This design comes from an exercise in tuning for a short achievable clock period and few clock cycles on the open sky130 flow, not from production work. Where RTL was checked, it was by simulation tests only, not by an equivalence proof against the original. Some runs may be left out. An edit can pass the tests and still lose a function that they never use. No functional check of the RTL was part of runs 2, 3 and 5 to 8.

Run 1, metal 1:
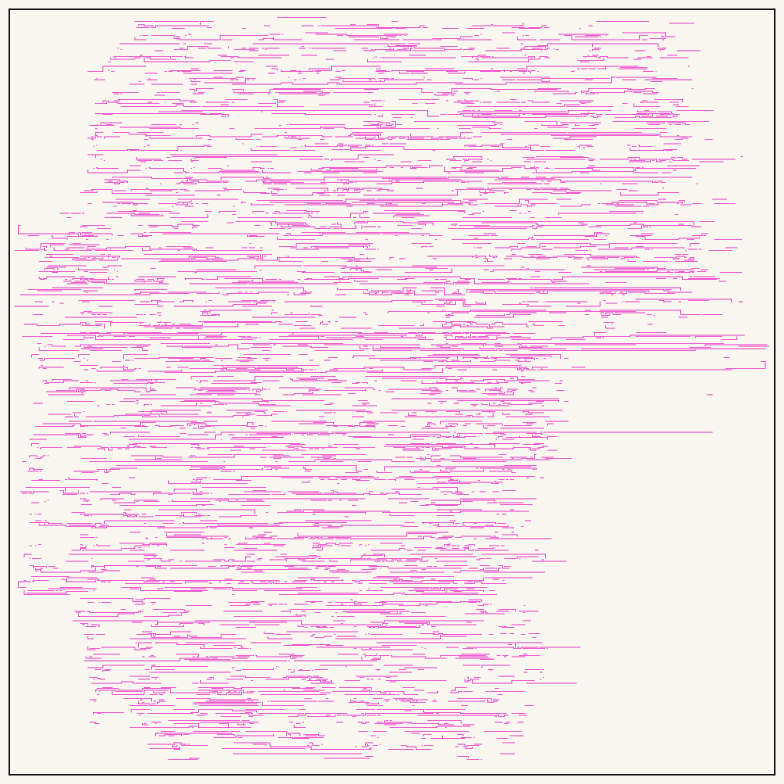
Run 1, placed standard cells:
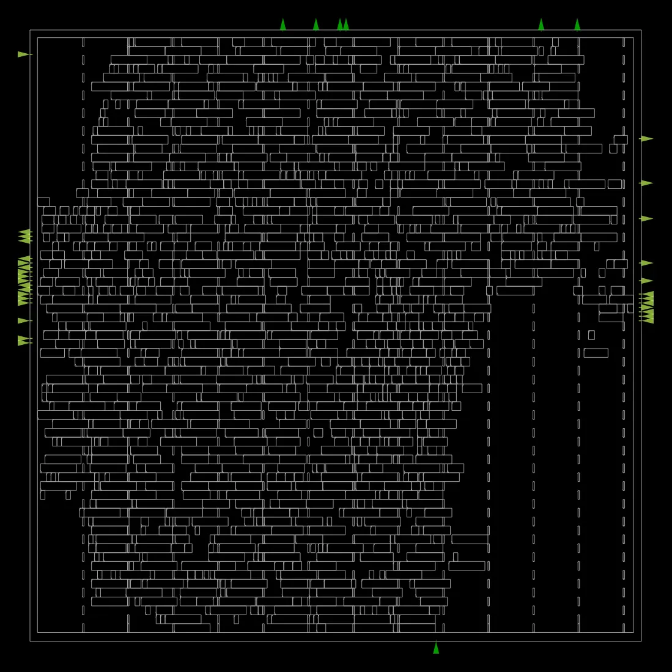
Run 1, signal metal coverage by tile:
Scale bar: 50 microns. The die is cut into 37 by 37 equal tiles; black is low, pale yellow is high, scaled to the fullest tile. Values are wire area over tile area, all layers added.
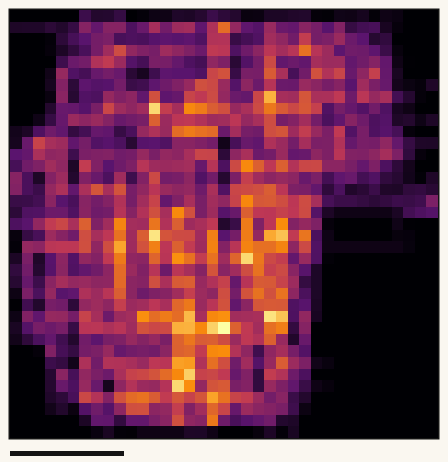
--- flow/design.v ---
`timescale 1ns / 1ps
module PC (
    input logic clk,
    input logic enable,
    input logic reset,
    input logic [4:0] next_inst_addr,
    input logic pc_src,
    input logic halt,
    output logic [4:0] curr_inst_addr
);
  always_ff @(posedge clk)
    if (reset) begin
      curr_inst_addr <= 5'b0;
    end else if ((enable || pc_src) && !halt) begin
      curr_inst_addr <= next_inst_addr;
    end
endmodule
`timescale 1ns / 1ps
module adder #(
    parameter int WIDTH = 8
) (
    input  logic [WIDTH - 1:0] a,
    input  logic [WIDTH - 1:0] b,
    output logic [WIDTH - 1:0] c
);
  assign c = a + b;
endmodule
`timescale 1ns / 1ps
module subtractor (
    input  logic [7:0] a,
    input  logic [7:0] b,
    output logic [7:0] c
);
  assign c = a - b;
endmodule
`timescale 1ns / 1ps
module mux2 #(
    parameter int WIDTH = 8
) (
    input logic [WIDTH - 1:0] d0,
    input logic [WIDTH - 1:0] d1,
    input logic s,
    output logic [WIDTH - 1:0] y
);
  assign y = s ? d1 : d0;
endmodule
`timescale 1ns / 1ps
module ALU (
    input logic [7:0] a,
    input logic [7:0] b,
    input logic f,
    output logic [7:0] y,
    output logic zero
);
  logic [7:0] p, q;
  adder add (
      .a(a),
      .b(b),
      .c(p)
  );
  subtractor sub (
      .a(a),
      .b(b),
      .c(q)
  );
  always_comb
    case (f)
      0: y = p;   
      1: y = q;   
      default: y = {8{1'bx}};
    endcase
  assign zero = (q == 0);
endmodule
`timescale 1ns / 1ps
module controller (
    input logic [2:0] op,
    output logic memW,
    output logic regW,
    output logic aluF,
    output logic mem_to_reg,
    output logic addition,
    output logic branch,
    output logic halt
);
  logic [6:0] controls;
  assign {regW, memW, mem_to_reg, addition, aluF, branch, halt} = controls;
  always_comb
    case (op)
      3'b000:  controls = 7'b0100000;   
      3'b001:  controls = 7'b1010000;   
      3'b010:  controls = 7'b1001000;   
      3'b101:  controls = 7'b0000110;   
      3'b111:  controls = 7'b0000001;   
      default: controls = 7'b0000000;   
    endcase
endmodule
`timescale 1ns / 1ps
module regfile (
    input logic clk,
    input logic write_enable,
    input logic reset,
    input logic [3:0] write_addr,
    input logic [7:0] write_data,
    input logic [3:0] read_addr_1,
    input logic [3:0] read_addr_2,
    output logic [7:0] read_data_1,
    output logic [7:0] read_data_2
);
  logic [7:0] registers[16];
  always_ff @(posedge clk)
    if (reset) begin
      for (int i = 0; i < 16; i = i + 1) begin
        registers[i] <= 8'b0;
      end
    end else if (write_enable) registers[write_addr] <= write_data;
  assign read_data_1 = registers[read_addr_1];
  assign read_data_2 = registers[read_addr_2];
endmodule
`timescale 1ns / 1ps
module dmem (
    input logic clk,
    input logic write_enable,
    input logic reset,
    input logic [3:0] write_addr,
    input logic [7:0] write_data,
    input logic [3:0] read_addr_1,
    input logic [3:0] read_addr_2,
    output logic [7:0] read_data_1,
    output logic [7:0] read_data_2
);
  logic [7:0] memory[16];
  always_ff @(posedge clk)
    if (reset) begin
      for (int i = 0; i < 16; i = i + 1) begin
        memory[i] <= 8'b0;
      end
    end else if (write_enable) memory[write_addr] <= write_data;
  assign read_data_1 = memory[read_addr_1];
  assign read_data_2 = memory[read_addr_2];
endmodule
`timescale 1ns / 1ps
module datapath (
    input logic clk,
    input logic reset,
    input logic [15:0] curr_inst,
    input logic regW,
    input logic [7:0] read_data_dmem,
    input logic mem_to_reg,
    input logic aluF,
    input logic addition,
    input logic branch,
    input logic [4:0] curr_inst_addr,
    output logic [3:0] read_addr_dmem,
    output logic [3:0] write_addr_dmem,
    output logic [4:0] next_inst_addr,
    output logic pc_branch,
    output logic [7:0] write_data_dmem
);
  logic immbit;
  assign immbit = curr_inst[12];
  logic [7:0] aluA, aluB, aluR;
  mux2 #(4) wa_dmem_mux (
      .d0(curr_inst[7:4]),
      .d1(curr_inst[11:8]),
      .s (immbit),
      .y (write_addr_dmem)
  );
  mux2 #(8) wd_dmem_mux (
      .d0(aluB),
      .d1(curr_inst[7:0]),
      .s (immbit),
      .y (write_data_dmem)
  );
  logic zero;
  assign pc_branch = zero & branch;
  logic immbit_addition;
  always_comb
    if (immbit || addition) immbit_addition = 1;
    else immbit_addition = 0;
  logic immbit_not_addition;
  assign immbit_not_addition = immbit && !addition;
  logic [7:0] res_mux_out;
  logic [7:0] write_data_rf;
  logic [3:0] write_addr_rf;
  logic [4:0] cur_addr_plus_1;
  adder #(5) a1 (
      .a(curr_inst_addr),
      .b(5'b00001),
      .c(cur_addr_plus_1)
  );
  mux2 #(5) pc_mux (
      .d0(cur_addr_plus_1),
      .d1(curr_inst[12:8]),
      .s (pc_branch),
      .y (next_inst_addr)
  );
  regfile rf (
      .clk(clk),
      .write_enable(regW),
      .reset(reset),
      .write_addr(write_addr_rf),
      .write_data(write_data_rf),
      .read_addr_1(curr_inst[7:4]),
      .read_addr_2(curr_inst[3:0]),
      .read_data_1(aluA),
      .read_data_2(aluB)
  );
  mux2 #(4) wa_rf_mux (
      .d0(curr_inst[7:4]),
      .d1(curr_inst[11:8]),
      .s (immbit_addition),
      .y (write_addr_rf)
  );
  mux2 #(8) wd_rf_mux (
      .d0(res_mux_out),
      .d1(curr_inst[7:0]),
      .s (immbit_not_addition),
      .y (write_data_rf)
  );
  mux2 #(8) res_mux (
      .d0(aluR),
      .d1(read_data_dmem),
      .s (mem_to_reg),
      .y (res_mux_out)
  );
  ALU alu (
      .a(aluA),
      .b(aluB),
      .f(aluF),
      .y(aluR),
      .zero(zero)
  );
  assign read_addr_dmem = curr_inst[3:0];
endmodule
`timescale 1ns / 1ps
module mips (
    input logic clk,
    input logic reset,
    input logic [15:0] curr_inst,
    input logic [7:0] read_data_dmem,
    input logic [4:0] curr_inst_addr,
    output logic [4:0] next_inst_addr,
    output logic memW,
    output logic [3:0] read_addr_dmem,
    output logic [3:0] write_addr_dmem,
    output logic pc_branch,
    output logic halt,
    output logic [7:0] write_data_dmem
);
  logic regW, aluF, mem_to_reg, addition, branch;
  controller cc (
      .op(curr_inst[15:13]),
      .memW(memW),
      .regW(regW),
      .aluF(aluF),
      .mem_to_reg(mem_to_reg),
      .addition(addition),
      .branch(branch),
      .halt(halt)
  );
  datapath dp (
      .clk(clk),
      .reset(reset),
      .curr_inst(curr_inst),
      .regW(regW),
      .read_data_dmem(read_data_dmem),
      .mem_to_reg(mem_to_reg),
      .aluF(aluF),
      .addition(addition),
      .branch(branch),
      .curr_inst_addr(curr_inst_addr),
      .read_addr_dmem(read_addr_dmem),
      .write_addr_dmem(write_addr_dmem),
      .next_inst_addr(next_inst_addr),
      .pc_branch(pc_branch),
      .write_data_dmem(write_data_dmem)
  );
endmodule
`timescale 1ns / 1ps
module top (
    input logic clk,
    input logic reset,
    output logic [4:0] curr_inst_addr,
    input logic [15:0] curr_inst,
    output logic write_enable_dmem,
    output logic [3:0] write_addr_dmem,
    output logic [7:0] write_data_dmem,
    output logic halted
);
  logic memW;
  logic halt;
  logic [4:0] next_inst_addr;
  logic pc_branch;
  logic [3:0] read_addr_dmem;
  logic [7:0] read_data_dmem;
  logic [3:0] read_addr_dummy;
  logic [7:0] read_data_dummy;
  assign read_addr_dummy = 4'b0;
  assign write_enable_dmem = memW;
  assign halted = halt;
  PC pc (
      .clk(clk),
      .enable(1'b1),
      .reset(reset),
      .next_inst_addr(next_inst_addr),
      .pc_src(pc_branch),
      .halt(halt),
      .curr_inst_addr(curr_inst_addr)
  );
  mips processor (
      .clk(clk),
      .reset(reset),
      .curr_inst(curr_inst),
      .read_data_dmem(read_data_dmem),
      .curr_inst_addr(curr_inst_addr),
      .next_inst_addr(next_inst_addr),
      .memW(memW),
      .read_addr_dmem(read_addr_dmem),
      .write_addr_dmem(write_addr_dmem),
      .pc_branch(pc_branch),
      .halt(halt),
      .write_data_dmem(write_data_dmem)
  );
  dmem dmem (
      .clk(clk),
      .write_enable(memW),
      .reset(reset),
      .write_addr(write_addr_dmem),
      .write_data(write_data_dmem),
      .read_addr_1(read_addr_dmem),
      .read_addr_2(read_addr_dummy),
      .read_data_1(read_data_dmem),
      .read_data_2(read_data_dummy)
  );
endmodule
--- flow/run.sh ---
#!/bin/bash
# synth_recipe.tcl (not shown) runs the flow's synth.tcl, then flattens the netlist and writes it again
# the make line also repeats each setting of config.mk as NAME=value (left out here)
make -C /OpenROAD-flow-scripts/flow DESIGN_CONFIG=/design/flow/config.mk WORK_HOME=/design/flow/orfs CLKGATE_MAP_FILE= SYNTH_SCRIPT=/design/flow/synth_recipe.tcl finish
--- flow/config.mk ---
export PLATFORM = sky130hd
export DESIGN_NAME = top
export DESIGN_NICKNAME = top
export VERILOG_FILES = /design/flow/design.v
export SDC_FILE = /design/flow/constraint.sdc
export NUM_CORES = 8
export LEC_CHECK = 0
export CAP_MARGIN = 20
export CORE_MARGIN = 2
export CORE_UTILIZATION = 40
export SETUP_SLACK_MARGIN = 2.0
export SLEW_MARGIN = 20
--- flow/constraint.sdc ---
create_clock -name core_clock -period 4.2 [get_ports {clk}]
set_input_delay 0.8400 -clock core_clock [delete_from_list [all_inputs] [get_ports {clk}]]
set_output_delay 0.8400 -clock core_clock [all_outputs]
set_load 0.01 [all_outputs]
==> run summary, run 1 <==
status=complete, no violations; ratio of final minimum period to clock period=0.961; 1st-pass router iterations=5; share of flip-flops with an asynchronous set or reset=0; critical path type=input port to flop; worst path cell trace=buf_12, buf_12, buf_4, mux4_2, mux4_2, inv_2, ha_4, nor2b_4, o22ai_2, nand2_1, a211oi_2, or4b_4, a2111oi_4, buf_4, mux2i_2, a211oi_2; P&R area growth vs syn=33.5%; All-Layer GR Usage=0.233; # IOs=37; routability congestion estimate=0.860; htree depth=1; hold bufs inserted after CTS=0; pre-CTS WS=-0.454 ns; FF/Latch Area=7790 sq um; initial antenna violation count=0; footprint of the multi-input gates=6370 sq um; grt total ovfl=0; critical path peak fanout=6; design area=17900 sq um; layout cell share with drive strength beyond 1=0.448; CP required=4.64 ns; drt via density=5.79; die height=187 microns; prevailing post-synth register cell=edfxtp_1; RSZ-0062 raised after global routing=yes; FMAX=248 MHz; # clock sinks=261; DIE AREA=35100 sq um; IO buf count=36; Final Critical Period=4.04 ns; Final Skew=0.0247 ns; root buf cell=clkbuf_16; Final Max Tran Viols=0; commonest non-fill, non-tap cell in the layout=edfxtp_1; clk buf depth=3; Final Setup Violations=0; PnR worst setup slack=0.164 ns; maxcap violations=0; Inst Count DP=1503; total CTS buffers=28; largest net degree at the start of global routing=35; total number of vias=9393; Initial DRC Count=893; EDFF count, synth=256; n_diodes=0; crit end category=flop; clock latency (worst-skew pair)=0.57 ns; Placed Area=15800 sq um; Slew @ Worst Pin=0.638 ns; Antenna Nets Post-Route=0; CTS tree=yes; count of cell types in the netlist=51; post-synthesis register bit count=261; Hold Crit Class=flop to flop; Hold Fails Final Rpt=0; most frequent cells in the layout=256 x edfxtp_1, 251 x nor2_1, 115 x mux4_2; syn nets=1011; mapped cell area=13400 sq um; post-synth top area share=0.572; total routed wirelength=40.8 mm; number of global-route vias before repair=9151; crit-path max cell delay=0.55 ns; Worst Path Arrival=4.48 ns; Nets=1188; DR WL/cell=25.1 microns; first-pass GRT wire length=60.3 mm; main area contributors after synthesis=edfxtp_1 57%, mux4_2 19%, nor2_1 7.9%, nand2b_1 2.0%, ha_1 1.5%; die width=187 microns; Syn Area/Cell=13.8 sq um; CP max stage cell=mux4_2; Sum Neg Setup Slack=0 ns; cell count after synthesis=975; DRC viols=0; clock slew at reported path FFs=0.07 ns; relative slew slack=0.570; HPWL after DPL=28.3 mm; Initial Utilization=0.404; area leader, netlist=edfxtp_1; Critical Path Source Type=input port; hold_ws=0.517 ns; yosys warns=6; register area share after synthesis=0.579; Final Util=0.539; row count=67
Testbench counts for the RTL of run 1, summed over its fixed seeds: cycles 23,147.
## Picture notes: 'metal 1'
share of all routed wire: 43%
main direction: horizontal
wire length on this layer: 17500 microns

## Picture notes: 'placed standard cells'
seq_cells: 261
Final Non-Filler Cells: 1622
FILL cells: 2698
Tapcells: 448
Core Region: 33300 sq um

## Picture notes: 'signal metal coverage by tile'
mean over tiles: 0.19
tiles over half the peak: 17%
emptiest ninth of the die: south-east
nearly empty tiles: 22%

[run 1: what timing repair did]
action	CTS	global route
resized for setup	134	50
hold endpoints to repair	0	0
gates cloned	5	1
endpoints found under the setup margin	536	535
pin swaps	23	12
setup buffers	37	24
[run 1: sequential cells by signal, summed over array words and instances (netlist names)]
signal	count
dmem.memory	128
pc.curr_inst_addr	5
processor.dp.rf.registers	128
[run 1: final timing paths]
path,start,endpoint,slack [ns],cells after the start
hold reg to reg,pc.curr_inst_addr[4],pc.curr_inst_addr[4],0.52,2
hold / removal,pc.curr_inst_addr[4],pc.curr_inst_addr[4],0.52,2
setup / recovery,curr_inst[0],pc.curr_inst_addr[1],0.16,16
setup reg to reg,processor.dp.rf.registers[2][2],processor.dp.rf.registers[4][7],0.30,13
[run 1: area by class of cell]
| cell class | instances | share of cell area |
|---|---|---|
| repair buffers | 203 | 0.118 |
| clock buffers | 37 | 0.0438 |
| well taps | 448 | 0.0312 |
| inverters | 27 | 0.00635 |
| flip-flops and latches | 261 | 0.434 |
| clock inverters | 15 | 0.0114 |
| multi-input cells | 631 | 0.355 |
[run 1: cells in the mapped netlist (3+ instances only)]
library cell	number
nor2_1	284
edfxtp_1	256
mux4_2	115
nand2_1	51
nand2b_1	42
clkbuf_1	37
inv_1	27
ha_1	16
mux2i_1	16
a21oi_1	14
buf_2	11
nand3_1	10
nor3_1	6
o21ai_0	6
a211oi_1	5
buf_1	5
dfxtp_1	5
xnor2_1	5
a31oi_1	4
mux4_1	4
nand3b_1	4
o21ai_1	4
o22ai_1	4
a21o_1	3
nor2b_1	3
o21bai_1	3
or3_1	3
[run 1: logic make-up after synthesis]
logic type / count (synthesis) / share of synthesized area
AND/OR/NAND/NOR: 411 / 0.128
flip-flops: 261 / 0.579
multiplexers: 137 / 0.214
buffers and inverters: 83 / 0.0256
AO/OA/AOI/OAI: 58 / 0.0302
adder cells (fa/ha/maj): 18 / 0.0179
XOR/XNOR: 7 / 0.00456
[run 1: worst max-delay path: cells and delay by family]
kind	cells	cell delay [ns]
adder cells (fa/ha/maj)	1	0.20
multiplexers	3	1.28
buffers and inverters	5	0.66
AND/OR/NAND/NOR	3	0.73
AO/OA/AOI/OAI	4	0.76
[run 1: layer usage]
metal | track usage | wire, microns
met1 | 0.343 | 17500
met2 | 0.356 | 18900
met3 | 0.0409 | 3280
met4 | 0.0675 | 1120
met5 | 0 | 0
Run 1, register map, names as in the netlist:
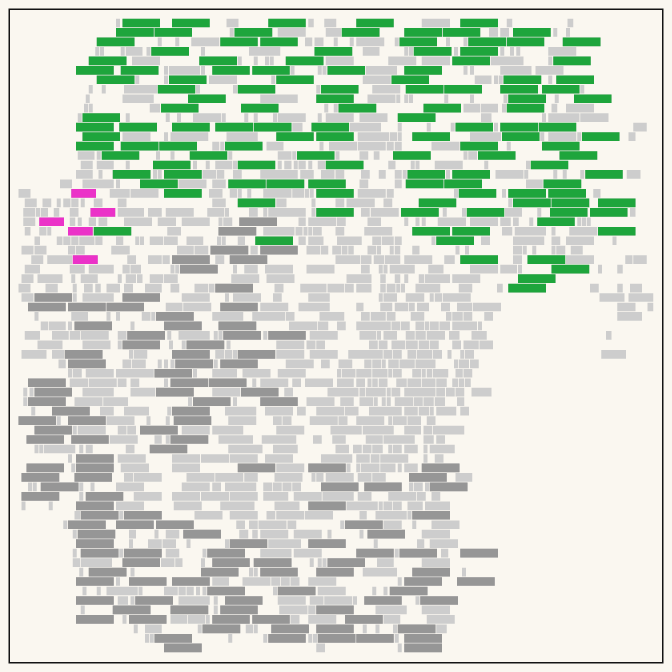

==> run 2, diff against run 1 <==
==> flow/design.v (replaced) <==
`timescale 1ns / 1ps
module top (
    input logic clk,
    input logic reset,
    output logic [4:0] curr_inst_addr,
    input logic [15:0] curr_inst,
    output logic write_enable_dmem,
    output logic [3:0] write_addr_dmem,
    output logic [7:0] write_data_dmem,
    output logic halted
);
  logic [7:0] rf[16];
  logic [7:0] dm[16];
  logic [4:0] pc;
  logic halted_r;
  logic [31:0] bp_v, bp_t;
  logic ex_wr, ex_add, ex_br, ex_pred;
  logic [3:0] ex_rd;
  logic [7:0] ex_a, ex_b, ex_l;
  logic [4:0] ex_alt, ex_bpc;
  logic st_v;
  logic [3:0] st_a;
  logic [7:0] st_d;
  assign curr_inst_addr = pc;
  assign write_enable_dmem = st_v;
  assign write_addr_dmem = st_a;
  assign write_data_dmem = st_d;
  assign halted = halted_r;
  logic [7:0] res;
  logic taken, mispredict;
  assign res = ex_add ? ex_a + ex_b : ex_l;
  assign taken = (ex_a == ex_b);
  assign mispredict = ex_br & (taken != ex_pred);
  logic [2:0] op;
  logic imm;
  logic [3:0] rd, ra, rb;
  logic [7:0] k8;
  logic [4:0] tgt;
  assign op = curr_inst[15:13];
  assign imm = curr_inst[12];
  assign rd = curr_inst[11:8];
  assign ra = curr_inst[7:4];
  assign rb = curr_inst[3:0];
  assign k8 = curr_inst[7:0];
  assign tgt = curr_inst[12:8];
  logic f_ok;
  assign f_ok = !halted_r && !mispredict;
  logic is_st, is_ld, is_add, is_br, is_halt;
  assign is_st = (op == 3'b000);
  assign is_ld = (op == 3'b001);
  assign is_add = (op == 3'b010);
  assign is_br = (op == 3'b101);
  assign is_halt = (op == 3'b111);
  logic [7:0] a_n, b_n, m_n;
  assign a_n = (ex_wr && ex_rd == ra) ? res : rf[ra];
  assign b_n = (ex_wr && ex_rd == rb) ? res : rf[rb];
  assign m_n = (st_v && st_a == rb) ? st_d : dm[rb];
  logic [4:0] pc1;
  assign pc1 = pc + 5'd1;
  logic pred;
  assign pred = (ra == rb) || (bp_v[pc] ? bp_t[pc] : (tgt <= pc));
  logic [4:0] pc_n;
  always_comb
    if (mispredict) pc_n = ex_alt;
    else if (halted_r || is_halt) pc_n = pc;
    else if (is_br && pred) pc_n = tgt;
    else pc_n = pc1;
  always_ff @(posedge clk)
    if (reset) begin
      pc <= 5'd0;
      halted_r <= 1'b0;
      ex_wr <= 1'b0;
      ex_br <= 1'b0;
      st_v <= 1'b0;
      bp_v <= 32'd0;
    end else begin
      pc <= pc_n;
      if (f_ok && is_halt) halted_r <= 1'b1;
      ex_wr <= f_ok && ((is_ld) || is_add);
      ex_br <= f_ok && is_br;
      st_v <= f_ok && is_st;
      if (ex_br) begin
        bp_v[ex_bpc] <= 1'b1;
      end
    end
  always_ff @(posedge clk) begin
    ex_add <= is_add;
    ex_rd <= (is_ld && !imm) ? ra : rd;
    ex_a <= a_n;
    ex_b <= b_n;
    ex_l <= imm ? k8 : m_n;
    ex_pred <= pred;
    ex_alt <= pred ? pc1 : tgt;
    ex_bpc <= pc;
    st_a <= imm ? rd : ra;
    st_d <= imm ? k8 : b_n;
    if (ex_br) bp_t[ex_bpc] <= taken;
  end
  always_ff @(posedge clk)
    if (reset) begin
      for (int i = 0; i < 16; i++) rf[i] <= 8'd0;
    end else if (ex_wr) rf[ex_rd] <= res;
  always_ff @(posedge clk)
    if (reset) begin
      for (int i = 0; i < 16; i++) dm[i] <= 8'd0;
    end else if (st_v) dm[st_a] <= st_d;
endmodule
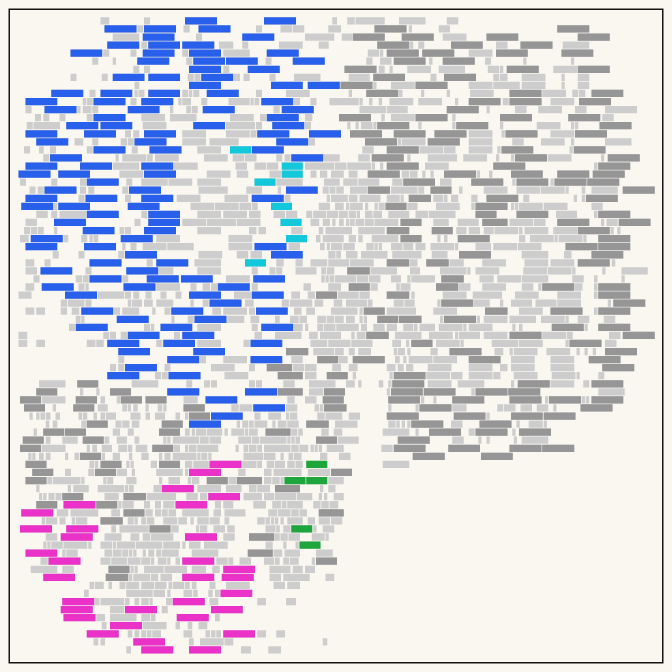
Run 2: register map, names as in the netlist
legend:
  green:
    netlist_name: `ex_alt`
    placed_flops: 5
    where: south
  blue:
    netlist_name: `dm`
    placed_flops: 128
  cyan:
    netlist_name: `ex_l`
    placed_flops: 8
    where: north
  magenta:
    netlist_name: `bp_t`
    placed_flops: 32
    where: south-west
not colored: 208

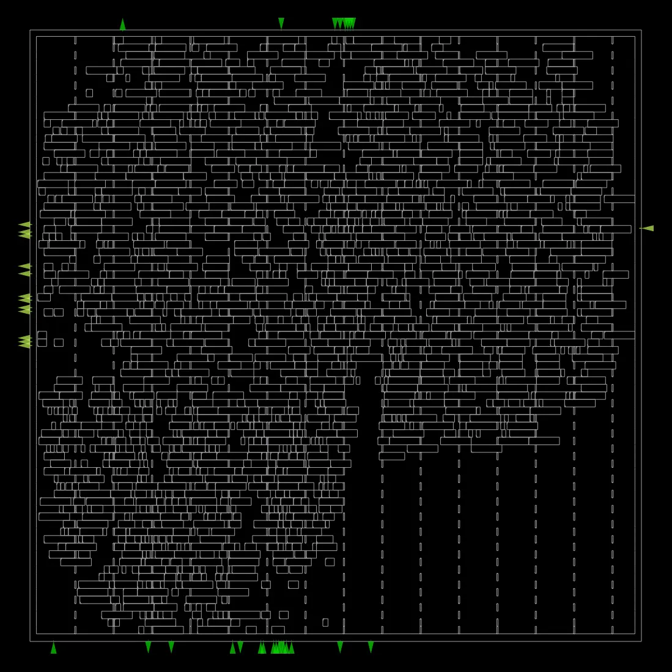
Run 2: placed standard cells
Core Region: 46300 sq um
seq_cells: 381
Final Non-Filler Cells: 2154
FILL cells: 3921

==> run 2 against run 1 <==
Compared with the run above:
- non-clock buffer count shrank 37
- critical path type is now flop to flop
- clock skew down 0.0058 ns
==> run summary, run 2 <==
status=complete, no violations; drt via density=5.88; Hold Fails Final Rpt=0; share of flip-flops with an asynchronous set or reset=0; prevailing post-synth register cell=edfxtp_1; main area contributors after synthesis=edfxtp_1 46%, mux4_2 16%, dfxtp_1 10%, and2_1 4.5%, nor2_1 4.1%; n_diodes=0; die height=220 microns; number of global-route vias before repair=12454; Syn Area/Cell=13.4 sq um; mapped cell area=18600 sq um; PnR worst setup slack=1.64 ns; Slew @ Worst Pin=0.710 ns; clock slew at reported path FFs=0.06 ns; Worst Hold Path EP=bp_v[12]; worst r2r path cells=8; Nets=1549; Final Util=0.508; clk buf depth=3; total routed wirelength=56.3 mm; Initial DRC Count=1282; Min-Delay Path Depth=2; Inst Count DP=1981; total CTS buffers=43; area leader, netlist=edfxtp_1; Antenna Nets Post-Route=0; DR WL/cell=26.2 microns; row count=79; Initial Utilization=0.403; clock latency (worst-skew pair)=0.58 ns; htree depth=2; largest family of logic cells by synthesized area=multiplexers; biggest regs=dm: 128 flops, rf: 128 flops; crit end category=flop; critical path peak fanout=5; Commonest cells post-synth=288 x edfxtp_1, 205 x nor2_1, 135 x and2_1; FMAX=391 MHz; ratio of final minimum period to clock period=0.609; 1st-pass router iterations=5; post-synthesis adder-cell area fraction=0.0118; HPWL after DPL=35.3 mm; DRC viols=0; All-Layer GR Usage=0.234; pre-CTS WS=0.803 ns; Simple-Gate Fraction of Synth Area=0.132; maxcap violations=0; grt total ovfl=0; post-synthesis register bit count=381; first-pass GRT wire length=82.7 mm; total number of vias=12676; CP required=4.66 ns; most common cell in the synthesized netlist=edfxtp_1; commonest non-fill, non-tap cell in the layout=edfxtp_1; Critical Path Source Type=flop; root buf cell=clkbuf_16; hold_sp=bp_v[12]; IO buf count=36; Sum Neg Setup Slack=0 ns; register area share after synthesis=0.564; relative slew slack=0.523; Final Max Tran Viols=0; Final Skew=0.0189 ns; CTS tree=yes; post-synth top area share=0.464; cell count after synthesis=1395; worst flop-to-flop path startpoint=pc[1]; EDFF count, synth=288; Worst Path Arrival=3.02 ns; fraction of synthesized area in multiplexers=0.209; syn nets=1430; post-synthesis xor/xnor area fraction=0.0122; Synth Area in Compound Gates=0.0435; largest net degree at the start of global routing=46; hold_ws=0.462 ns; RSZ-0062 raised after global routing=yes; layout cell share with drive strength beyond 1=0.366; Final Setup Violations=0; # IOs=37; terminus of the critical flop-to-flop path=ex_alt[2]; # clock sinks=381; initial antenna violation count=6; yosys warns=1; P&R area growth vs syn=26.1%; routability congestion estimate=0.919; die width=220 microns; design area=23500 sq um; Placed Area=19900 sq um; most frequent cells in the layout=288 x edfxtp_1, 171 x nor2_1, 134 x and2_1; DIE AREA=48400 sq um; critical path type=flop to flop; Final Critical Period=2.56 ns; R2R setup slack=1.64 ns; Hold Crit Class=flop to flop; count of cell types in the netlist=66
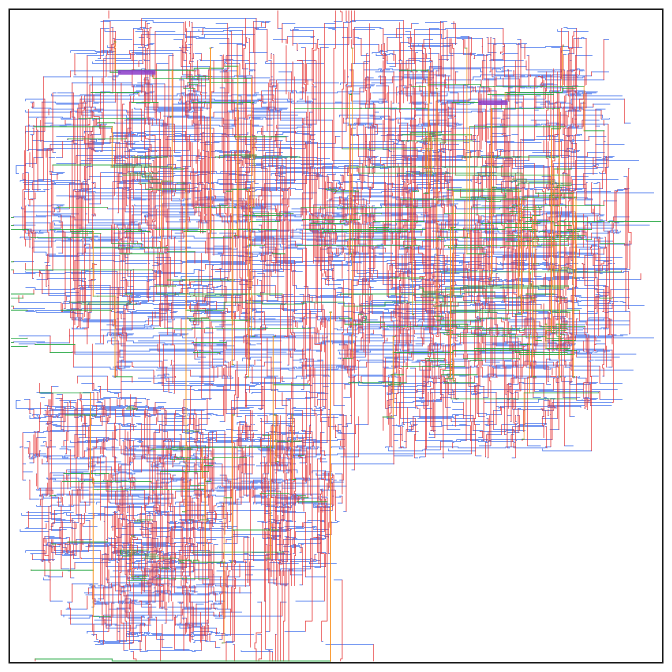
Run 2: metal layers overlaid
legend:
  red:
    layer: met2
    wire_length: 26.6 mm
  blue:
    layer: met1
    wire_length: 23.5 mm
  purple:
    layer: met5
    wire_length: 19.3 microns
  orange:
    layer: met4
    wire_length: 2230 microns
  green:
    layer: met3
    wire_length: 4000 microns

run 2: cell count changes in the layout (fill, tap and decap cells not counted), moves of 28 or more:
| cell | before | now |
|---|---|---|
| and2_1 | 2 | 134 |
| buf_4 | 110 | 73 |
| dfxtp_1 | 5 | 65 |
| edfxtp_1 | 256 | 288 |
| nand2b_4 | 28 | 0 |
| nor2_1 | 251 | 171 |
run 2: worst max-delay path by stage:
stage,from,end,slack (ns),cells past startpoint
floorplan,curr_inst[0],ex_l[0],1.50,6
detailed placement,curr_inst[0],ex_l[5],0.80,6
global placement,curr_inst[0],st_d[1],0.81,7
CTS,pc[1],ex_alt[4],1.70,8
finish,pc[1],ex_alt[2],1.64,8
global route,pc[1],ex_alt[1],1.61,7
run 2: area by class of cell:
| type | instances | area, sq um | area share |
|---|---|---|---|
| sequential | 381 | 10600 | 0.450 |
| multi-input combinational | 888 | 8670 | 0.369 |
| timing repair buffer | 166 | 1990 | 0.0845 |
| clock buffer | 65 | 1290 | 0.0549 |
| tap | 607 | 759 | 0.0323 |
| inverter | 34 | 133 | 0.00564 |
| clock inverter | 13 | 95.1 | 0.00405 |
run 2: cell families (layout without fill, tap and decap cells):
group	count (synthesis)	in the layout
fa+ha+maj	17	17
mux	215	215
xor+xnor	26	26
compound gates	135	135
simple gates	495	495
flops	381	381
buf+inv	126	278
run 2: what timing repair did:
| action | CTS | global route |
|---|---|---|
| hold buffers | 0 | 0 |
| buffers inserted | 57 | 26 |
| hold endpoints to repair | 0 | 0 |
| setup endpoints to repair | 313 | 259 |
| resized for setup | 184 | 158 |
| cloned | 8 | 4 |
| pin swaps | 24 | 54 |
run 2: metal layers:
layer	global-route usage	vias up	wire (microns)
met2	0.369	583	26600
li1	-	5453	-
met3	0.0357	127	4000
met4	0.0996	4	2230
met5	0	-	19
met1	0.323	6509	23500
run 2: critical path, stage by stage, from the launching register on:
cell       delay (ns)
dfxtp_4          0.39
clkbuf_16        0.16
mux4_2           0.48
mux2_4           0.29
nand3_2          0.06
and4_4           0.26
mux2i_2          0.27
and2_4           0.24
mux2_4           0.31
Run 2, metal 1:
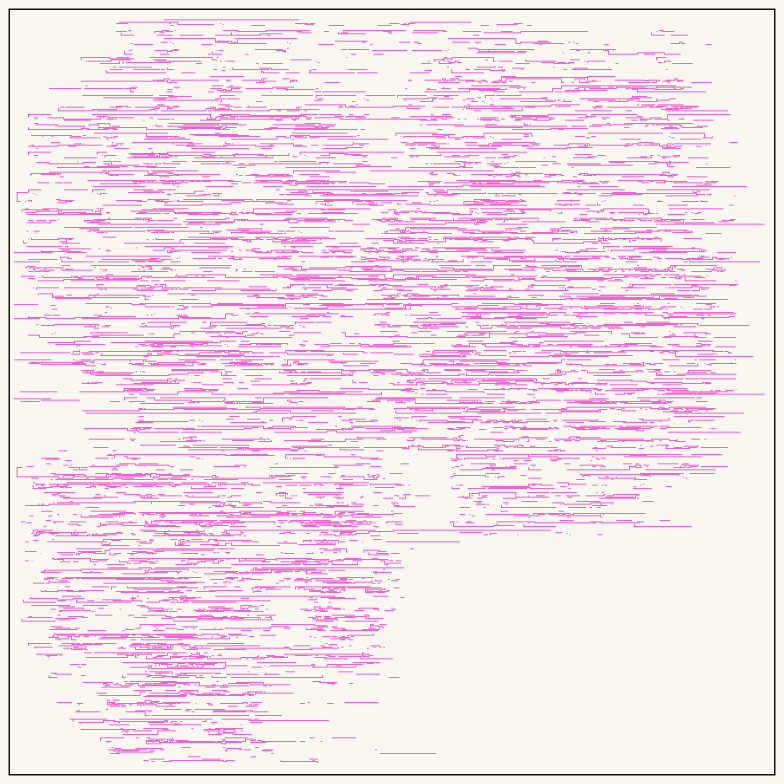

==> run 3, diff against run 2 <==
--- a/flow/design.v
+++ b/flow/design.v
@@ -13,11 +13,11 @@
   logic [7:0] dm[16];
   logic [4:0] pc;
   logic halted_r;
-  logic [31:0] bp_v, bp_t;
+  logic [31:0] bp_t;
   logic ex_wr, ex_add, ex_br, ex_pred;
   logic [3:0] ex_rd;
   logic [7:0] ex_a, ex_b, ex_l;
-  logic [4:0] ex_alt, ex_bpc;
+  logic [4:0] ex_pc1, ex_tgt, ex_bpc;
   logic st_v;
   logic [3:0] st_a;
   logic [7:0] st_d;
@@ -58,10 +58,10 @@
   logic [4:0] pc1;
   assign pc1 = pc + 5'd1;
   logic pred;
-  assign pred = (ra == rb) || (bp_v[pc] ? bp_t[pc] : (tgt <= pc));
+  assign pred = (ra == rb) || bp_t[pc];
   logic [4:0] pc_n;
   always_comb
-    if (mispredict) pc_n = ex_alt;
+    if (mispredict) pc_n = ex_pred ? ex_pc1 : ex_tgt;
     else if (halted_r || is_halt) pc_n = pc;
     else if (is_br && pred) pc_n = tgt;
     else pc_n = pc1;
@@ -72,16 +72,14 @@
       ex_wr <= 1'b0;
       ex_br <= 1'b0;
       st_v <= 1'b0;
-      bp_v <= 32'd0;
+      bp_t <= 32'd0;
     end else begin
       pc <= pc_n;
       if (f_ok && is_halt) halted_r <= 1'b1;
       ex_wr <= f_ok && ((is_ld) || is_add);
       ex_br <= f_ok && is_br;
       st_v <= f_ok && is_st;
-      if (ex_br) begin
-        bp_v[ex_bpc] <= 1'b1;
-      end
+      if (ex_br) bp_t[ex_bpc] <= taken;
     end
   always_ff @(posedge clk) begin
     ex_add <= is_add;
@@ -90,11 +88,11 @@
     ex_b <= b_n;
     ex_l <= imm ? k8 : m_n;
     ex_pred <= pred;
-    ex_alt <= pred ? pc1 : tgt;
+    ex_pc1 <= pc1;
+    ex_tgt <= tgt;
     ex_bpc <= pc;
     st_a <= imm ? rd : ra;
     st_d <= imm ? k8 : b_n;
-    if (ex_br) bp_t[ex_bpc] <= taken;
   end
   always_ff @(posedge clk)
     if (reset) begin
--- a/flow/config.mk
+++ b/flow/config.mk
@@ -5,8 +5,9 @@
 export SDC_FILE = /design/flow/constraint.sdc
 export NUM_CORES = 8
 export LEC_CHECK = 0
+export ABC_CLOCK_PERIOD_IN_PS = 1500
 export CAP_MARGIN = 20
 export CORE_MARGIN = 2
 export CORE_UTILIZATION = 40
-export SETUP_SLACK_MARGIN = 2.0
+export SETUP_SLACK_MARGIN = 3.0
 export SLEW_MARGIN = 20
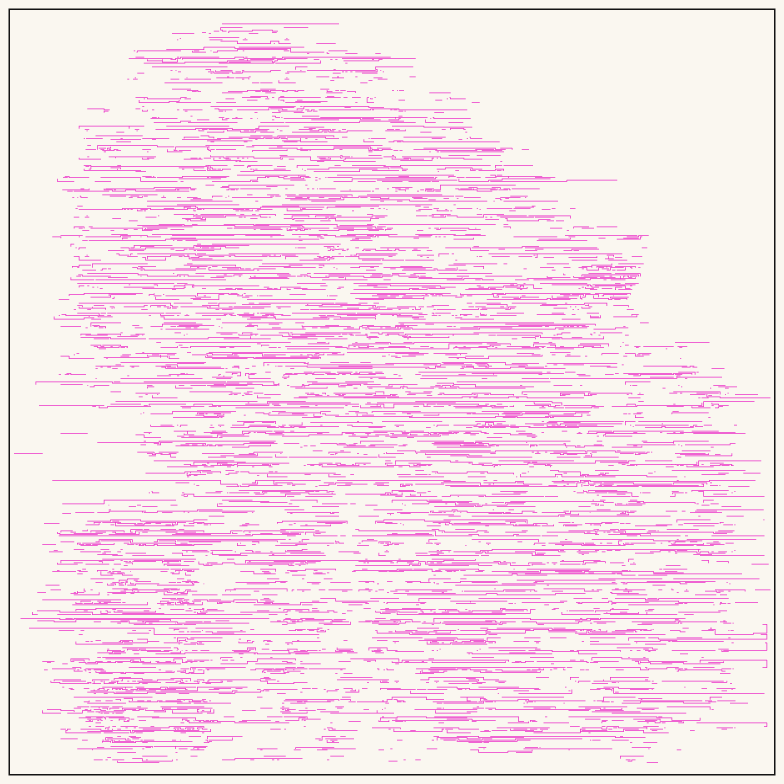
Run 3: metal 1
main direction: horizontal
share of all routed wire: 42%
longest straight run: 57.5 microns

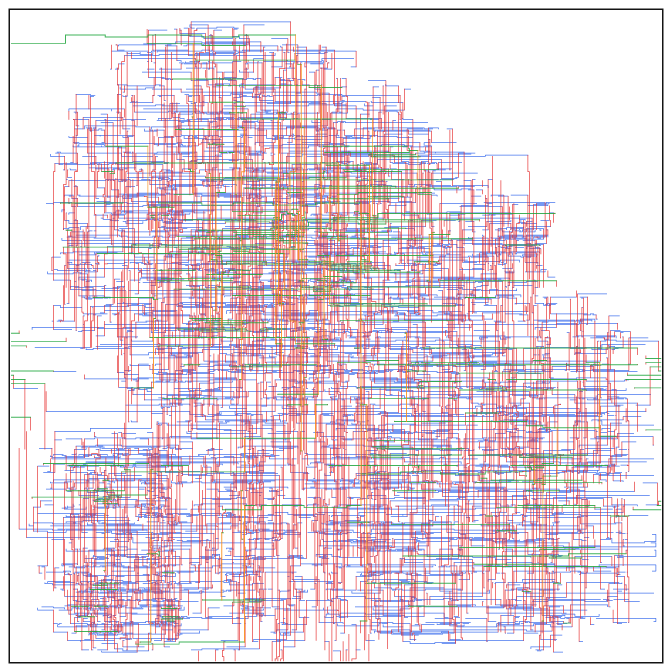
Run 3: metal layers overlaid
legend:
  blue:
    layer: met1
    wire_length: 23.1 mm
  red:
    layer: met2
    wire_length: 26.5 mm
  green:
    layer: met3
    wire_length: 4490 microns
  orange:
    layer: met4
    wire_length: 1570 microns

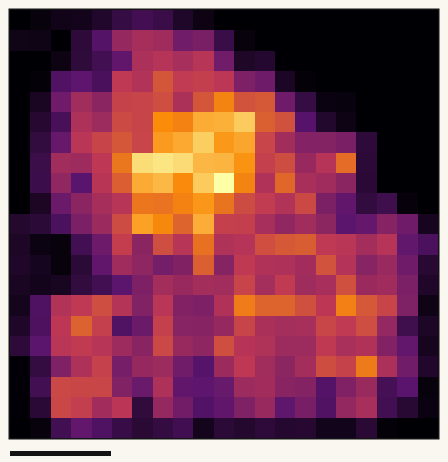
Run 3: signal metal coverage by tile
Scale bar: 50 microns. The die is cut into 21 by 21 equal tiles; black is low, pale yellow is high, scaled to the fullest tile. Values are wire area over tile area, all layers added.
nearly empty tiles: 17%
emptiest ninth of the die: north-east
tiles over half the peak: 24%
mean over tiles: 0.20
fullest tile: 0.63

==> run 3 against run 2 <==
Compared with the run above:
- core utilization increased by 7.5 points
- cell area increased by 4.5%
- global-route usage increased by 1.4 points
- cell count decreased by 3.4%
- still clean
- first-iteration DRC count decreased by 10%
==> run summary, run 3 <==
mapped cell area=17100 sq um; Routed met3 length=4.49 mm; commonest non-fill, non-tap cell in the layout=edfxtp_1; GR Util met2=0.399; share of flip-flops with an asynchronous set or reset=0; met3 GRT Util=0.0486; relative slew slack=0.402; Simple-Gate Fraction of Synth Area=0.146; initial antenna violation count=1; yosys warns=1; clock latency (worst-skew pair)=0.57 ns; M1 wire length=23.1 mm; Final Setup Violations=0; post-synthesis register bit count=354; Initial Utilization=0.407; CTS tree=yes; gr busiest metal=met2; hold_ws=0.474 ns; Core Region=42100 sq um; # clock sinks=354; FILL cells=3125; Initial DRC Count=1151; layout cell share with drive strength beyond 1=0.526; number of global-route vias before repair=11970; P&R area growth vs syn=43.2%; ratio of final minimum period to clock period=0.535; total CTS buffers=41; post-synthesis adder-cell area fraction=0.00919; CP max stage cell=dfxtp_4; clock slew at reported path FFs=0.06 ns; largest family of logic cells by synthesized area=multiplexers; RSZ-0062 raised after global routing=yes; fraction of synthesized area in multiplexers=0.204; root buf cell=clkbuf_16; row count=75; EDFF count, synth=256; prevailing post-synth register cell=edfxtp_1; highest routed layer=met4; main area contributors after synthesis=edfxtp_1 45%, mux4_2 16%, dfxtp_1 11%, and2_1 4.7%, nor2_1 4.4%; DIE AREA=44500 sq um; Hold Crit Class=flop to flop; footprint of the multi-input gates=9100 sq um; FMAX=445 MHz; 1st-pass router iterations=5; drt via density=5.85; Commonest cells post-synth=256 x edfxtp_1, 200 x nor2_1, 128 x and2_1; first-pass GRT wire length=80.3 mm; Antenna Nets Post-Route=0; Hold Fails Final Rpt=0; post-synth top area share=0.448; Final Critical Period=2.25 ns; routability congestion estimate=0.895; register area share after synthesis=0.563; total number of vias=12175; CP required=4.53 ns; htree depth=2; area leader, netlist=edfxtp_1; HPWL after DPL=31.7 mm; global routing met1 resource utilization=0.345; critical path type=flop to flop; Critical Path Source Type=flop; Sum Neg Setup Slack=0 ns; worst path cell trace=ha_4, inv_2, fa_2, nor2b_1, o21a_1, o21ai_4, and3_4, nor3_4, buf_6, buf_16, nor2_2; Synth Area in Compound Gates=0.0371; biggest regs=dm: 128 flops, rf: 128 flops, bp_t: 32 flops; grt total ovfl=0; most common cell in the synthesized netlist=edfxtp_1; die height=211 microns; total routed wirelength=55.7 mm; Nets=1539; maxcap violations=0; crit-path max cell delay=0.37 ns; most frequent cells in the layout=256 x edfxtp_1, 126 x mux4_2, 107 x and2_1; DRC viols=0; All-Layer GR Usage=0.248; status=complete, no violations; clk buf depth=3; die width=211 microns; critical path peak fanout=8; Final Max Tran Viols=0; Worst Path Arrival=2.58 ns; DR WL/cell=26.8 microns; post-synthesis xor/xnor area fraction=0.0153; # IOs=37; IO buf count=36; largest net degree at the start of global routing=50; routed wl met2=26.5 mm; count of cell types in the netlist=60; Slew @ Worst Pin=0.888 ns; FF/Latch Area=9750 sq um; n_diodes=0; crit end category=flop; Final Skew=0.0144 ns; syn nets=1306; Syn Area/Cell=13.4 sq um; cell count after synthesis=1276
## run 3: cell types whose count changed after synthesis, sizes merged, moves of 10 or more
cell    delta
mux2i     +15
nand2b    +18
o21ai     -41
nand2     -20
or2       +10
edfxtp    -32
mux2      -41
## run 3: worst max-delay path: cells and delay by family, from the launching register on
kind / cells / cell delay [ns]
buffers and inverters: 3 / 0.36
AOI/OAI and AO/OA: 2 / 0.28
and+or+nand+nor: 4 / 0.51
DFF: 1 / 0.37
adders and majority gates: 2 / 0.47
## run 3: layout make-up
class | instances | area share
Timing Repair Buffer | 274 | 0.147
Clock inverter | 17 | 0.00642
Sequential cell | 354 | 0.397
Tap cell | 539 | 0.0275
Multi-Input combinational cell | 813 | 0.370
Clock buffer | 59 | 0.0478
Inverter | 25 | 0.00407
## run 3: what timing repair did
| action | in CTS | in global routing |
|---|---|---|
| pin swaps | 81 | 85 |
| gates cloned | 15 | 4 |
| endpoints found under the setup margin | 615 | 611 |
| buffers inserted | 151 | 50 |
| resized for setup | 378 | 239 |
| hold buffers | 0 | 0 |
## run 3: worst paths after layout
| path | startpoint | cells past startpoint | slack [ns] | end |
|---|---|---|---|---|
| min reg2reg | bp_t[5] | 2 | 0.47 | bp_t[5] |
| min | bp_t[5] | 2 | 0.47 | bp_t[5] |
| max | ex_a[0] | 11 | 1.95 | rf[5][6] |
| max reg2reg | ex_a[0] | 11 | 1.95 | rf[5][6] |
## run 3: metrics by stage
step | instances | instance area (sq um) | utilization | setup WS (ns)
2_1_floorplan | 1276 | 18400 | - | 1.70
3_3_place_gp | 1785 | 18900 | 0.448 | 0.977
3_5_place_dp | 1785 | 18900 | 0.448 | 0.956
4_1_cts | 2027 | 23100 | 0.549 | 1.96
5_1_grt | 2081 | 24600 | 0.583 | 1.88
6_report | 2081 | 24600 | 0.583 | 1.95
## run 3: cell families after synthesis
logic type / count (synthesis)
adders and majority gates: 12
muxes: 185
and+or+nand+nor: 495
AOI/OAI and AO/OA: 91
DFF: 354
buffers and inverters: 109
xor gates and xnor gates: 30
Run 3, register map, names as in the netlist:
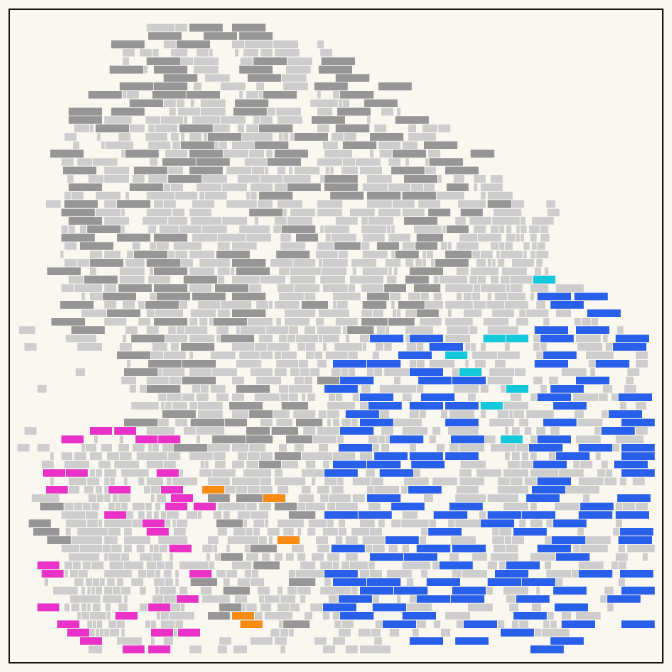

==> run 4, diff against run 3 <==
--- a/flow/design.v
+++ b/flow/design.v
@@ -59,40 +59,48 @@
   assign pc1 = pc + 5'd1;
   logic pred;
   assign pred = (ra == rb) || bp_t[pc];
+  logic r0cap;
+  logic cap;
+  assign cap = !r0cap && (pc == 5'd0);
   logic [4:0] pc_n;
   always_comb
     if (mispredict) pc_n = ex_pred ? ex_pc1 : ex_tgt;
-    else if (halted_r || is_halt) pc_n = pc;
+    else if (halted_r || is_halt) pc_n = 5'd0;
     else if (is_br && pred) pc_n = tgt;
     else pc_n = pc1;
+  logic [4:0] pc_cap;
+  assign pc_cap = is_br ? tgt : 5'd1;
   always_ff @(posedge clk)
     if (reset) begin
-      pc <= 5'd0;
-      halted_r <= 1'b0;
-      ex_wr <= 1'b0;
+      r0cap <= cap;
+      pc <= cap ? pc_cap : 5'd0;
+      halted_r <= cap && is_halt;
+      ex_wr <= cap && (is_ld || is_add);
       ex_br <= 1'b0;
-      st_v <= 1'b0;
+      st_v <= cap && is_st;
       bp_t <= 32'd0;
     end else begin
+      r0cap <= 1'b0;
       pc <= pc_n;
       if (f_ok && is_halt) halted_r <= 1'b1;
-      ex_wr <= f_ok && ((is_ld) || is_add);
+      ex_wr <= f_ok && (is_ld || is_add);
       ex_br <= f_ok && is_br;
       st_v <= f_ok && is_st;
       if (ex_br) bp_t[ex_bpc] <= taken;
     end
   always_ff @(posedge clk) begin
-    ex_add <= is_add;
+    ex_add <= is_add && !reset;
     ex_rd <= (is_ld && !imm) ? ra : rd;
     ex_a <= a_n;
     ex_b <= b_n;
-    ex_l <= imm ? k8 : m_n;
+    if (reset) ex_l <= (imm && !is_add) ? k8 : 8'd0;
+    else ex_l <= imm ? k8 : m_n;
     ex_pred <= pred;
     ex_pc1 <= pc1;
     ex_tgt <= tgt;
     ex_bpc <= pc;
     st_a <= imm ? rd : ra;
-    st_d <= imm ? k8 : b_n;
+    st_d <= imm ? k8 : (reset ? 8'd0 : b_n);
   end
   always_ff @(posedge clk)
     if (reset) begin
--- a/flow/config.mk
+++ b/flow/config.mk
@@ -5,7 +5,6 @@
 export SDC_FILE = /design/flow/constraint.sdc
 export NUM_CORES = 8
 export LEC_CHECK = 0
-export ABC_CLOCK_PERIOD_IN_PS = 1500
 export CAP_MARGIN = 20
 export CORE_MARGIN = 2
 export CORE_UTILIZATION = 40
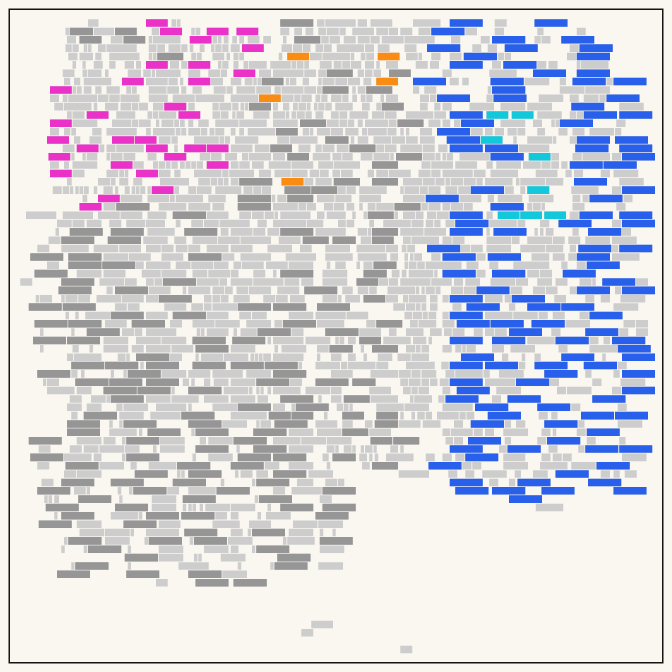
Run 4: register map, names as in the netlist
legend:
  magenta:
    netlist_name: `bp_t`
    placed_flops: 32
    where: north-west
  cyan:
    netlist_name: `ex_l`
    placed_flops: 8
    where: north-east
  orange:
    netlist_name: `ex_tgt`
    placed_flops: 5
    where: north
  blue:
    netlist_name: `dm`
    placed_flops: 128
not colored: 182

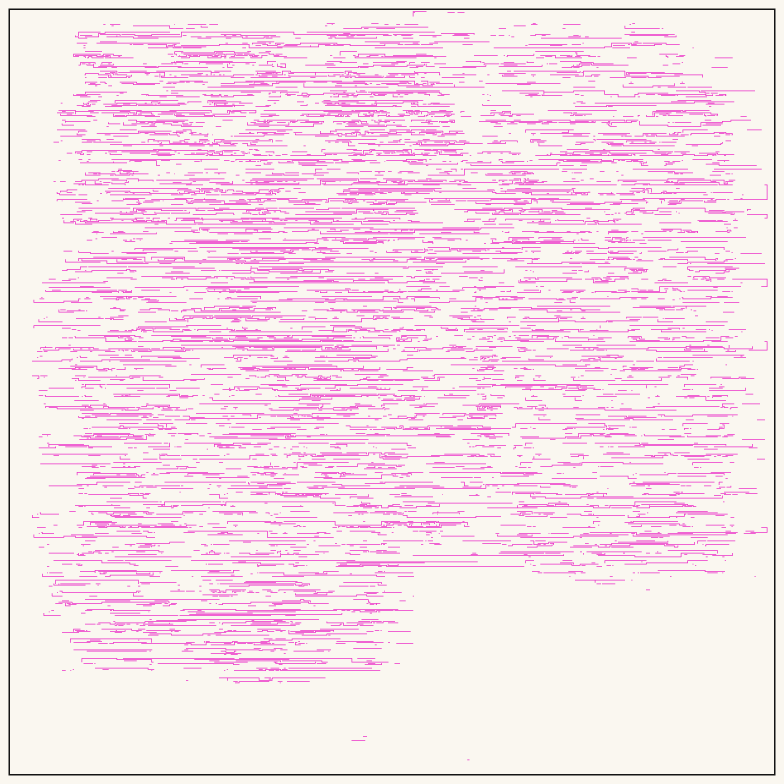
Run 4: metal 1
nets with wire on the layer: 1563
wire length on this layer: 22.5 mm
main direction: horizontal
longest straight run: 45.5 microns

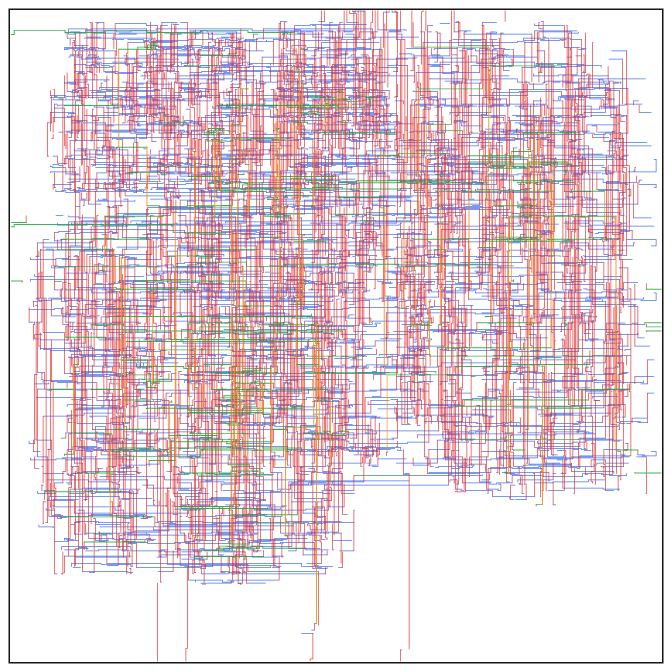
Run 4: metal layers overlaid
legend:
  green:
    layer: met3
    wire_length: 3540 microns
  blue:
    layer: met1
    wire_length: 22.5 mm
  orange:
    layer: met4
    wire_length: 2520 microns
  red:
    layer: met2
    wire_length: 29.5 mm

==> run 4 against run 3 <==
Compared with the run above:
- area after synthesis increased by 1.2%
- routed wire length increased by 4.2%
- register-to-register slack got worse by 0.20 ns
- critical path type unchanged
- highest routed layer unchanged
==> run summary, run 4 <==
number of global-route vias before repair=12945; critical path type=flop to flop; worst setup path startpoint=ex_a[3]; Final Setup Violations=0; post-synth top area share=0.444; DR WL/cell=26.3 microns; P&R area growth vs syn=45.1%; most common cell in the synthesized netlist=edfxtp_1; Final Max Tran Viols=0; initial antenna violation count=1; die width=212 microns; crit end category=flop; worst flop-to-flop path startpoint=ex_a[3]; Hold Crit Class=input port to flop; grt total ovfl=0; clock latency (worst-skew pair)=0.56 ns; drt via density=5.79; area leader, netlist=edfxtp_1; biggest regs=dm: 128 flops, rf: 128 flops, bp_t: 32 flops; IO buf count=36; status=complete, no violations; Critical Path Source Type=flop; total routed wirelength=58.1 mm; hold_sp=curr_inst[12]; Initial DRC Count=1114; CP required=4.69 ns; root buf cell=clkbuf_16; Final Util=0.586; total number of vias=12777; Sum Neg Setup Slack=0 ns; yosys warns=1; Core Region=43000 sq um; DIE AREA=45100 sq um; total CTS buffers=40; htree depth=2; cell count after synthesis=1357; largest net degree at the start of global routing=36; die height=212 microns; count of cell types in the netlist=61; Initial Utilization=0.404; clk buf depth=3; syn nets=1388; R2R setup slack=1.75 ns; row count=76; relative slew slack=0.338; Commonest cells post-synth=257 x edfxtp_1, 178 x nor2_1, 131 x and2_1; Final Critical Period=2.45 ns; prevailing post-synth register cell=edfxtp_1; post-synthesis register bit count=355; ratio of final minimum period to clock period=0.582; Final Skew=0.0277 ns; Antenna Nets Post-Route=0; # clock sinks=355; # IOs=37; layout cell share with drive strength beyond 1=0.535; routability congestion estimate=0.811; pre-CTS WS=1.00 ns; Syn Area/Cell=12.8 sq um; All-Layer GR Usage=0.254; Worst Path Arrival=2.94 ns; DRC viols=0; register area share after synthesis=0.557; CTS tree=yes; mapped cell area=17400 sq um; share of flip-flops with an asynchronous set or reset=0; main area contributors after synthesis=edfxtp_1 44%, mux4_2 16%, dfxtp_1 11%, and2_1 4.7%, nor2_1 3.8%; FMAX=409 MHz; HPWL after DPL=31.0 mm; critical path peak fanout=5; hold bufs inserted after CTS=0; commonest non-fill, non-tap cell in the layout=edfxtp_1; Slew @ Worst Pin=0.992 ns; clock slew at reported path FFs=0.07 ns; Nets=1620; RSZ-0062 raised after global routing=yes; first-pass GRT wire length=84.1 mm; most frequent cells in the layout=257 x edfxtp_1, 122 x mux4_2, 100 x nor2_1; maxcap violations=0; EDFF count, synth=257; 1st-pass router iterations=5; PnR worst setup slack=1.75 ns; Hold Fails Final Rpt=0
Testbench counts for the RTL of run 4, summed over its fixed seeds: cycles 23,671.
## run 4: cell types whose count changed in the layout (fill, tap and decap cells not counted), sizes merged, moves of 8 or more
cell,change
inv,+11
mux2i,-23
nor2,-22
nand3,+18
o21ai,+38
nand2b,+8
nor2b,+8
nand2,+20
a21oi,+14
## run 4: logic make-up (layout without fill, tap and decap cells)
family          after synthesis  in the layout  share of synthesized area
other cells                   0              1                          0
xor+xnor                     26             26                     0.0131
buf+inv                     124            386                     0.0290
fa+ha+maj                    13             13                    0.00980
mux                         159            159                      0.183
simple gates                537            539                      0.159
flops                       355            355                      0.557
compound gates              143            143                     0.0491
## run 4: per-stage QoR
| step | hold slack, ns | instances | area [sq um] |
|---|---|---|---|
| 2_1_floorplan | 0.399 | 1357 | 18800 |
| 4_1_cts | 0.421 | 2170 | 23900 |
| 5_1_grt | 0.432 | 2206 | 25200 |
| 3_5_place_dp | 0.431 | 1909 | 19200 |
| 6_report | 0.434 | 2207 | 25200 |
| 3_3_place_gp | 0.437 | 1909 | 19200 |
## run 4: final timing paths
path	end	cells past startpoint
min reg2reg	bp_t[5]	2
max reg2reg	pc[1]	8
min	ex_tgt[4]	1
max	pc[1]	8
## run 4: final cells by class
cell class / count / area (sq um)
inverter: 38 / 151
clock buffer: 62 / 1150
tap: 585 / 732
clock inverter: 12 / 120
timing repair buffer: 274 / 3740
multi-input combinational: 880 / 9520
sequential: 355 / 9780
antenna: 1 / 2.50
fill: 3249 / 17800
## run 4: what timing repair did
item | in CTS | in global routing
endpoints found under the setup margin | 618 | 615
buffers inserted | 163 | 34
pin swaps | 76 | 75
resized for setup | 445 | 274
gates cloned | 24 | 2
## run 4: worst max-delay path: stages, from the launching register on
cell     delay [ns]
dfxtp_1        0.40
ha_4           0.25
or3_4          0.42
or4_4          0.55
nand3_4        0.14
buf_4          0.12
nand4_1        0.12
or2_4          0.28
nand4_1        0.09
## run 4: routing by layer
layer	wire length, microns	share of wire	vias up	track usage
li1	-	-	5524	-
met1	22500	0.39	6552	0.327
met2	29500	0.51	525	0.436
met5	0	0	-	0
met4	2520	0.043	0	0.0909
met3	3540	0.061	176	0.0384
Run 4, signal metal coverage by tile:
Scale bar: 50 microns. The die is cut into 21 by 21 equal tiles; black is low, pale yellow is high, scaled to the fullest tile. Values are wire area over tile area, all layers added.
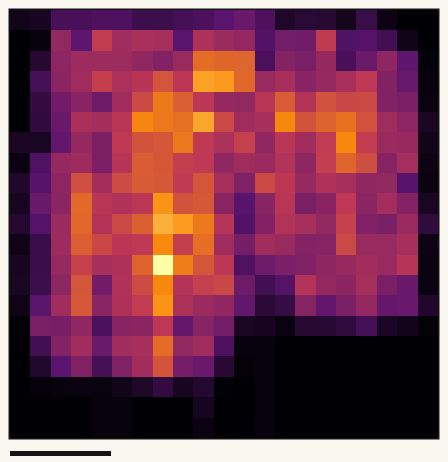

==> run 5, diff against run 4 <==
--- a/flow/design.v
+++ b/flow/design.v
@@ -16,11 +16,13 @@
   logic [31:0] bp_t;
   logic ex_wr, ex_add, ex_br, ex_pred;
   logic [3:0] ex_rd;
+  logic [15:0] ex_we;   
   logic [7:0] ex_a, ex_b, ex_l;
   logic [4:0] ex_pc1, ex_tgt, ex_bpc;
   logic st_v;
   logic [3:0] st_a;
   logic [7:0] st_d;
+  logic [15:0] st_we;   
   assign curr_inst_addr = pc;
   assign write_enable_dmem = st_v;
   assign write_addr_dmem = st_a;
@@ -51,10 +53,32 @@
   assign is_add = (op == 3'b010);
   assign is_br = (op == 3'b101);
   assign is_halt = (op == 3'b111);
+  logic [15:0] ra_oh, rb_oh, rd_oh;
+  always_comb
+    for (int j = 0; j < 16; j++) begin
+      ra_oh[j] = (ra == 4'(j));
+      rb_oh[j] = (rb == 4'(j));
+      rd_oh[j] = (rd == 4'(j));
+    end
+  logic [7:0] rfa, rfb, dmb;
+  always_comb begin
+    rfa = 8'd0;
+    rfb = 8'd0;
+    dmb = 8'd0;
+    for (int j = 0; j < 16; j++) begin
+      rfa = rfa | (rf[j] & {8{ra_oh[j]}});
+      rfb = rfb | (rf[j] & {8{rb_oh[j]}});
+      dmb = dmb | (dm[j] & {8{rb_oh[j]}});
+    end
+  end
+  logic fwa, fwb, fwm;
+  assign fwa = ex_wr && (ex_rd == ra);
+  assign fwb = ex_wr && (ex_rd == rb);
+  assign fwm = st_v && (st_a == rb);
   logic [7:0] a_n, b_n, m_n;
-  assign a_n = (ex_wr && ex_rd == ra) ? res : rf[ra];
-  assign b_n = (ex_wr && ex_rd == rb) ? res : rf[rb];
-  assign m_n = (st_v && st_a == rb) ? st_d : dm[rb];
+  assign a_n = fwa ? res : rfa;
+  assign b_n = fwb ? res : rfb;
+  assign m_n = fwm ? st_d : dmb;
   logic [4:0] pc1;
   assign pc1 = pc + 5'd1;
   logic pred;
@@ -62,35 +86,50 @@
   logic r0cap;
   logic cap;
   assign cap = !r0cap && (pc == 5'd0);
+  logic [4:0] pc_other;
+  always_comb
+    if (mispredict) pc_other = ex_pred ? ex_pc1 : ex_tgt;
+    else if (halted_r) pc_other = 5'd0;
+    else pc_other = pc1;
+  logic take;
+  assign take = is_br && pred && !mispredict && !halted_r;
   logic [4:0] pc_n;
-  always_comb
-    if (mispredict) pc_n = ex_pred ? ex_pc1 : ex_tgt;
-    else if (halted_r || is_halt) pc_n = 5'd0;
-    else if (is_br && pred) pc_n = tgt;
-    else pc_n = pc1;
+  assign pc_n = take ? tgt : pc_other;
   logic [4:0] pc_cap;
   assign pc_cap = is_br ? tgt : 5'd1;
+  logic ld_wr;
+  assign ld_wr = is_ld || is_add;
+  logic [3:0] dst;
+  assign dst = (is_ld && !imm) ? ra : rd;
+  logic [15:0] dst_oh;
+  assign dst_oh = (is_ld && !imm) ? ra_oh : rd_oh;
+  logic [15:0] sta_oh;
+  assign sta_oh = imm ? rd_oh : ra_oh;
   always_ff @(posedge clk)
     if (reset) begin
       r0cap <= cap;
       pc <= cap ? pc_cap : 5'd0;
       halted_r <= cap && is_halt;
-      ex_wr <= cap && (is_ld || is_add);
+      ex_wr <= cap && ld_wr;
+      ex_we <= (cap && ld_wr) ? dst_oh : 16'd0;
       ex_br <= 1'b0;
       st_v <= cap && is_st;
+      st_we <= (cap && is_st) ? sta_oh : 16'd0;
       bp_t <= 32'd0;
     end else begin
       r0cap <= 1'b0;
       pc <= pc_n;
       if (f_ok && is_halt) halted_r <= 1'b1;
-      ex_wr <= f_ok && (is_ld || is_add);
+      ex_wr <= f_ok && ld_wr;
+      ex_we <= (f_ok && ld_wr) ? dst_oh : 16'd0;
       ex_br <= f_ok && is_br;
       st_v <= f_ok && is_st;
+      st_we <= (f_ok && is_st) ? sta_oh : 16'd0;
       if (ex_br) bp_t[ex_bpc] <= taken;
     end
   always_ff @(posedge clk) begin
     ex_add <= is_add && !reset;
-    ex_rd <= (is_ld && !imm) ? ra : rd;
+    ex_rd <= dst;
     ex_a <= a_n;
     ex_b <= b_n;
     if (reset) ex_l <= (imm && !is_add) ? k8 : 8'd0;
@@ -103,11 +142,11 @@
     st_d <= imm ? k8 : (reset ? 8'd0 : b_n);
   end
   always_ff @(posedge clk)
-    if (reset) begin
-      for (int i = 0; i < 16; i++) rf[i] <= 8'd0;
-    end else if (ex_wr) rf[ex_rd] <= res;
+    for (int i = 0; i < 16; i++)
+      if (reset) rf[i] <= 8'd0;
+      else if (ex_we[i]) rf[i] <= res;
   always_ff @(posedge clk)
-    if (reset) begin
-      for (int i = 0; i < 16; i++) dm[i] <= 8'd0;
-    end else if (st_v) dm[st_a] <= st_d;
+    for (int i = 0; i < 16; i++)
+      if (reset) dm[i] <= 8'd0;
+      else if (st_we[i]) dm[i] <= st_d;
 endmodule
--- a/flow/config.mk
+++ b/flow/config.mk
@@ -5,6 +5,7 @@
 export SDC_FILE = /design/flow/constraint.sdc
 export NUM_CORES = 8
 export LEC_CHECK = 0
+export ABC_CLOCK_PERIOD_IN_PS = 800
 export CAP_MARGIN = 20
 export CORE_MARGIN = 2
 export CORE_UTILIZATION = 40
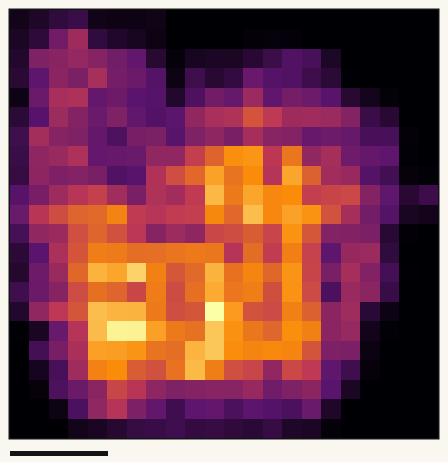
Run 5: signal metal coverage by tile
Scale bar: 50 microns. The die is cut into 22 by 22 equal tiles; black is low, pale yellow is high, scaled to the fullest tile. Values are wire area over tile area, all layers added.
fullest tile: 0.87
emptiest ninth of the die: north-east
mean over tiles: 0.29
tiles over half the peak: 28%
densest ninth of the die: center

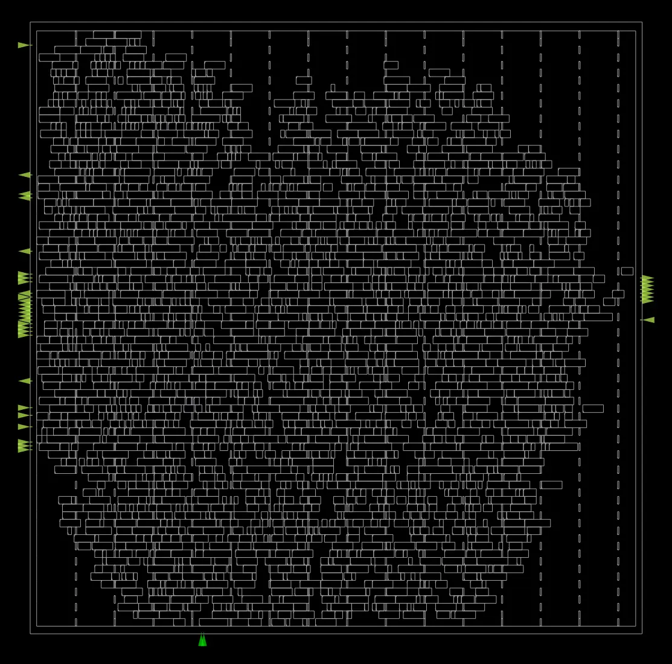
Run 5: placed standard cells
FILL cells: 3835
seq_cells: 387
Core Region: 45300 sq um
Final Non-Filler Cells: 2872
Tapcells: 600

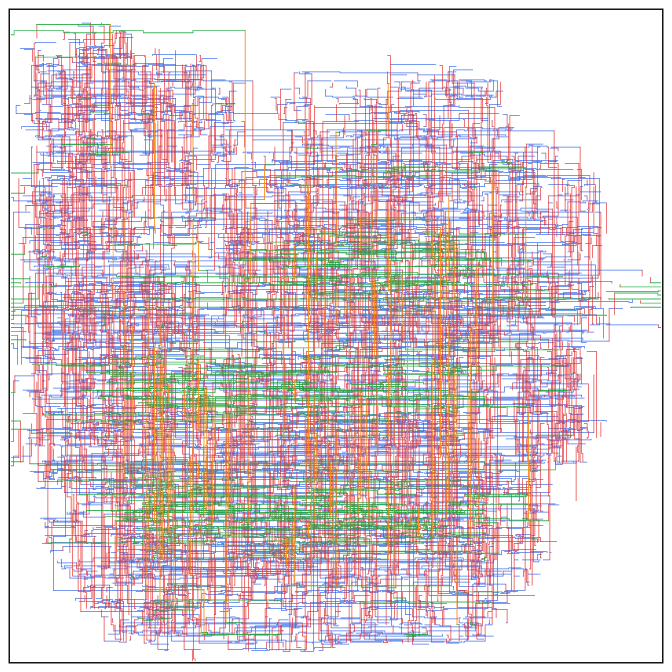
Run 5: metal layers overlaid
legend:
  blue:
    layer: met1
    wire_length: 30.9 mm
  green:
    layer: met3
    wire_length: 10000 microns
  orange:
    layer: met4
    wire_length: 4020 microns
  red:
    layer: met2
    wire_length: 33.1 mm

==> run 5 against run 4 <==
Compared with the run above:
- still clean on timing, DRC and antenna
- fmax fell by 11%
- sequential cell count rose by 32
- critical path depth increased by 1
- critical endpoint is now pc[0]
- largest cell class is now multi-input combinational cells
==> run summary, run 5 <==
die height=218 microns; mapped cell area=18300 sq um; DR WL/cell=27.2 microns; Final Critical Period=2.75 ns; htree depth=2; clock slew at reported path FFs=0.07 ns; CP max stage cell=or3_4; Synth Area in Compound Gates=0.195; first-pass GRT wire length=114 mm; prevailing post-synth register cell=dfxtp_1; drt via density=6.43; DRC viols=0; row count=78; # IOs=37; Simple-Gate Fraction of Synth Area=0.173; Critical Path Source Type=flop; post-synthesis adder-cell area fraction=0.00929; area leader, netlist=dfxtp_1; count of cell types in the netlist=77; pre-CTS WS=0.834 ns; initial antenna violation count=2; # clock sinks=387; terminus of the critical flop-to-flop path=pc[0]; Worst Path Arrival=3.20 ns; worst r2r path cells=9; Nets=2271; root buf cell=clkbuf_16; Hold Crit Class=flop to flop; total CTS buffers=42; CTS tree=yes; number of global-route vias before repair=17374; main area contributors after synthesis=dfxtp_1 42%, mux2i_1 10%, nor2_1 6.9%, a211oi_1 5.0%, a21oi_1 2.6%; most common cell in the synthesized netlist=dfxtp_1; commonest non-fill, non-tap cell in the layout=dfxtp_1; R2R setup slack=1.45 ns; critical path type=flop to flop; hold_ws=0.458 ns; register area share after synthesis=0.423; Final Max Tran Viols=0; syn nets=2106; share of flip-flops with an asynchronous set or reset=0; Final Util=0.566; layout cell share with drive strength beyond 1=0.359; grt total ovfl=0; critical path peak fanout=5; capture point of the critical path=pc[0]; biggest regs=dm: 128 flops, rf: 128 flops, bp_t: 32 flops; RSZ-0062 raised after global routing=yes; cell count after synthesis=2075; clk buf depth=3; Slew @ Worst Pin=0.851 ns; most frequent cells in the layout=323 x dfxtp_1, 317 x nor2_1, 179 x mux2i_1; post-synthesis register bit count=387; FMAX=364 MHz; routability congestion estimate=0.977; P&R area growth vs syn=39.9%; fraction of synthesized area in multiplexers=0.137; Initial DRC Count=2508; CP required=4.65 ns; DIE AREA=47500 sq um; 1st-pass router iterations=9; Sum Neg Setup Slack=0 ns; total routed wirelength=78.0 mm; IO buf count=36; crit-path max cell delay=0.38 ns; Final Skew=0.0213 ns; post-synth top area share=0.422; maxcap violations=0; clock latency (worst-skew pair)=0.58 ns; Syn Area/Cell=8.83 sq um; PnR worst setup slack=1.45 ns; worst path cell trace=ha_2, or3_4, nor3_4, buf_12, buf_16, mux2_4, nor3_4, and2_4, mux2_4; status=complete, no violations; Antenna Nets Post-Route=0; Initial Utilization=0.405; worst setup path startpoint=ex_a[3]; Commonest cells post-synth=386 x dfxtp_1, 338 x nor2_1, 188 x mux2i_1; worst flop-to-flop path startpoint=ex_a[3]; ratio of final minimum period to clock period=0.655; All-Layer GR Usage=0.317; Final Setup Violations=0; yosys warns=3; largest net degree at the start of global routing=81; crit end category=flop; post-synthesis xor/xnor area fraction=0.0138; die width=218 microns; largest family of logic cells by synthesized area=compound AO/OA/AOI/OAI gates; hold bufs inserted after CTS=0; total number of vias=18458; Hold Fails Final Rpt=0; relative slew slack=0.430; EDFF count, synth=1; HPWL after DPL=46.8 mm
[run 5: cell types whose count changed after synthesis, sizes merged, moves of 65 or more]
cell    before  now
a211oi       4  121
a21oi       38  103
and2       131   10
dfxtp       98  386
edfxtp     257    1
mux2i       20  188
mux4       124   10
nor2       178  340
[run 5: layer usage]
metal | part of all wire | up-vias | GRT usage
met4 | 0.051 | 0 | 0.137
met2 | 0.42 | 1299 | 0.467
met1 | 0.40 | 8958 | 0.430
met3 | 0.13 | 314 | 0.0936
met5 | 0 | - | 0
li1 | - | 7887 | -
[run 5: through the flow]
step           cell area, sq um  std cells
6_report                  25600       2872
5_1_grt                   25600       2871
4_1_cts                   24600       2820
3_5_place_dp              19700       2581
3_3_place_gp              19700       2581
2_1_floorplan             19800       2075
[run 5: kinds of logic after synthesis]
| family | count (synthesis) |
|---|---|
| buffers and inverters | 214 |
| adder cells (fa/ha/maj) | 13 |
| flip-flops | 387 |
| XOR/XNOR | 28 |
| AND/OR/NAND/NOR | 693 |
| AO/OA/AOI/OAI | 506 |
| multiplexers | 234 |
[run 5: final cells by class]
cell class,instances,area [sq um]
clock inverters,5,78.8
diodes,2,5.00
well taps,600,751
multi-input cells,1479,11700
flip-flops and latches,387,7870
inverters,28,130
repair buffers,302,3710
fillers,3835,19700
clock buffers,69,1350
[run 5: repair_timing]
action | 4_1_cts | 5_1_grt
buffers inserted | 144 | 48
resized for setup | 535 | 178
endpoints found under the hold margin | 0 | 0
cloned | 21 | 2
pin swaps | 123 | 73
endpoints found under the setup margin | 391 | 286
[run 5: worst max-delay path, delay by kind of cell, from the launching register on]
kind	cells	cell delay (ns)
buffers and inverters	2	0.29
multiplexers	2	0.61
flip-flops	1	0.35
adder cells (fa/ha/maj)	1	0.35
AND/OR/NAND/NOR	4	1.04
[run 5: how the worst min path moves through the flow]
stage | cells after the start | to | from
2_1_floorplan | 0 | ex_bpc[2] | pc[2]
3_3_place_gp | 0 | ex_bpc[4] | pc[4]
3_5_place_dp | 0 | ex_bpc[4] | pc[4]
4_1_cts | 2 | bp_t[14] | bp_t[14]
5_1_grt | 2 | bp_t[2] | bp_t[2]
6_report | 2 | bp_t[14] | bp_t[14]
==> run 6, diff against run 5 <==
--- a/flow/config.mk
+++ b/flow/config.mk
@@ -5,7 +5,7 @@
 export SDC_FILE = /design/flow/constraint.sdc
 export NUM_CORES = 8
 export LEC_CHECK = 0
-export ABC_CLOCK_PERIOD_IN_PS = 800
+export ABC_CLOCK_PERIOD_IN_PS = 1500
 export CAP_MARGIN = 20
 export CORE_MARGIN = 2
 export CORE_UTILIZATION = 40
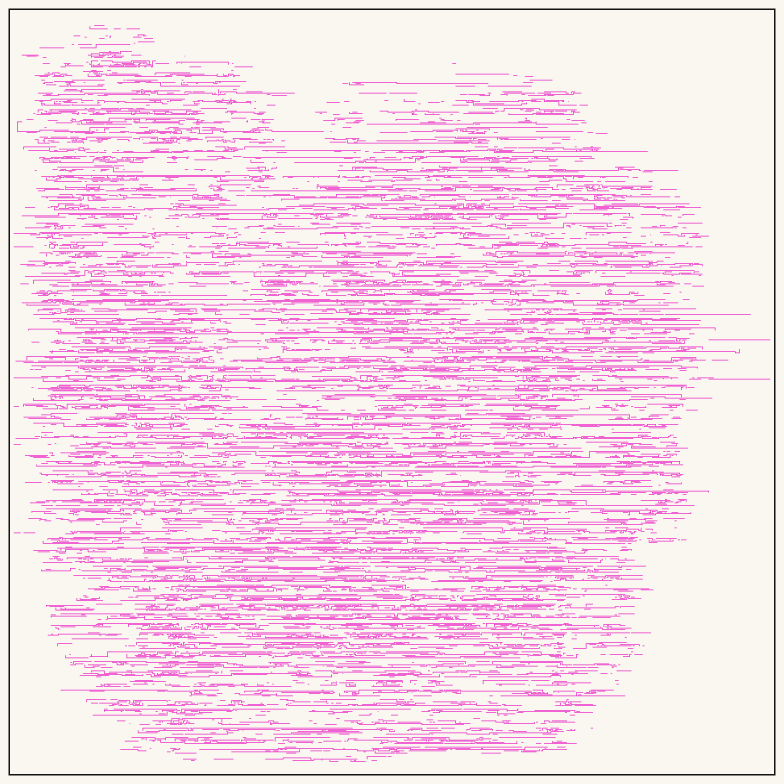
Run 6: metal 1
share of all routed wire: 40%
nets with wire on the layer: 2160

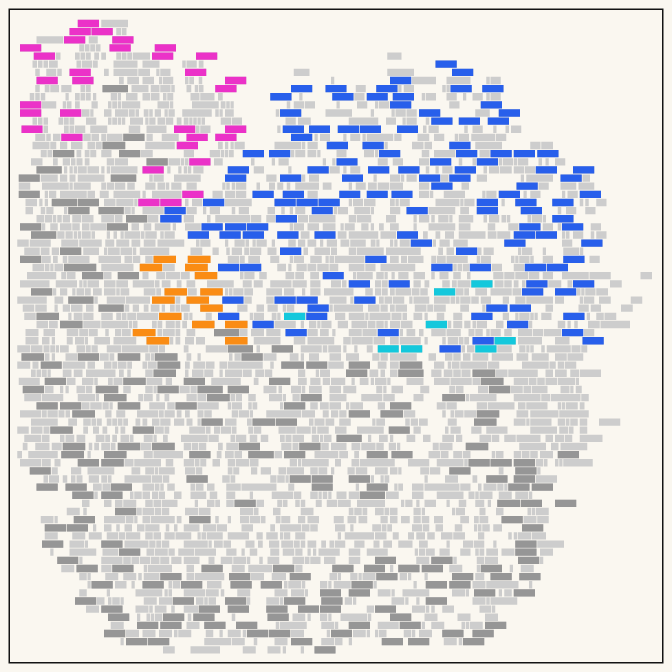
Run 6: register map, names as in the netlist
legend:
  blue:
    netlist_name: `dm`
    placed_flops: 128
  magenta:
    netlist_name: `bp_t`
    placed_flops: 32
    where: north-west
  orange:
    netlist_name: `st_we`
    placed_flops: 16
  cyan:
    netlist_name: `ex_l`
    placed_flops: 8

==> run 6 against run 5 <==
Compared with the run above:
- core utilization unchanged
- routed wire length unchanged
- sequential share of layout area unchanged
- fmax unchanged
- global-route usage unchanged
==> run summary, run 6 <==
Final Setup Violations=0; clock latency (worst-skew pair)=0.58 ns; commonest non-fill, non-tap cell in the layout=dfxtp_1; hold_sp=bp_t[14]; Inst Count DP=2581; hold bufs inserted after CTS=0; die height=218 microns; biggest regs=dm: 128 flops, rf: 128 flops, bp_t: 32 flops; Worst Path Arrival=3.20 ns; Commonest cells post-synth=386 x dfxtp_1, 338 x nor2_1, 188 x mux2i_1; die width=218 microns; Final Critical Period=2.75 ns; syn nets=2106; most common cell in the synthesized netlist=dfxtp_1; crit-path max cell delay=0.38 ns; area leader, netlist=dfxtp_1; Final Max Tran Viols=0; Nets=2271; largest net degree at the start of global routing=81; grt total ovfl=0; post-synthesis register bit count=387; yosys warns=3; DRC viols=0; Final Skew=0.0213 ns; FMAX=364 MHz; row count=78; root buf cell=clkbuf_16; cell count after synthesis=2075; drt via density=6.43; most frequent cells in the layout=323 x dfxtp_1, 317 x nor2_1, 179 x mux2i_1; 1st-pass router iterations=9; worst flop-to-flop path startpoint=ex_a[3]; mapped cell area=18300 sq um; initial antenna violation count=2; Critical Path Source Type=flop; Hold Fails Final Rpt=0; critical path type=flop to flop; critical path peak fanout=5; Slew @ Worst Pin=0.851 ns; Antenna Nets Post-Route=0; Initial DRC Count=2508; Hold Crit Class=flop to flop; relative slew slack=0.430; CTS tree=yes; Initial Utilization=0.405; maxcap violations=0; main area contributors after synthesis=dfxtp_1 42%, mux2i_1 10%, nor2_1 6.9%, a211oi_1 5.0%, a21oi_1 2.6%; Core Region=45300 sq um; first-pass GRT wire length=114 mm; RSZ-0062 raised after global routing=yes; htree depth=2; Syn Area/Cell=8.83 sq um; # clock sinks=387; clk buf depth=3; FF/Latch Area=7870 sq um; CP max stage cell=or3_4; worst setup path startpoint=ex_a[3]; HPWL after DPL=46.8 mm; status=complete, no violations; footprint of the multi-input gates=11700 sq um; total routed wirelength=78.0 mm; EDFF count, synth=1; ratio of final minimum period to clock period=0.655; worst path cell trace=ha_2, or3_4, nor3_4, buf_12, buf_16, mux2_4, nor3_4, and2_4, mux2_4; number of global-route vias before repair=17374; IO buf count=36; DIE AREA=47500 sq um; prevailing post-synth register cell=dfxtp_1; share of flip-flops with an asynchronous set or reset=0; DR WL/cell=27.2 microns; FILL cells=3835; total number of vias=18458; clock slew at reported path FFs=0.07 ns; layout cell share with drive strength beyond 1=0.359; All-Layer GR Usage=0.317; post-synth top area share=0.422; register area share after synthesis=0.423; routability congestion estimate=0.977; Sum Neg Setup Slack=0 ns; P&R area growth vs syn=39.9%; count of cell types in the netlist=77; crit end category=flop; total CTS buffers=42; Final Non-Filler Cells=2872; CP required=4.65 ns; # IOs=37
-- run 6: worst paths after layout --
path         depth (start not counted)  endpoint  slack, ns
max                                  9     pc[0]       1.45
min                                  2  bp_t[14]       0.46
max reg2reg                          9     pc[0]       1.45
min reg2reg                          2  bp_t[14]       0.46
-- run 6: kinds of logic (layout without fill, tap and decap cells) --
family	count (synthesis)	count (layout)	share of synthesized area
multiplexers	234	234	0.137
flip-flops	387	387	0.423
adder cells (fa/ha/maj)	13	13	0.00929
buffers and inverters	214	404	0.0492
XOR/XNOR	28	28	0.0138
other	0	2	0
AO/OA/AOI/OAI	506	506	0.195
AND/OR/NAND/NOR	693	698	0.173
-- run 6: final cells by class --
cell class                 count  share of cell area
tap                          600              0.0293
clock buffer                  69              0.0525
clock inverter                 5             0.00308
multi-input combinational   1479               0.458
timing repair buffer         302               0.145
inverter                      28             0.00508
sequential                   387               0.307
antenna                        2            0.000195
-- run 6: per-stage QoR --
step | hold slack (ns) | instance area [sq um] | utilization | setup slack (ns)
after floorplan | 0.390 | 19800 | - | 1.70
after global placement | 0.414 | 19700 | 0.435 | 0.762
after detailed placement | 0.422 | 19700 | 0.435 | 0.834
after CTS | 0.460 | 24600 | 0.543 | 1.48
after global routing | 0.483 | 25600 | 0.566 | 1.44
final | 0.458 | 25600 | 0.566 | 1.45
-- run 6: what timing repair did --
item                                    CTS  global route
pin swaps                               123            73
endpoints found under the setup margin  391           286
gates resized for setup                 535           178
setup buffers                           144            48
cloned                                   21             2
hold endpoints to repair                  0             0
-- run 6: per-layer routing --
layer | vias to the layer above | global-route usage | wire length, microns
met5 | - | 0 | 0
met4 | 0 | 0.137 | 4020
met3 | 314 | 0.0936 | 10000
li1 | 7887 | - | -
met1 | 8958 | 0.430 | 30900
met2 | 1299 | 0.467 | 33100
-- run 6: critical path: cells and delay by family, from the launching register on --
kind          cells  cell delay [ns]
fa+ha+maj         1             0.35
buf+inv           2             0.29
flops             1             0.35
mux               2             0.61
simple gates      4             1.04
==> run 7: a larger rewrite; changed files in full <==
==> flow/design.v <==
`timescale 1ns / 1ps
module top (
    input logic clk,
    input logic reset,
    output logic [4:0] curr_inst_addr,
    input logic [15:0] curr_inst,
    output logic write_enable_dmem,
    output logic [3:0] write_addr_dmem,
    output logic [7:0] write_data_dmem,
    output logic halted
);
  logic [7:0] rf[16];
  logic [7:0] dm[16];
  logic [4:0] pc;
  logic halted_r;
  logic [31:0] bp_t;
  logic d_v, d_st, d_ld, d_add, d_br, d_halt, d_wr, d_imm, d_pred;
  logic [7:0] d_k8;
  logic [3:0] d_dst, d_sta;
  logic [15:0] d_ra, d_rb, d_dst_oh, d_sta_oh;
  logic d_fwa, d_fwb, d_fwm;
  logic [4:0] d_pc1, d_tgt, d_pc;
  logic ex_wr, ex_add, ex_br, ex_pred;
  logic [15:0] ex_we;   
  logic [7:0] ex_a, ex_b, ex_l;
  logic [4:0] ex_pc1, ex_tgt, ex_bpc;
  logic st_v;
  logic [3:0] st_a;
  logic [7:0] st_d;
  logic [15:0] st_we;   
  assign curr_inst_addr = pc;
  assign write_enable_dmem = st_v;
  assign write_addr_dmem = st_a;
  assign write_data_dmem = st_d;
  assign halted = halted_r;
  logic [7:0] res;
  logic taken, mispredict;
  assign res = ex_add ? ex_a + ex_b : ex_l;
  assign taken = (ex_a == ex_b);
  assign mispredict = ex_br && (taken != ex_pred);
  logic [7:0] rfa, rfb, dmb;
  always_comb begin
    rfa = 8'd0;
    rfb = 8'd0;
    dmb = 8'd0;
    for (int j = 0; j < 16; j++) begin
      rfa = rfa | (rf[j] & {8{d_ra[j]}});
      rfb = rfb | (rf[j] & {8{d_rb[j]}});
      dmb = dmb | (dm[j] & {8{d_rb[j]}});
    end
  end
  logic [7:0] a_n, b_n, m_n;
  assign a_n = d_fwa ? res : rfa;
  assign b_n = d_fwb ? res : rfb;
  assign m_n = d_fwm ? st_d : dmb;
  logic d_ok;
  assign d_ok = d_v && !mispredict;
  logic [2:0] op;
  logic imm;
  logic [3:0] rd, ra, rb;
  logic [7:0] k8;
  logic [4:0] tgt;
  assign op = curr_inst[15:13];
  assign imm = curr_inst[12];
  assign rd = curr_inst[11:8];
  assign ra = curr_inst[7:4];
  assign rb = curr_inst[3:0];
  assign k8 = curr_inst[7:0];
  assign tgt = curr_inst[12:8];
  logic is_st, is_ld, is_add, is_br, is_halt;
  assign is_st = (op == 3'b000);
  assign is_ld = (op == 3'b001);
  assign is_add = (op == 3'b010);
  assign is_br = (op == 3'b101);
  assign is_halt = (op == 3'b111);
  logic [15:0] ra_oh, rb_oh, rd_oh;
  always_comb
    for (int j = 0; j < 16; j++) begin
      ra_oh[j] = (ra == 4'(j));
      rb_oh[j] = (rb == 4'(j));
      rd_oh[j] = (rd == 4'(j));
    end
  logic f_wr;
  assign f_wr = is_ld || is_add;
  logic [3:0] dst, sta;
  assign dst = (is_ld && !imm) ? ra : rd;
  assign sta = imm ? rd : ra;
  logic [15:0] rz;
  always_comb
    for (int j = 0; j < 16; j++) rz[j] = (rf[j] == 8'd0);
  logic pred;
  assign pred = (ra == rb) || bp_t[pc] || ((rz & ra_oh) != 16'd0 && (rz & rb_oh) != 16'd0);
  logic f_ok;
  assign f_ok = !halted_r && !(d_v && d_halt) && !mispredict;
  logic [4:0] pc1;
  assign pc1 = pc + 5'd1;
  logic r0cap;
  logic cap;
  assign cap = !r0cap && (pc == 5'd0);
  logic [4:0] pc_other;
  always_comb
    if (mispredict) pc_other = ex_pred ? ex_pc1 : ex_tgt;
    else if (halted_r) pc_other = 5'd0;
    else pc_other = pc1;
  logic take;
  assign take = is_br && pred && !mispredict && !halted_r;
  logic [4:0] pc_n;
  assign pc_n = take ? tgt : pc_other;
  always_ff @(posedge clk)
    if (reset) begin
      r0cap <= cap;
      pc <= cap ? (is_br ? tgt : 5'd1) : 5'd0;
      halted_r <= cap && is_halt;
      d_v <= cap;
      ex_wr <= 1'b0;
      ex_br <= 1'b0;
      st_v <= 1'b0;
      bp_t <= 32'd0;
    end else begin
      r0cap <= 1'b0;
      pc <= pc_n;
      if ((f_ok && is_halt && !(d_v && d_br)) || (d_ok && d_halt)) halted_r <= 1'b1;
      d_v <= f_ok;
      ex_wr <= d_ok && d_wr;
      ex_br <= d_ok && d_br;
      st_v <= d_ok && d_st;
      if (ex_br) bp_t[ex_bpc] <= taken;
    end
  always_ff @(posedge clk) begin
    d_st <= is_st;
    d_ld <= is_ld;
    d_add <= is_add;
    d_br <= is_br;
    d_halt <= is_halt;
    d_wr <= f_wr;
    d_imm <= imm;
    d_k8 <= k8;
    d_dst <= dst;
    d_sta <= sta;
    d_ra <= ra_oh;
    d_rb <= rb_oh;
    d_dst_oh <= (is_ld && !imm) ? ra_oh : rd_oh;
    d_sta_oh <= imm ? rd_oh : ra_oh;
    d_pred <= pred || reset;
    d_pc1 <= pc1;
    d_tgt <= tgt;
    d_pc <= pc;
    d_fwa <= !reset && d_v && d_wr && (d_dst == ra);
    d_fwb <= !reset && d_v && d_wr && (d_dst == rb);
    d_fwm <= !reset && d_v && d_st && (d_sta == rb);
  end
  always_ff @(posedge clk) begin
    ex_add <= d_add;
    ex_we <= d_dst_oh;
    ex_a <= a_n;
    ex_b <= b_n;
    ex_l <= d_imm ? d_k8 : m_n;
    ex_pred <= d_pred;
    ex_pc1 <= d_pc1;
    ex_tgt <= d_tgt;
    ex_bpc <= d_pc;
    st_a <= d_sta;
    st_we <= d_sta_oh;
    st_d <= d_imm ? d_k8 : b_n;
  end
  always_ff @(posedge clk)
    for (int i = 0; i < 16; i++)
      if (reset) rf[i] <= 8'd0;
      else if (ex_wr && ex_we[i]) rf[i] <= res;
  always_ff @(posedge clk)
    for (int i = 0; i < 16; i++)
      if (reset) dm[i] <= 8'd0;
      else if (st_v && st_we[i]) dm[i] <= st_d;
endmodule
==> flow/config.mk <==
export PLATFORM = sky130hd
export DESIGN_NAME = top
export DESIGN_NICKNAME = top
export VERILOG_FILES = /design/flow/design.v
export SDC_FILE = /design/flow/constraint.sdc
export NUM_CORES = 8
export LEC_CHECK = 0
export CAP_MARGIN = 20
export CORE_MARGIN = 2
export CORE_UTILIZATION = 30
export SETUP_SLACK_MARGIN = 3.0
export SLEW_MARGIN = 20
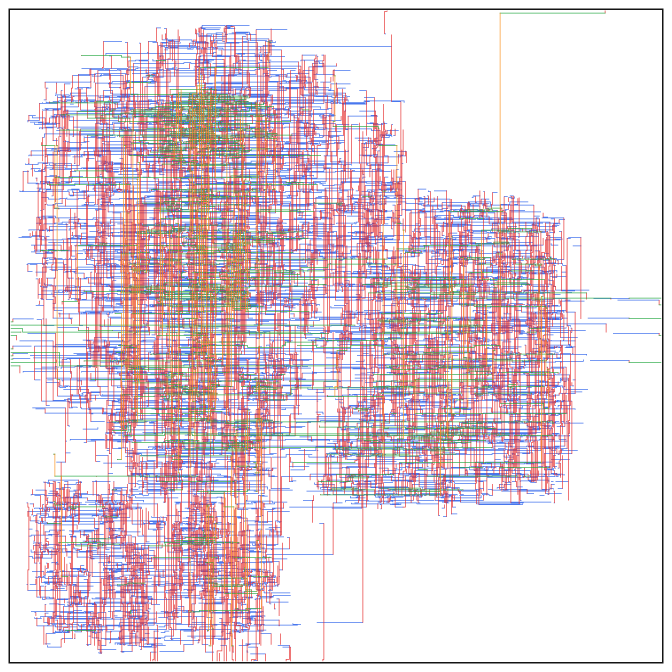
Run 7: metal layers overlaid
legend:
  orange:
    layer: met4
    wire_length: 4570 microns
  red:
    layer: met2
    wire_length: 35.7 mm
  green:
    layer: met3
    wire_length: 8560 microns
  blue:
    layer: met1
    wire_length: 33.8 mm

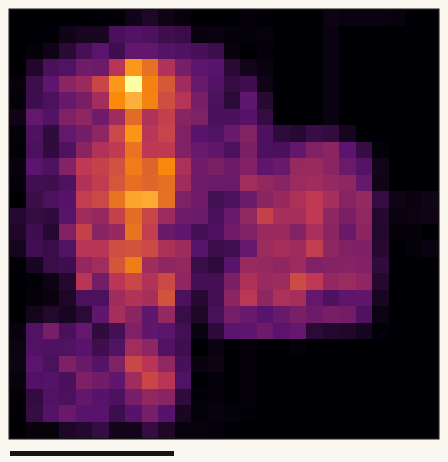
Run 7: signal metal coverage by tile
Scale bar: 100 microns. The die is cut into 26 by 26 equal tiles; black is low, pale yellow is high, scaled to the fullest tile. Values are wire area over tile area, all layers added.
fullest tile: 1.0
nearly empty tiles: 33%
emptiest ninth of the die: north-east
mean over tiles: 0.21
tiles over half the peak: 8.7%

==> run 7 against run 6 <==
Compared with the run above:
- critical path depth is the same
- first-iteration DRC count shrank 6.1%
- via count grew 2.7%
- global-route usage shrank 8.6 points
- cell count grew 12%
- register-to-register slack gained 0.37 ns
- clock-buffer cell count grew 2
- routed wire length grew 5.9%
- setup slack gained 0.37 ns
- area after synthesis grew 8.4%
- critical path type unchanged
- core utilization shrank 15 points
- largest cell class unchanged
==> run summary, run 7 <==
Final Non-Filler Cells=3220; htree depth=2; root buf cell=clkbuf_16; crit end category=flop; Sum Neg Setup Slack=0 ns; EDFF count, synth=1; Hold Crit Class=flop to flop; maxcap violations=0; total routed wirelength=82.6 mm; syn nets=2263; clk buf depth=3; CP max stage cell=o311a_1; Commonest cells post-synth=487 x dfxtp_1, 222 x nand3_1, 218 x nand2_1; Antenna Nets Post-Route=0; number of global-route vias before repair=18163; most common cell in the synthesized netlist=dfxtp_1; global routing met1 resource utilization=0.308; prevailing post-synth register cell=dfxtp_1; area leader, netlist=dfxtp_1; CTS tree=yes; relative slew slack=0.496; yosys warns=3; die width=261 microns; HPWL after DPL=51.9 mm; RSZ-0062 raised after global routing=yes; Slew @ Worst Pin=0.749 ns; critical path type=flop to flop; post-synthesis register bit count=488; first-pass GRT wire length=120 mm; crit-path max cell delay=0.35 ns; critical path peak fanout=3; Syn Area/Cell=8.90 sq um; largest net degree at the start of global routing=92; GR Util met2=0.352; layout cell share with drive strength beyond 1=0.392; Synth Area in Compound Gates=0.201; Final Critical Period=2.38 ns; total CTS buffers=52; largest family of logic cells by synthesized area=compound AO/OA/AOI/OAI gates; Final Max Tran Viols=0; Hold Fails Final Rpt=0; commonest non-fill, non-tap cell in the layout=dfxtp_1; ratio of final minimum period to clock period=0.567; FF/Latch Area=9870 sq um; # clock sinks=488; Simple-Gate Fraction of Synth Area=0.200; Nets=2349; pre-CTS WS=0.453 ns; biggest regs=dm: 128 flops, rf: 128 flops, bp_t: 32 flops; clock latency (worst-skew pair)=0.63 ns; register area share after synthesis=0.492; All-Layer GR Usage=0.232; Inst Count DP=2961; most frequent cells in the layout=446 x dfxtp_1, 197 x nand3_1, 187 x nand2_1; post-synth top area share=0.491; grt total ovfl=0; IO buf count=36; routability congestion estimate=0.970; hold bufs inserted after CTS=0; count of cell types in the netlist=75; die height=261 microns; drt via density=5.89; footprint of the multi-input gates=11900 sq um; DRC viols=0; FMAX=420 MHz; share of flip-flops with an asynchronous set or reset=0; met3 GRT Util=0.0552; gr busiest metal=met2; CP required=4.73 ns; clock slew at reported path FFs=0.06 ns; # IOs=37; Initial DRC Count=2355; Critical Path Source Type=flop; fraction of synthesized area in multiplexers=0.0326; 1st-pass router iterations=10; Initial Utilization=0.303; total number of vias=18962; Final Setup Violations=0; status=complete, no violations; cell count after synthesis=2231; DIE AREA=68300 sq um; worst path cell trace=ha_4, nor4_4, buf_6, a31oi_4, a21o_1, o311a_1, and3b_2, a22o_1, o31ai_1; main area contributors after synthesis=dfxtp_1 49%, nand3_1 5.6%, a22oi_1 5.0%, a211oi_1 4.4%, nand2_1 4.1%; P&R area growth vs syn=38.6%; mapped cell area=19900 sq um; post-synthesis adder-cell area fraction=0.00920; initial antenna violation count=2; Worst Path Arrival=2.91 ns; PnR worst setup slack=1.82 ns; FILL cells=6230; post-synthesis xor/xnor area fraction=0.0101; DR WL/cell=25.7 microns; n_diodes=0; Final Skew=0.0312 ns
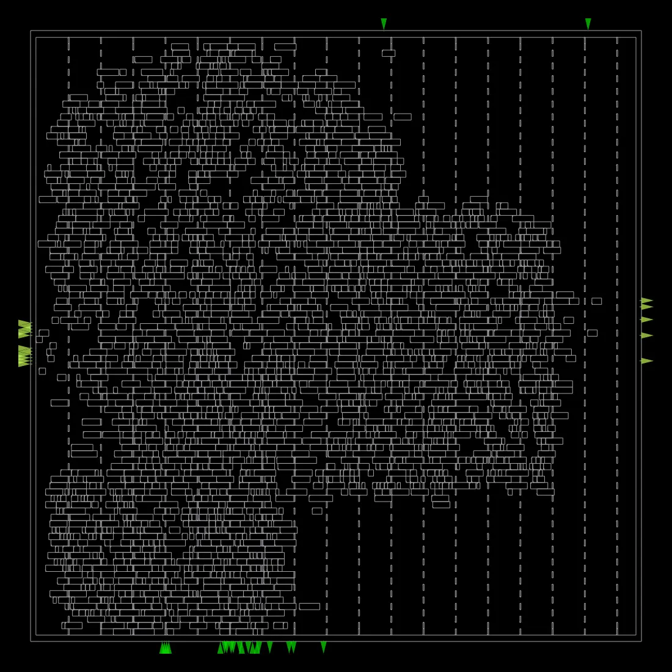
Run 7: placed standard cells
Core Region: 65600 sq um
row count: 94
seq_cells: 488
Tapcells: 864

[run 7: changes by cell type after synthesis, moves of 23 or more]
cell      previous run  this run
mux2i_1            188        26
nor2_1             338       181
nand3_1             94       222
nand2_1             95       218
dfxtp_1            386       487
a22oi_1             44       133
a21oi_1             96       161
clkbuf_1           127       177
nand4_1              5        39
nor4_1               7        39
nand2b_1            29         6
o21ai_0             71        48
[run 7: final cells by class]
cell class / count / area share
clock buffers: 71 / 0.0531
clock inverters: 22 / 0.00822
inverters: 33 / 0.00491
multi-input cells: 1493 / 0.432
flip-flops and latches: 488 / 0.359
well taps: 864 / 0.0393
repair buffers: 249 / 0.104
[run 7: kinds of logic after synthesis]
| kind of cell | Yosys count |
|---|---|
| simple gates | 820 |
| compound gates | 583 |
| flops | 488 |
| buf+inv | 253 |
| mux | 50 |
| xor+xnor | 23 |
| fa+ha+maj | 14 |
[run 7: path summary, 6_finish.rpt]
check	from	endpoint	slack, ns	cells past startpoint
max	ex_a[1]	pc[0]	1.82	9
min	d_add	ex_add	0.33	0
max reg2reg	ex_a[1]	pc[0]	1.82	9
min reg2reg	d_add	ex_add	0.33	0
[run 7: critical path, delay by kind of cell, from the launching register on]
family,cells,cell delay [ns]
compound gates,5,1.02
fa+ha+maj,1,0.25
buf+inv,1,0.18
flops,1,0.34
simple gates,2,0.51
[run 7: metal layers]
metal	wire [microns]	vias up
met2	35700	1062
li1	-	8315
met3	8560	273
met5	0	-
met4	4570	0
met1	33800	9312
[run 7: metrics by stage]
step | hold slack (ns) | utilization | area [sq um]
2_1_floorplan | 0.310 | - | 22400
3_3_place_gp | 0.310 | 0.340 | 22300
3_5_place_dp | 0.312 | 0.340 | 22300
4_1_cts | 0.323 | 0.403 | 26500
5_1_grt | 0.328 | 0.420 | 27500
6_report | 0.325 | 0.420 | 27500
[run 7: repair_timing]
item | CTS | global route
gates cloned | 11 | 7
setup buffers | 95 | 53
resized for setup | 516 | 122
pin swaps | 66 | 63
endpoints found under the setup margin | 440 | 391
Run 7, register map, names as in the netlist:
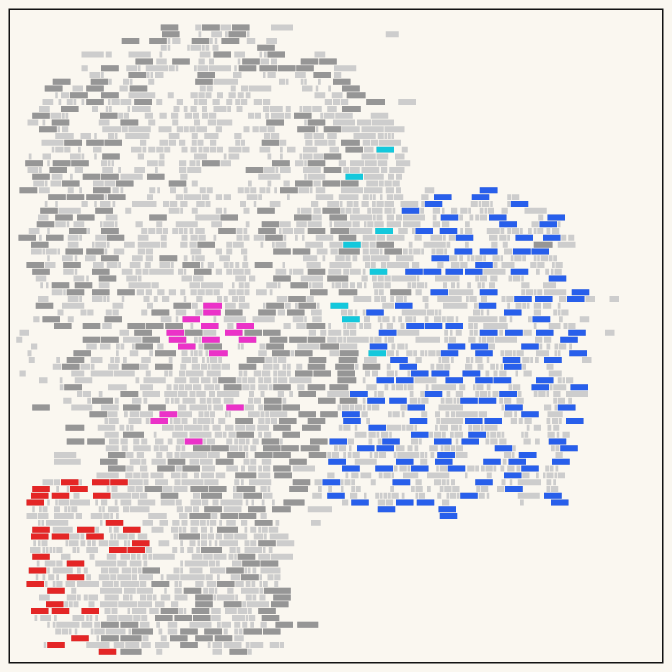

==> run 8, diff against run 7 <==
--- a/flow/config.mk
+++ b/flow/config.mk
@@ -7,6 +7,6 @@
 export LEC_CHECK = 0
 export CAP_MARGIN = 20
 export CORE_MARGIN = 2
-export CORE_UTILIZATION = 30
+export CORE_UTILIZATION = 40
 export SETUP_SLACK_MARGIN = 3.0
 export SLEW_MARGIN = 20
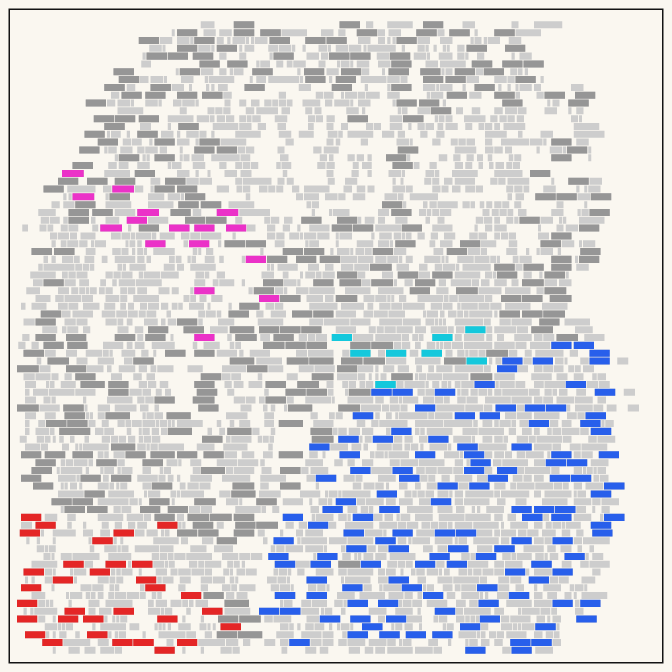
Run 8: register map, names as in the netlist
legend:
  blue:
    netlist_name: `dm`
    placed_flops: 128
  cyan:
    netlist_name: `ex_l`
    placed_flops: 8
  red:
    netlist_name: `bp_t`
    placed_flops: 32
    where: south-west
  magenta:
    netlist_name: `d_ra`
    placed_flops: 16
not colored: 304

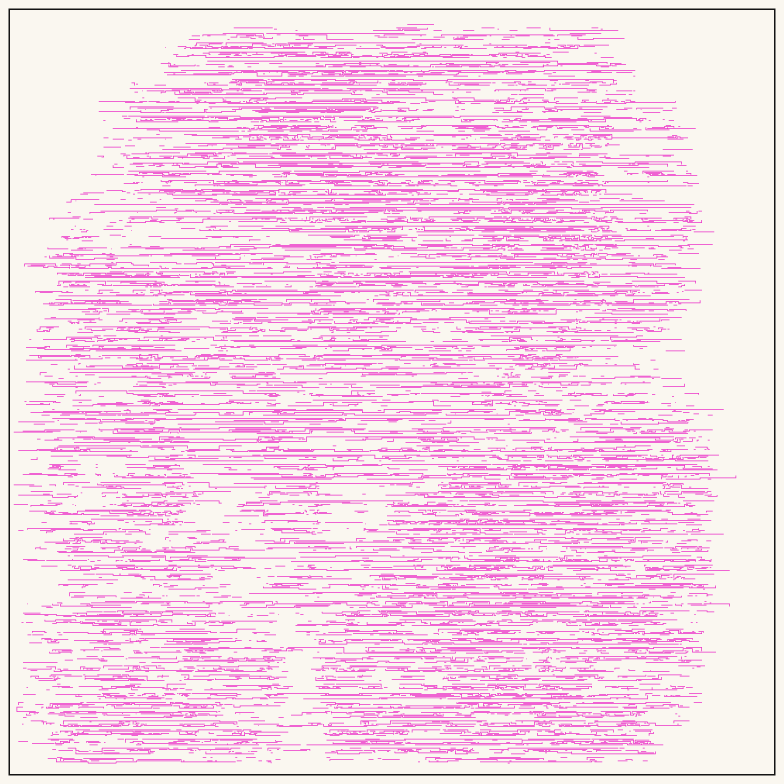
Run 8: metal 1
longest straight run: 104 microns
main direction: horizontal
wire length on this layer: 36.3 mm
share of all routed wire: 40%

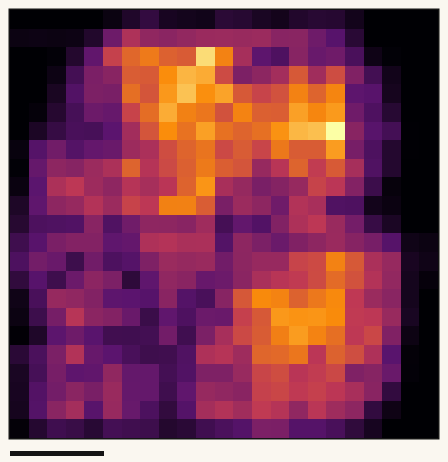
Run 8: signal metal coverage by tile
Scale bar: 50 microns. The die is cut into 23 by 23 equal tiles; black is low, pale yellow is high, scaled to the fullest tile. Values are wire area over tile area, all layers added.
emptiest ninth of the die: north-west
nearly empty tiles: 12%
fullest tile: 0.92
densest ninth of the die: north
tiles over half the peak: 23%

==> run 8 against run 7 <==
Compared with the run above:
- critical path depth unchanged
- highest routed layer is now met5
- cell count down 3.2%
- cell area increased by 9.6%
- area after synthesis did not move
- fmax rose by 0.57%
==> run summary, run 8 <==
prevailing post-synth register cell=dfxtp_1; Final Skew=0.0350 ns; worst r2r path cells=9; R2R setup slack=1.83 ns; drt via density=6.44; register area share after synthesis=0.492; clock slew at reported path FFs=0.06 ns; Syn Area/Cell=8.90 sq um; Hold Fails Final Rpt=0; # IOs=37; 1st-pass router iterations=8; count of cell types in the netlist=75; IO buf count=36; Nets=2445; die width=227 microns; Core Region=49000 sq um; root buf cell=clkbuf_16; Sum Neg Setup Slack=0 ns; CP max stage cell=dfxtp_2; post-synthesis register bit count=488; worst flop-to-flop path startpoint=ex_b[6]; # clock sinks=488; total number of vias=20066; relative slew slack=0.327; FMAX=422 MHz; cell count after synthesis=2231; Antenna Nets Post-Route=0; critical path peak fanout=5; CTS tree=yes; crit-path max cell delay=0.33 ns; clk buf depth=3; Final Non-Filler Cells=3117; Final Critical Period=2.37 ns; biggest regs=dm: 128 flops, rf: 128 flops, bp_t: 32 flops; commonest non-fill, non-tap cell in the layout=dfxtp_1; first-pass GRT wire length=122 mm; ratio of final minimum period to clock period=0.564; Worst Path Arrival=2.90 ns; largest net degree at the start of global routing=93; share of flip-flops with an asynchronous set or reset=0; DRC viols=0; die height=227 microns; grt total ovfl=0; total CTS buffers=53; HPWL after DPL=52.3 mm; main area contributors after synthesis=dfxtp_1 49%, nand3_1 5.6%, a22oi_1 5.0%, a211oi_1 4.4%, nand2_1 4.1%; worst path cell trace=ha_4, nor4_4, buf_6, a31oi_4, a21o_1, o311a_1, and3b_2, a22o_1, o31ai_1; critical path type=flop to flop; area leader, netlist=dfxtp_1; P&R area growth vs syn=52.0%; Slew @ Worst Pin=1.01 ns; DIE AREA=51500 sq um; yosys warns=3; row count=81; crit end category=flop; number of global-route vias before repair=18435; mapped cell area=19900 sq um; capture point of the critical path=pc[0]; total routed wirelength=90.6 mm; status=complete, no violations; hold_ws=0.320 ns; most frequent cells in the layout=426 x dfxtp_1, 165 x nor2_1, 155 x buf_4; maxcap violations=0; worst setup path startpoint=ex_b[6]; Final Max Tran Viols=0; All-Layer GR Usage=0.320; Final Util=0.617; post-synth top area share=0.491; most common cell in the synthesized netlist=dfxtp_1; Hold Crit Class=flop to flop; CP required=4.73 ns; DR WL/cell=29.1 microns; clock latency (worst-skew pair)=0.63 ns; routability congestion estimate=0.970; Initial Utilization=0.406; terminus of the critical flop-to-flop path=pc[0]; Critical Path Source Type=flop; EDFF count, synth=1; Commonest cells post-synth=487 x dfxtp_1, 222 x nand3_1, 218 x nand2_1; Inst Count DP=2766; layout cell share with drive strength beyond 1=0.481; RSZ-0062 raised after global routing=yes; Final Setup Violations=0; syn nets=2263; Initial DRC Count=2544; initial antenna violation count=4; htree depth=2; FILL cells=3793
[run 8: cell counts after synthesis]
Identical to the previous run, type by type.
[run 8: critical path: cells and delay by family (launching register included)]
family                   cells  cell delay [ns]
AO/OA/AOI/OAI                5             0.96
AND/OR/NAND/NOR              2             0.51
flip-flops                   1             0.33
adder cells (fa/ha/maj)      1             0.27
buffers and inverters        1             0.18
[run 8: logic make-up (layout without fill, tap and decap cells)]
logic type,count (synthesis),after routing,share of synthesized area
xor gates and xnor gates,23,23,0.0101
DFF,488,488,0.492
AOI/OAI and AO/OA,583,583,0.202
adders and majority gates,14,14,0.00920
buffers and inverters,253,464,0.0540
muxes,50,50,0.0326
and+or+nand+nor,820,830,0.200
other,0,1,0
[run 8: how the worst min path moves through the flow]
stage	slack [ns]	depth (start not counted)	to	startpoint
after floorplan	0.31	0	ex_bpc[0]	d_pc[0]
after global placement	0.31	0	ex_pc1[3]	d_pc1[3]
after detailed placement	0.31	0	ex_pc1[1]	d_pc1[1]
after CTS	0.32	0	ex_pc1[4]	d_pc1[4]
after global routing	0.33	0	ex_bpc[2]	d_pc[2]
final	0.32	0	ex_pc1[4]	d_pc1[4]
[run 8: layer usage]
layer / vias up / track usage / wire (microns)
met5: - / 0 / 128
li1: 8550 / - / -
met2: 1265 / 0.490 / 40000
met3: 334 / 0.0706 / 9320
met4: 10 / 0.125 / 4850
met1: 9907 / 0.438 / 36300
[run 8: per-stage QoR]
step | setup slack (ns) | instance area [sq um]
CTS | 1.88 | 26900
detailed placement | 0.508 | 22200
floorplan | 1.77 | 22400
global route | 1.71 | 30200
global placement | 0.602 | 22200
finish | 1.83 | 30200
[run 8: repair_timing]
action	CTS	global route
pin swaps	63	195
endpoints found under the hold margin	0	0
hold buffers	0	0
gates cloned	15	33
setup buffers	131	77
gates resized for setup	564	405
endpoints found under the setup margin	441	384
[run 8: final cells by class]
type,count,area (sq um),share of cell area
Antenna cell,1,2.50,0.0000829
Clock buffer,83,1580,0.0523
Clock inverter,11,209,0.00692
Inverter,33,135,0.00448
Multi-Input combinational cell,1500,13400,0.443
Sequential cell,488,9900,0.328
Tap cell,664,831,0.0275
Timing Repair Buffer,337,4160,0.138
Run 8, metal layers overlaid:
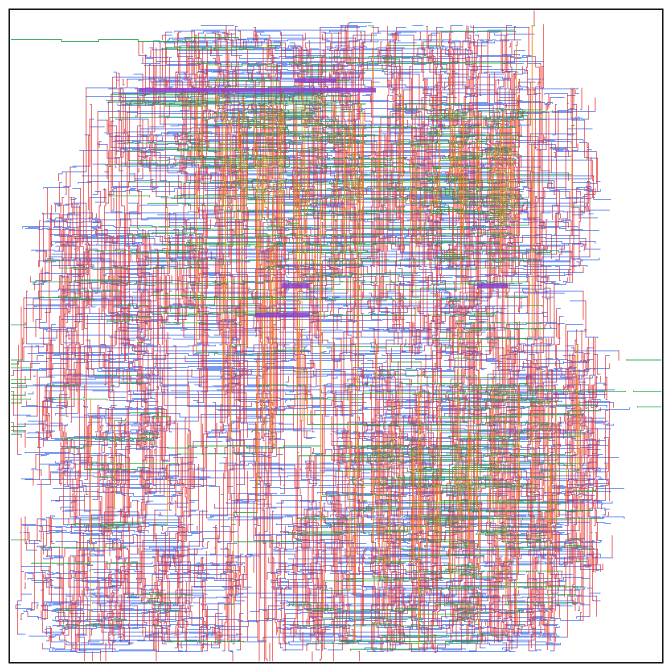

## Run 9: large edit since run 8, in outline
flow/design.v: 174 -> 204 lines; modules unchanged: 0
  top: edited, 173 -> 203 lines
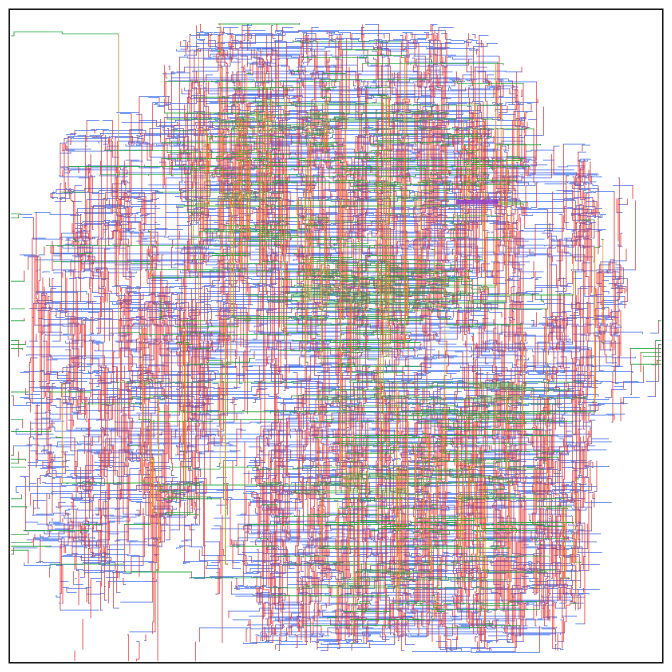
Run 9: metal layers overlaid
legend:
  purple:
    layer: met5
    wire_length: 12.9 microns
  orange:
    layer: met4
    wire_length: 4460 microns
  blue:
    layer: met1
    wire_length: 33.1 mm
  red:
    layer: met2
    wire_length: 36.1 mm
  green:
    layer: met3
    wire_length: 8740 microns

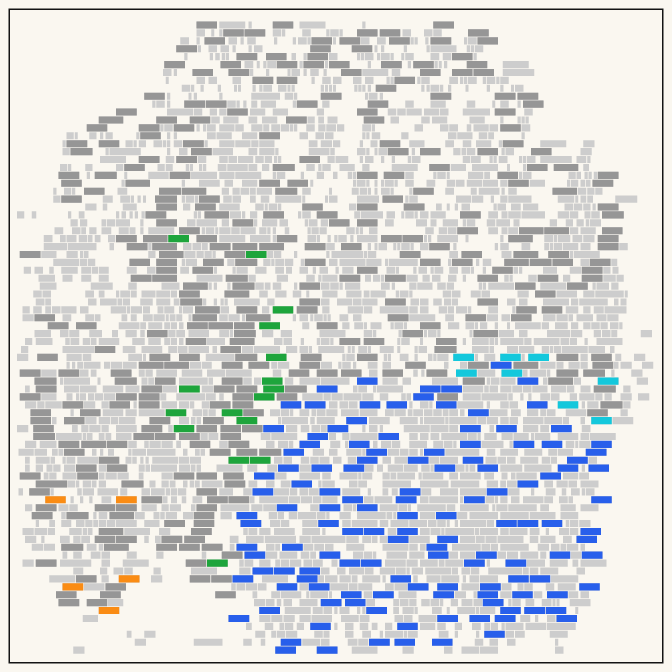
Run 9: register map, names as in the netlist
legend:
  green:
    netlist_name: `w_we`
    placed_flops: 16
  orange:
    netlist_name: `ex_tgt`
    placed_flops: 5
    where: south-west
  cyan:
    netlist_name: `ex_l`
    placed_flops: 8
    where: east
  blue:
    netlist_name: `dm`
    placed_flops: 128
not colored: 344

==> run 9 against run 8 <==
Compared with the run above:
- non-clock buffer count down 81
- global-route usage down 0.60 points
- cell count down 3.9%
- hold slack better by 0.0015 ns
- clock skew down 0.012 ns
- area after synthesis down 2.4%
- first-iteration DRC count down 14%
- critical path type unchanged
- highest routed layer unchanged
==> run summary, run 9 <==
area leader, netlist=dfxtp_1; share of flip-flops with an asynchronous set or reset=0; crit-path max cell delay=0.35 ns; clock latency (worst-skew pair)=0.63 ns; FILL cells=3651; most common cell in the synthesized netlist=dfxtp_1; cell repeated most along the worst path=a21o_1; main area contributors after synthesis=dfxtp_1 52%, nand2_1 9.5%, a21oi_1 7.2%, nand3_1 4.1%, a221oi_1 3.7%; PnR worst setup slack=1.81 ns; register area share after synthesis=0.518; Syn Area/Cell=8.68 sq um; most frequent cells in the layout=438 x dfxtp_1, 372 x nand2_1, 263 x a21oi_2; commonest non-fill, non-tap cell in the layout=dfxtp_1; biggest regs=dm: 128 flops, rf: 128 flops; row count=80; count of cell types in the netlist=62; post-synthesis register bit count=501; CP bufs+invs=2; die width=224 microns; worst r2r path cells=10; die height=224 microns; # clock sinks=501; Antenna Nets Post-Route=0; EDFF count, synth=1; clk buf depth=3; clock slew at reported path FFs=0.06 ns; total routed wirelength=82.4 mm; pre-CTS WS=0.747 ns; syn nets=2262; yosys warns=3; status=complete, no violations; worst path cell trace=ha_4, fa_2, a21o_1, a21o_1, buf_4, buf_6, xor2_4, mux2i_4, a21oi_4, mux2_4; initial antenna violation count=2; DR WL/cell=27.5 microns; CP max stage cell=fa_2; P&R area growth vs syn=48.7%; footprint of the multi-input gates=12500 sq um; largest net degree at the start of global routing=38; Slew @ Worst Pin=1.08 ns; IO buf count=36; cell count after synthesis=2234; Commonest cells post-synth=500 x dfxtp_1, 492 x nand2_1, 278 x a21oi_1; HPWL after DPL=47.4 mm; CTS tree=yes; Final Setup Violations=0; Sum Neg Setup Slack=0 ns; relative slew slack=0.278; routability congestion estimate=0.923; total CTS buffers=52; All-Layer GR Usage=0.314; drt via density=6.27; Initial DRC Count=2176; Hold Fails Final Rpt=0; Min-Delay Path Depth=0; Core Region=47700 sq um; Final Util=0.604; mapped cell area=19400 sq um; RSZ-0062 raised after global routing=yes; DIE AREA=50200 sq um; Top delay family on crit path=multiplexers; 1st-pass router iterations=6; root buf cell=clkbuf_16; number of global-route vias before repair=17878; htree depth=2; layout cell share with drive strength beyond 1=0.475; grt total ovfl=0; Final Max Tran Viols=0; hold bufs inserted after CTS=0; ratio of final minimum period to clock period=0.569; crit end category=flop; n_diodes=0; # IOs=37; prevailing post-synth register cell=dfxtp_1; critical path peak fanout=3; maxcap violations=0; Stages on worst setup path=10; critical path type=flop to flop; Critical Path Source Type=flop; first-pass GRT wire length=118 mm; post-synth top area share=0.516; DRC viols=0; Nets=2368; total number of vias=18783; FF/Latch Area=10200 sq um; Initial Utilization=0.406; CP required=4.71 ns; Final Skew=0.0232 ns; Worst Path Arrival=2.90 ns; Final Critical Period=2.39 ns; FMAX=418 MHz; Hold Crit Class=flop to flop
Testbench counts for the RTL of run 9, summed over its fixed seeds: cycles 24,003.
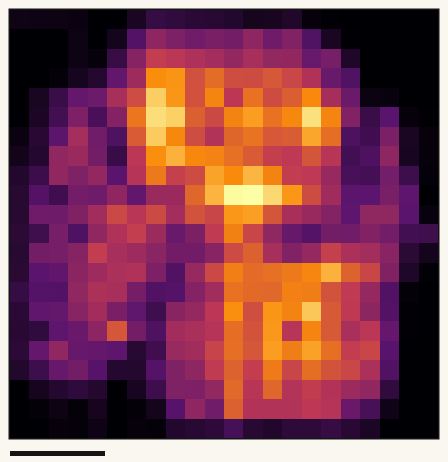
Run 9: signal metal coverage by tile
Scale bar: 50 microns. The die is cut into 22 by 22 equal tiles; black is low, pale yellow is high, scaled to the fullest tile. Values are wire area over tile area, all layers added.
nearly empty tiles: 16%
tiles over half the peak: 27%
densest ninth of the die: center
fullest tile: 0.84
mean over tiles: 0.28

==> run 9: cell count changes after synthesis, moves of 15 or more <==
cell / before / now
nand2_1: 218 / 492
a21oi_1: 161 / 278
a22o_1: 34 / 81
clkbuf_1: 177 / 161
nand3_1: 222 / 160
o211ai_1: 1 / 16
buf_1: 12 / 28
nor4_1: 39 / 7
a22oi_1: 133 / 27
a221oi_1: 33 / 82
nor2_1: 181 / 32
a211oi_1: 117 / 2
==> run 9: per-stage QoR <==
stage          cells  hold WS (ns)  cell area (sq um)
3_5_place_dp    2718         0.312              21600
5_1_grt         2996         0.328              28800
4_1_cts         2939         0.323              26900
3_3_place_gp    2718         0.311              21600
2_1_floorplan   2234         0.310              22000
6_report        2996         0.321              28800
==> run 9: what timing repair did <==
item | CTS | global route
pin swaps | 83 | 130
buffers inserted | 102 | 52
cloned | 24 | 5
endpoints found under the setup margin | 439 | 328
endpoints found under the hold margin | 0 | 0
resized for setup | 650 | 292
==> run 9: worst paths after layout <==
path	from	slack, ns	to
worst max-delay path	ex_a[0]	1.81	st_d[4]
worst min-delay path	d_tgt[0]	0.32	ex_tgt[0]
worst max register to register	ex_a[0]	1.81	st_d[4]
worst min register to register	d_tgt[0]	0.32	ex_tgt[0]
==> run 9: layer usage <==
metal / vias up / GRT usage / part of all wire
li1: 8110 / - / -
met1: 9223 / 0.422 / 0.40
met2: 1142 / 0.468 / 0.44
met3: 306 / 0.0801 / 0.11
met4: 2 / 0.155 / 0.054
met5: - / 0 / 0.00015
==> run 9: final cells by class <==
class / count / area share
clock buffers: 65 / 0.0500
inverters: 30 / 0.00425
clock inverters: 30 / 0.0133
repair buffers: 256 / 0.117
multi-input cells: 1499 / 0.435
flip-flops and latches: 501 / 0.354
well taps: 615 / 0.0267
==> run 9: cells by family after synthesis <==
family | synth area share
and+or+nand+nor | 0.183
AOI/OAI and AO/OA | 0.199
DFF | 0.518
buffers and inverters | 0.0464
muxes | 0.0278
xor gates and xnor gates | 0.0190
adders and majority gates | 0.00684

==> notes/layouts.md <==
Pictures saved along the way, in no particular order.

Placed standard cells.
(a)
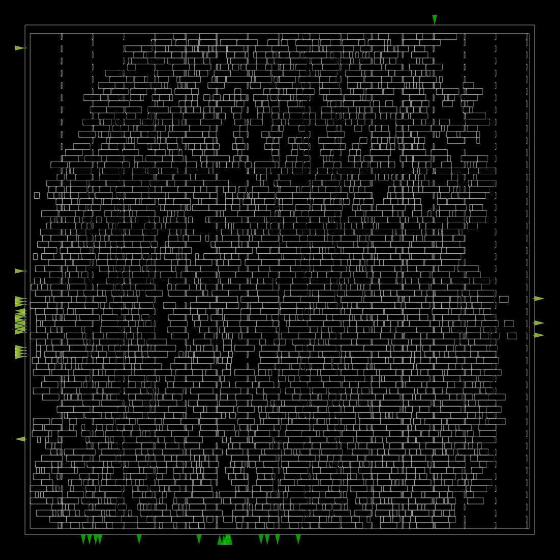
(b)
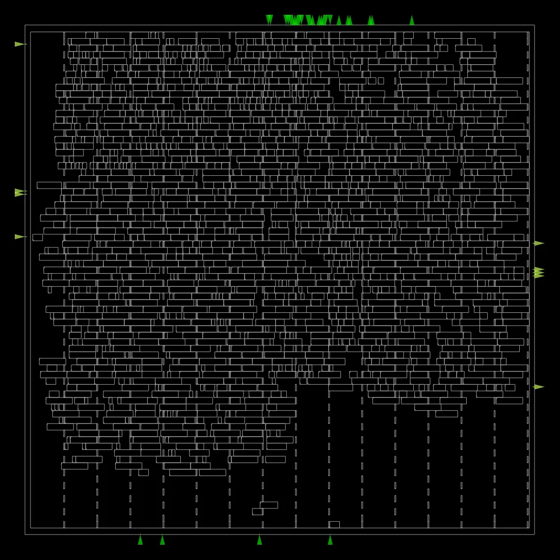
(c)
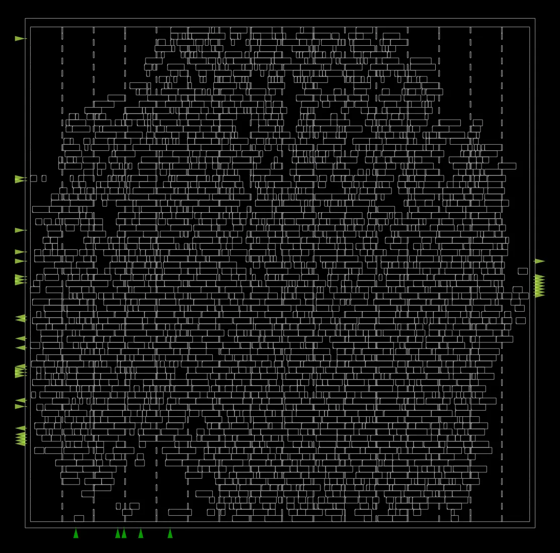
(d)
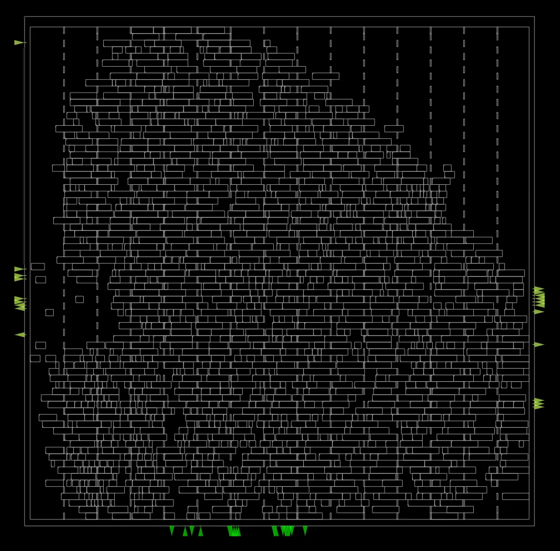
(c): run 9
(b): run 4
(d): run 3
(a): run 8

-- static timing again, ports no longer ideal --
Ports are ideal in the flow. The routed layouts listed here were re-timed in OpenROAD.
Step 1: set_driving_cell puts a clkbuf_16 on clk and a buf_2 on each other input, an assumption about the parent block.
Step 2 adds t to the input delays and takes it off the output delays; t is the mean of the earliest and latest rising clock arrival at the registers after step 1. Input paths then give back, and output paths get back, about the clock's delay inside the block.
Slacks: ideal / step 1 / step 2; pairs: ideal / step 1.
| run | t, ns | setup slack, ns | worst setup path at the end | clock arrival spread, ns |
|---|---|---|---|---|
| run 1 | 0.601 | 0.164 / 0.145 / -0.457 | input to register | 0.025 / 0.025 |
| run 2 | 0.621 | 1.640 / 1.640 / 1.131 | input to register | 0.020 / 0.020 |
| run 3 | 0.624 | 1.952 / 1.946 / 1.322 | input to register | 0.017 / 0.016 |
| run 4 | 0.603 | 1.754 / 1.754 / 1.282 | input to register | 0.029 / 0.029 |
| run 5 | 0.624 | 1.451 / 1.451 / 1.251 | input to register | 0.022 / 0.022 |
| run 6 | 0.624 | 1.451 / 1.451 / 1.251 | input to register | 0.022 / 0.022 |
| run 7 | 0.678 | 1.817 / 1.817 / 1.367 | input to register | 0.041 / 0.041 |
| run 8 | 0.679 | 1.830 / 1.830 / 1.360 | input to register | 0.037 / 0.037 |
| run 9 | 0.677 | 1.810 / 1.810 / 1.443 | input to register | 0.024 / 0.023 |
With both steps, setup timing fails in run 1, where it was met with ideal ports. For run 3, which loses most, drivers alone change the setup slack by -0.006 ns; drivers and shift together by -0.630 ns.
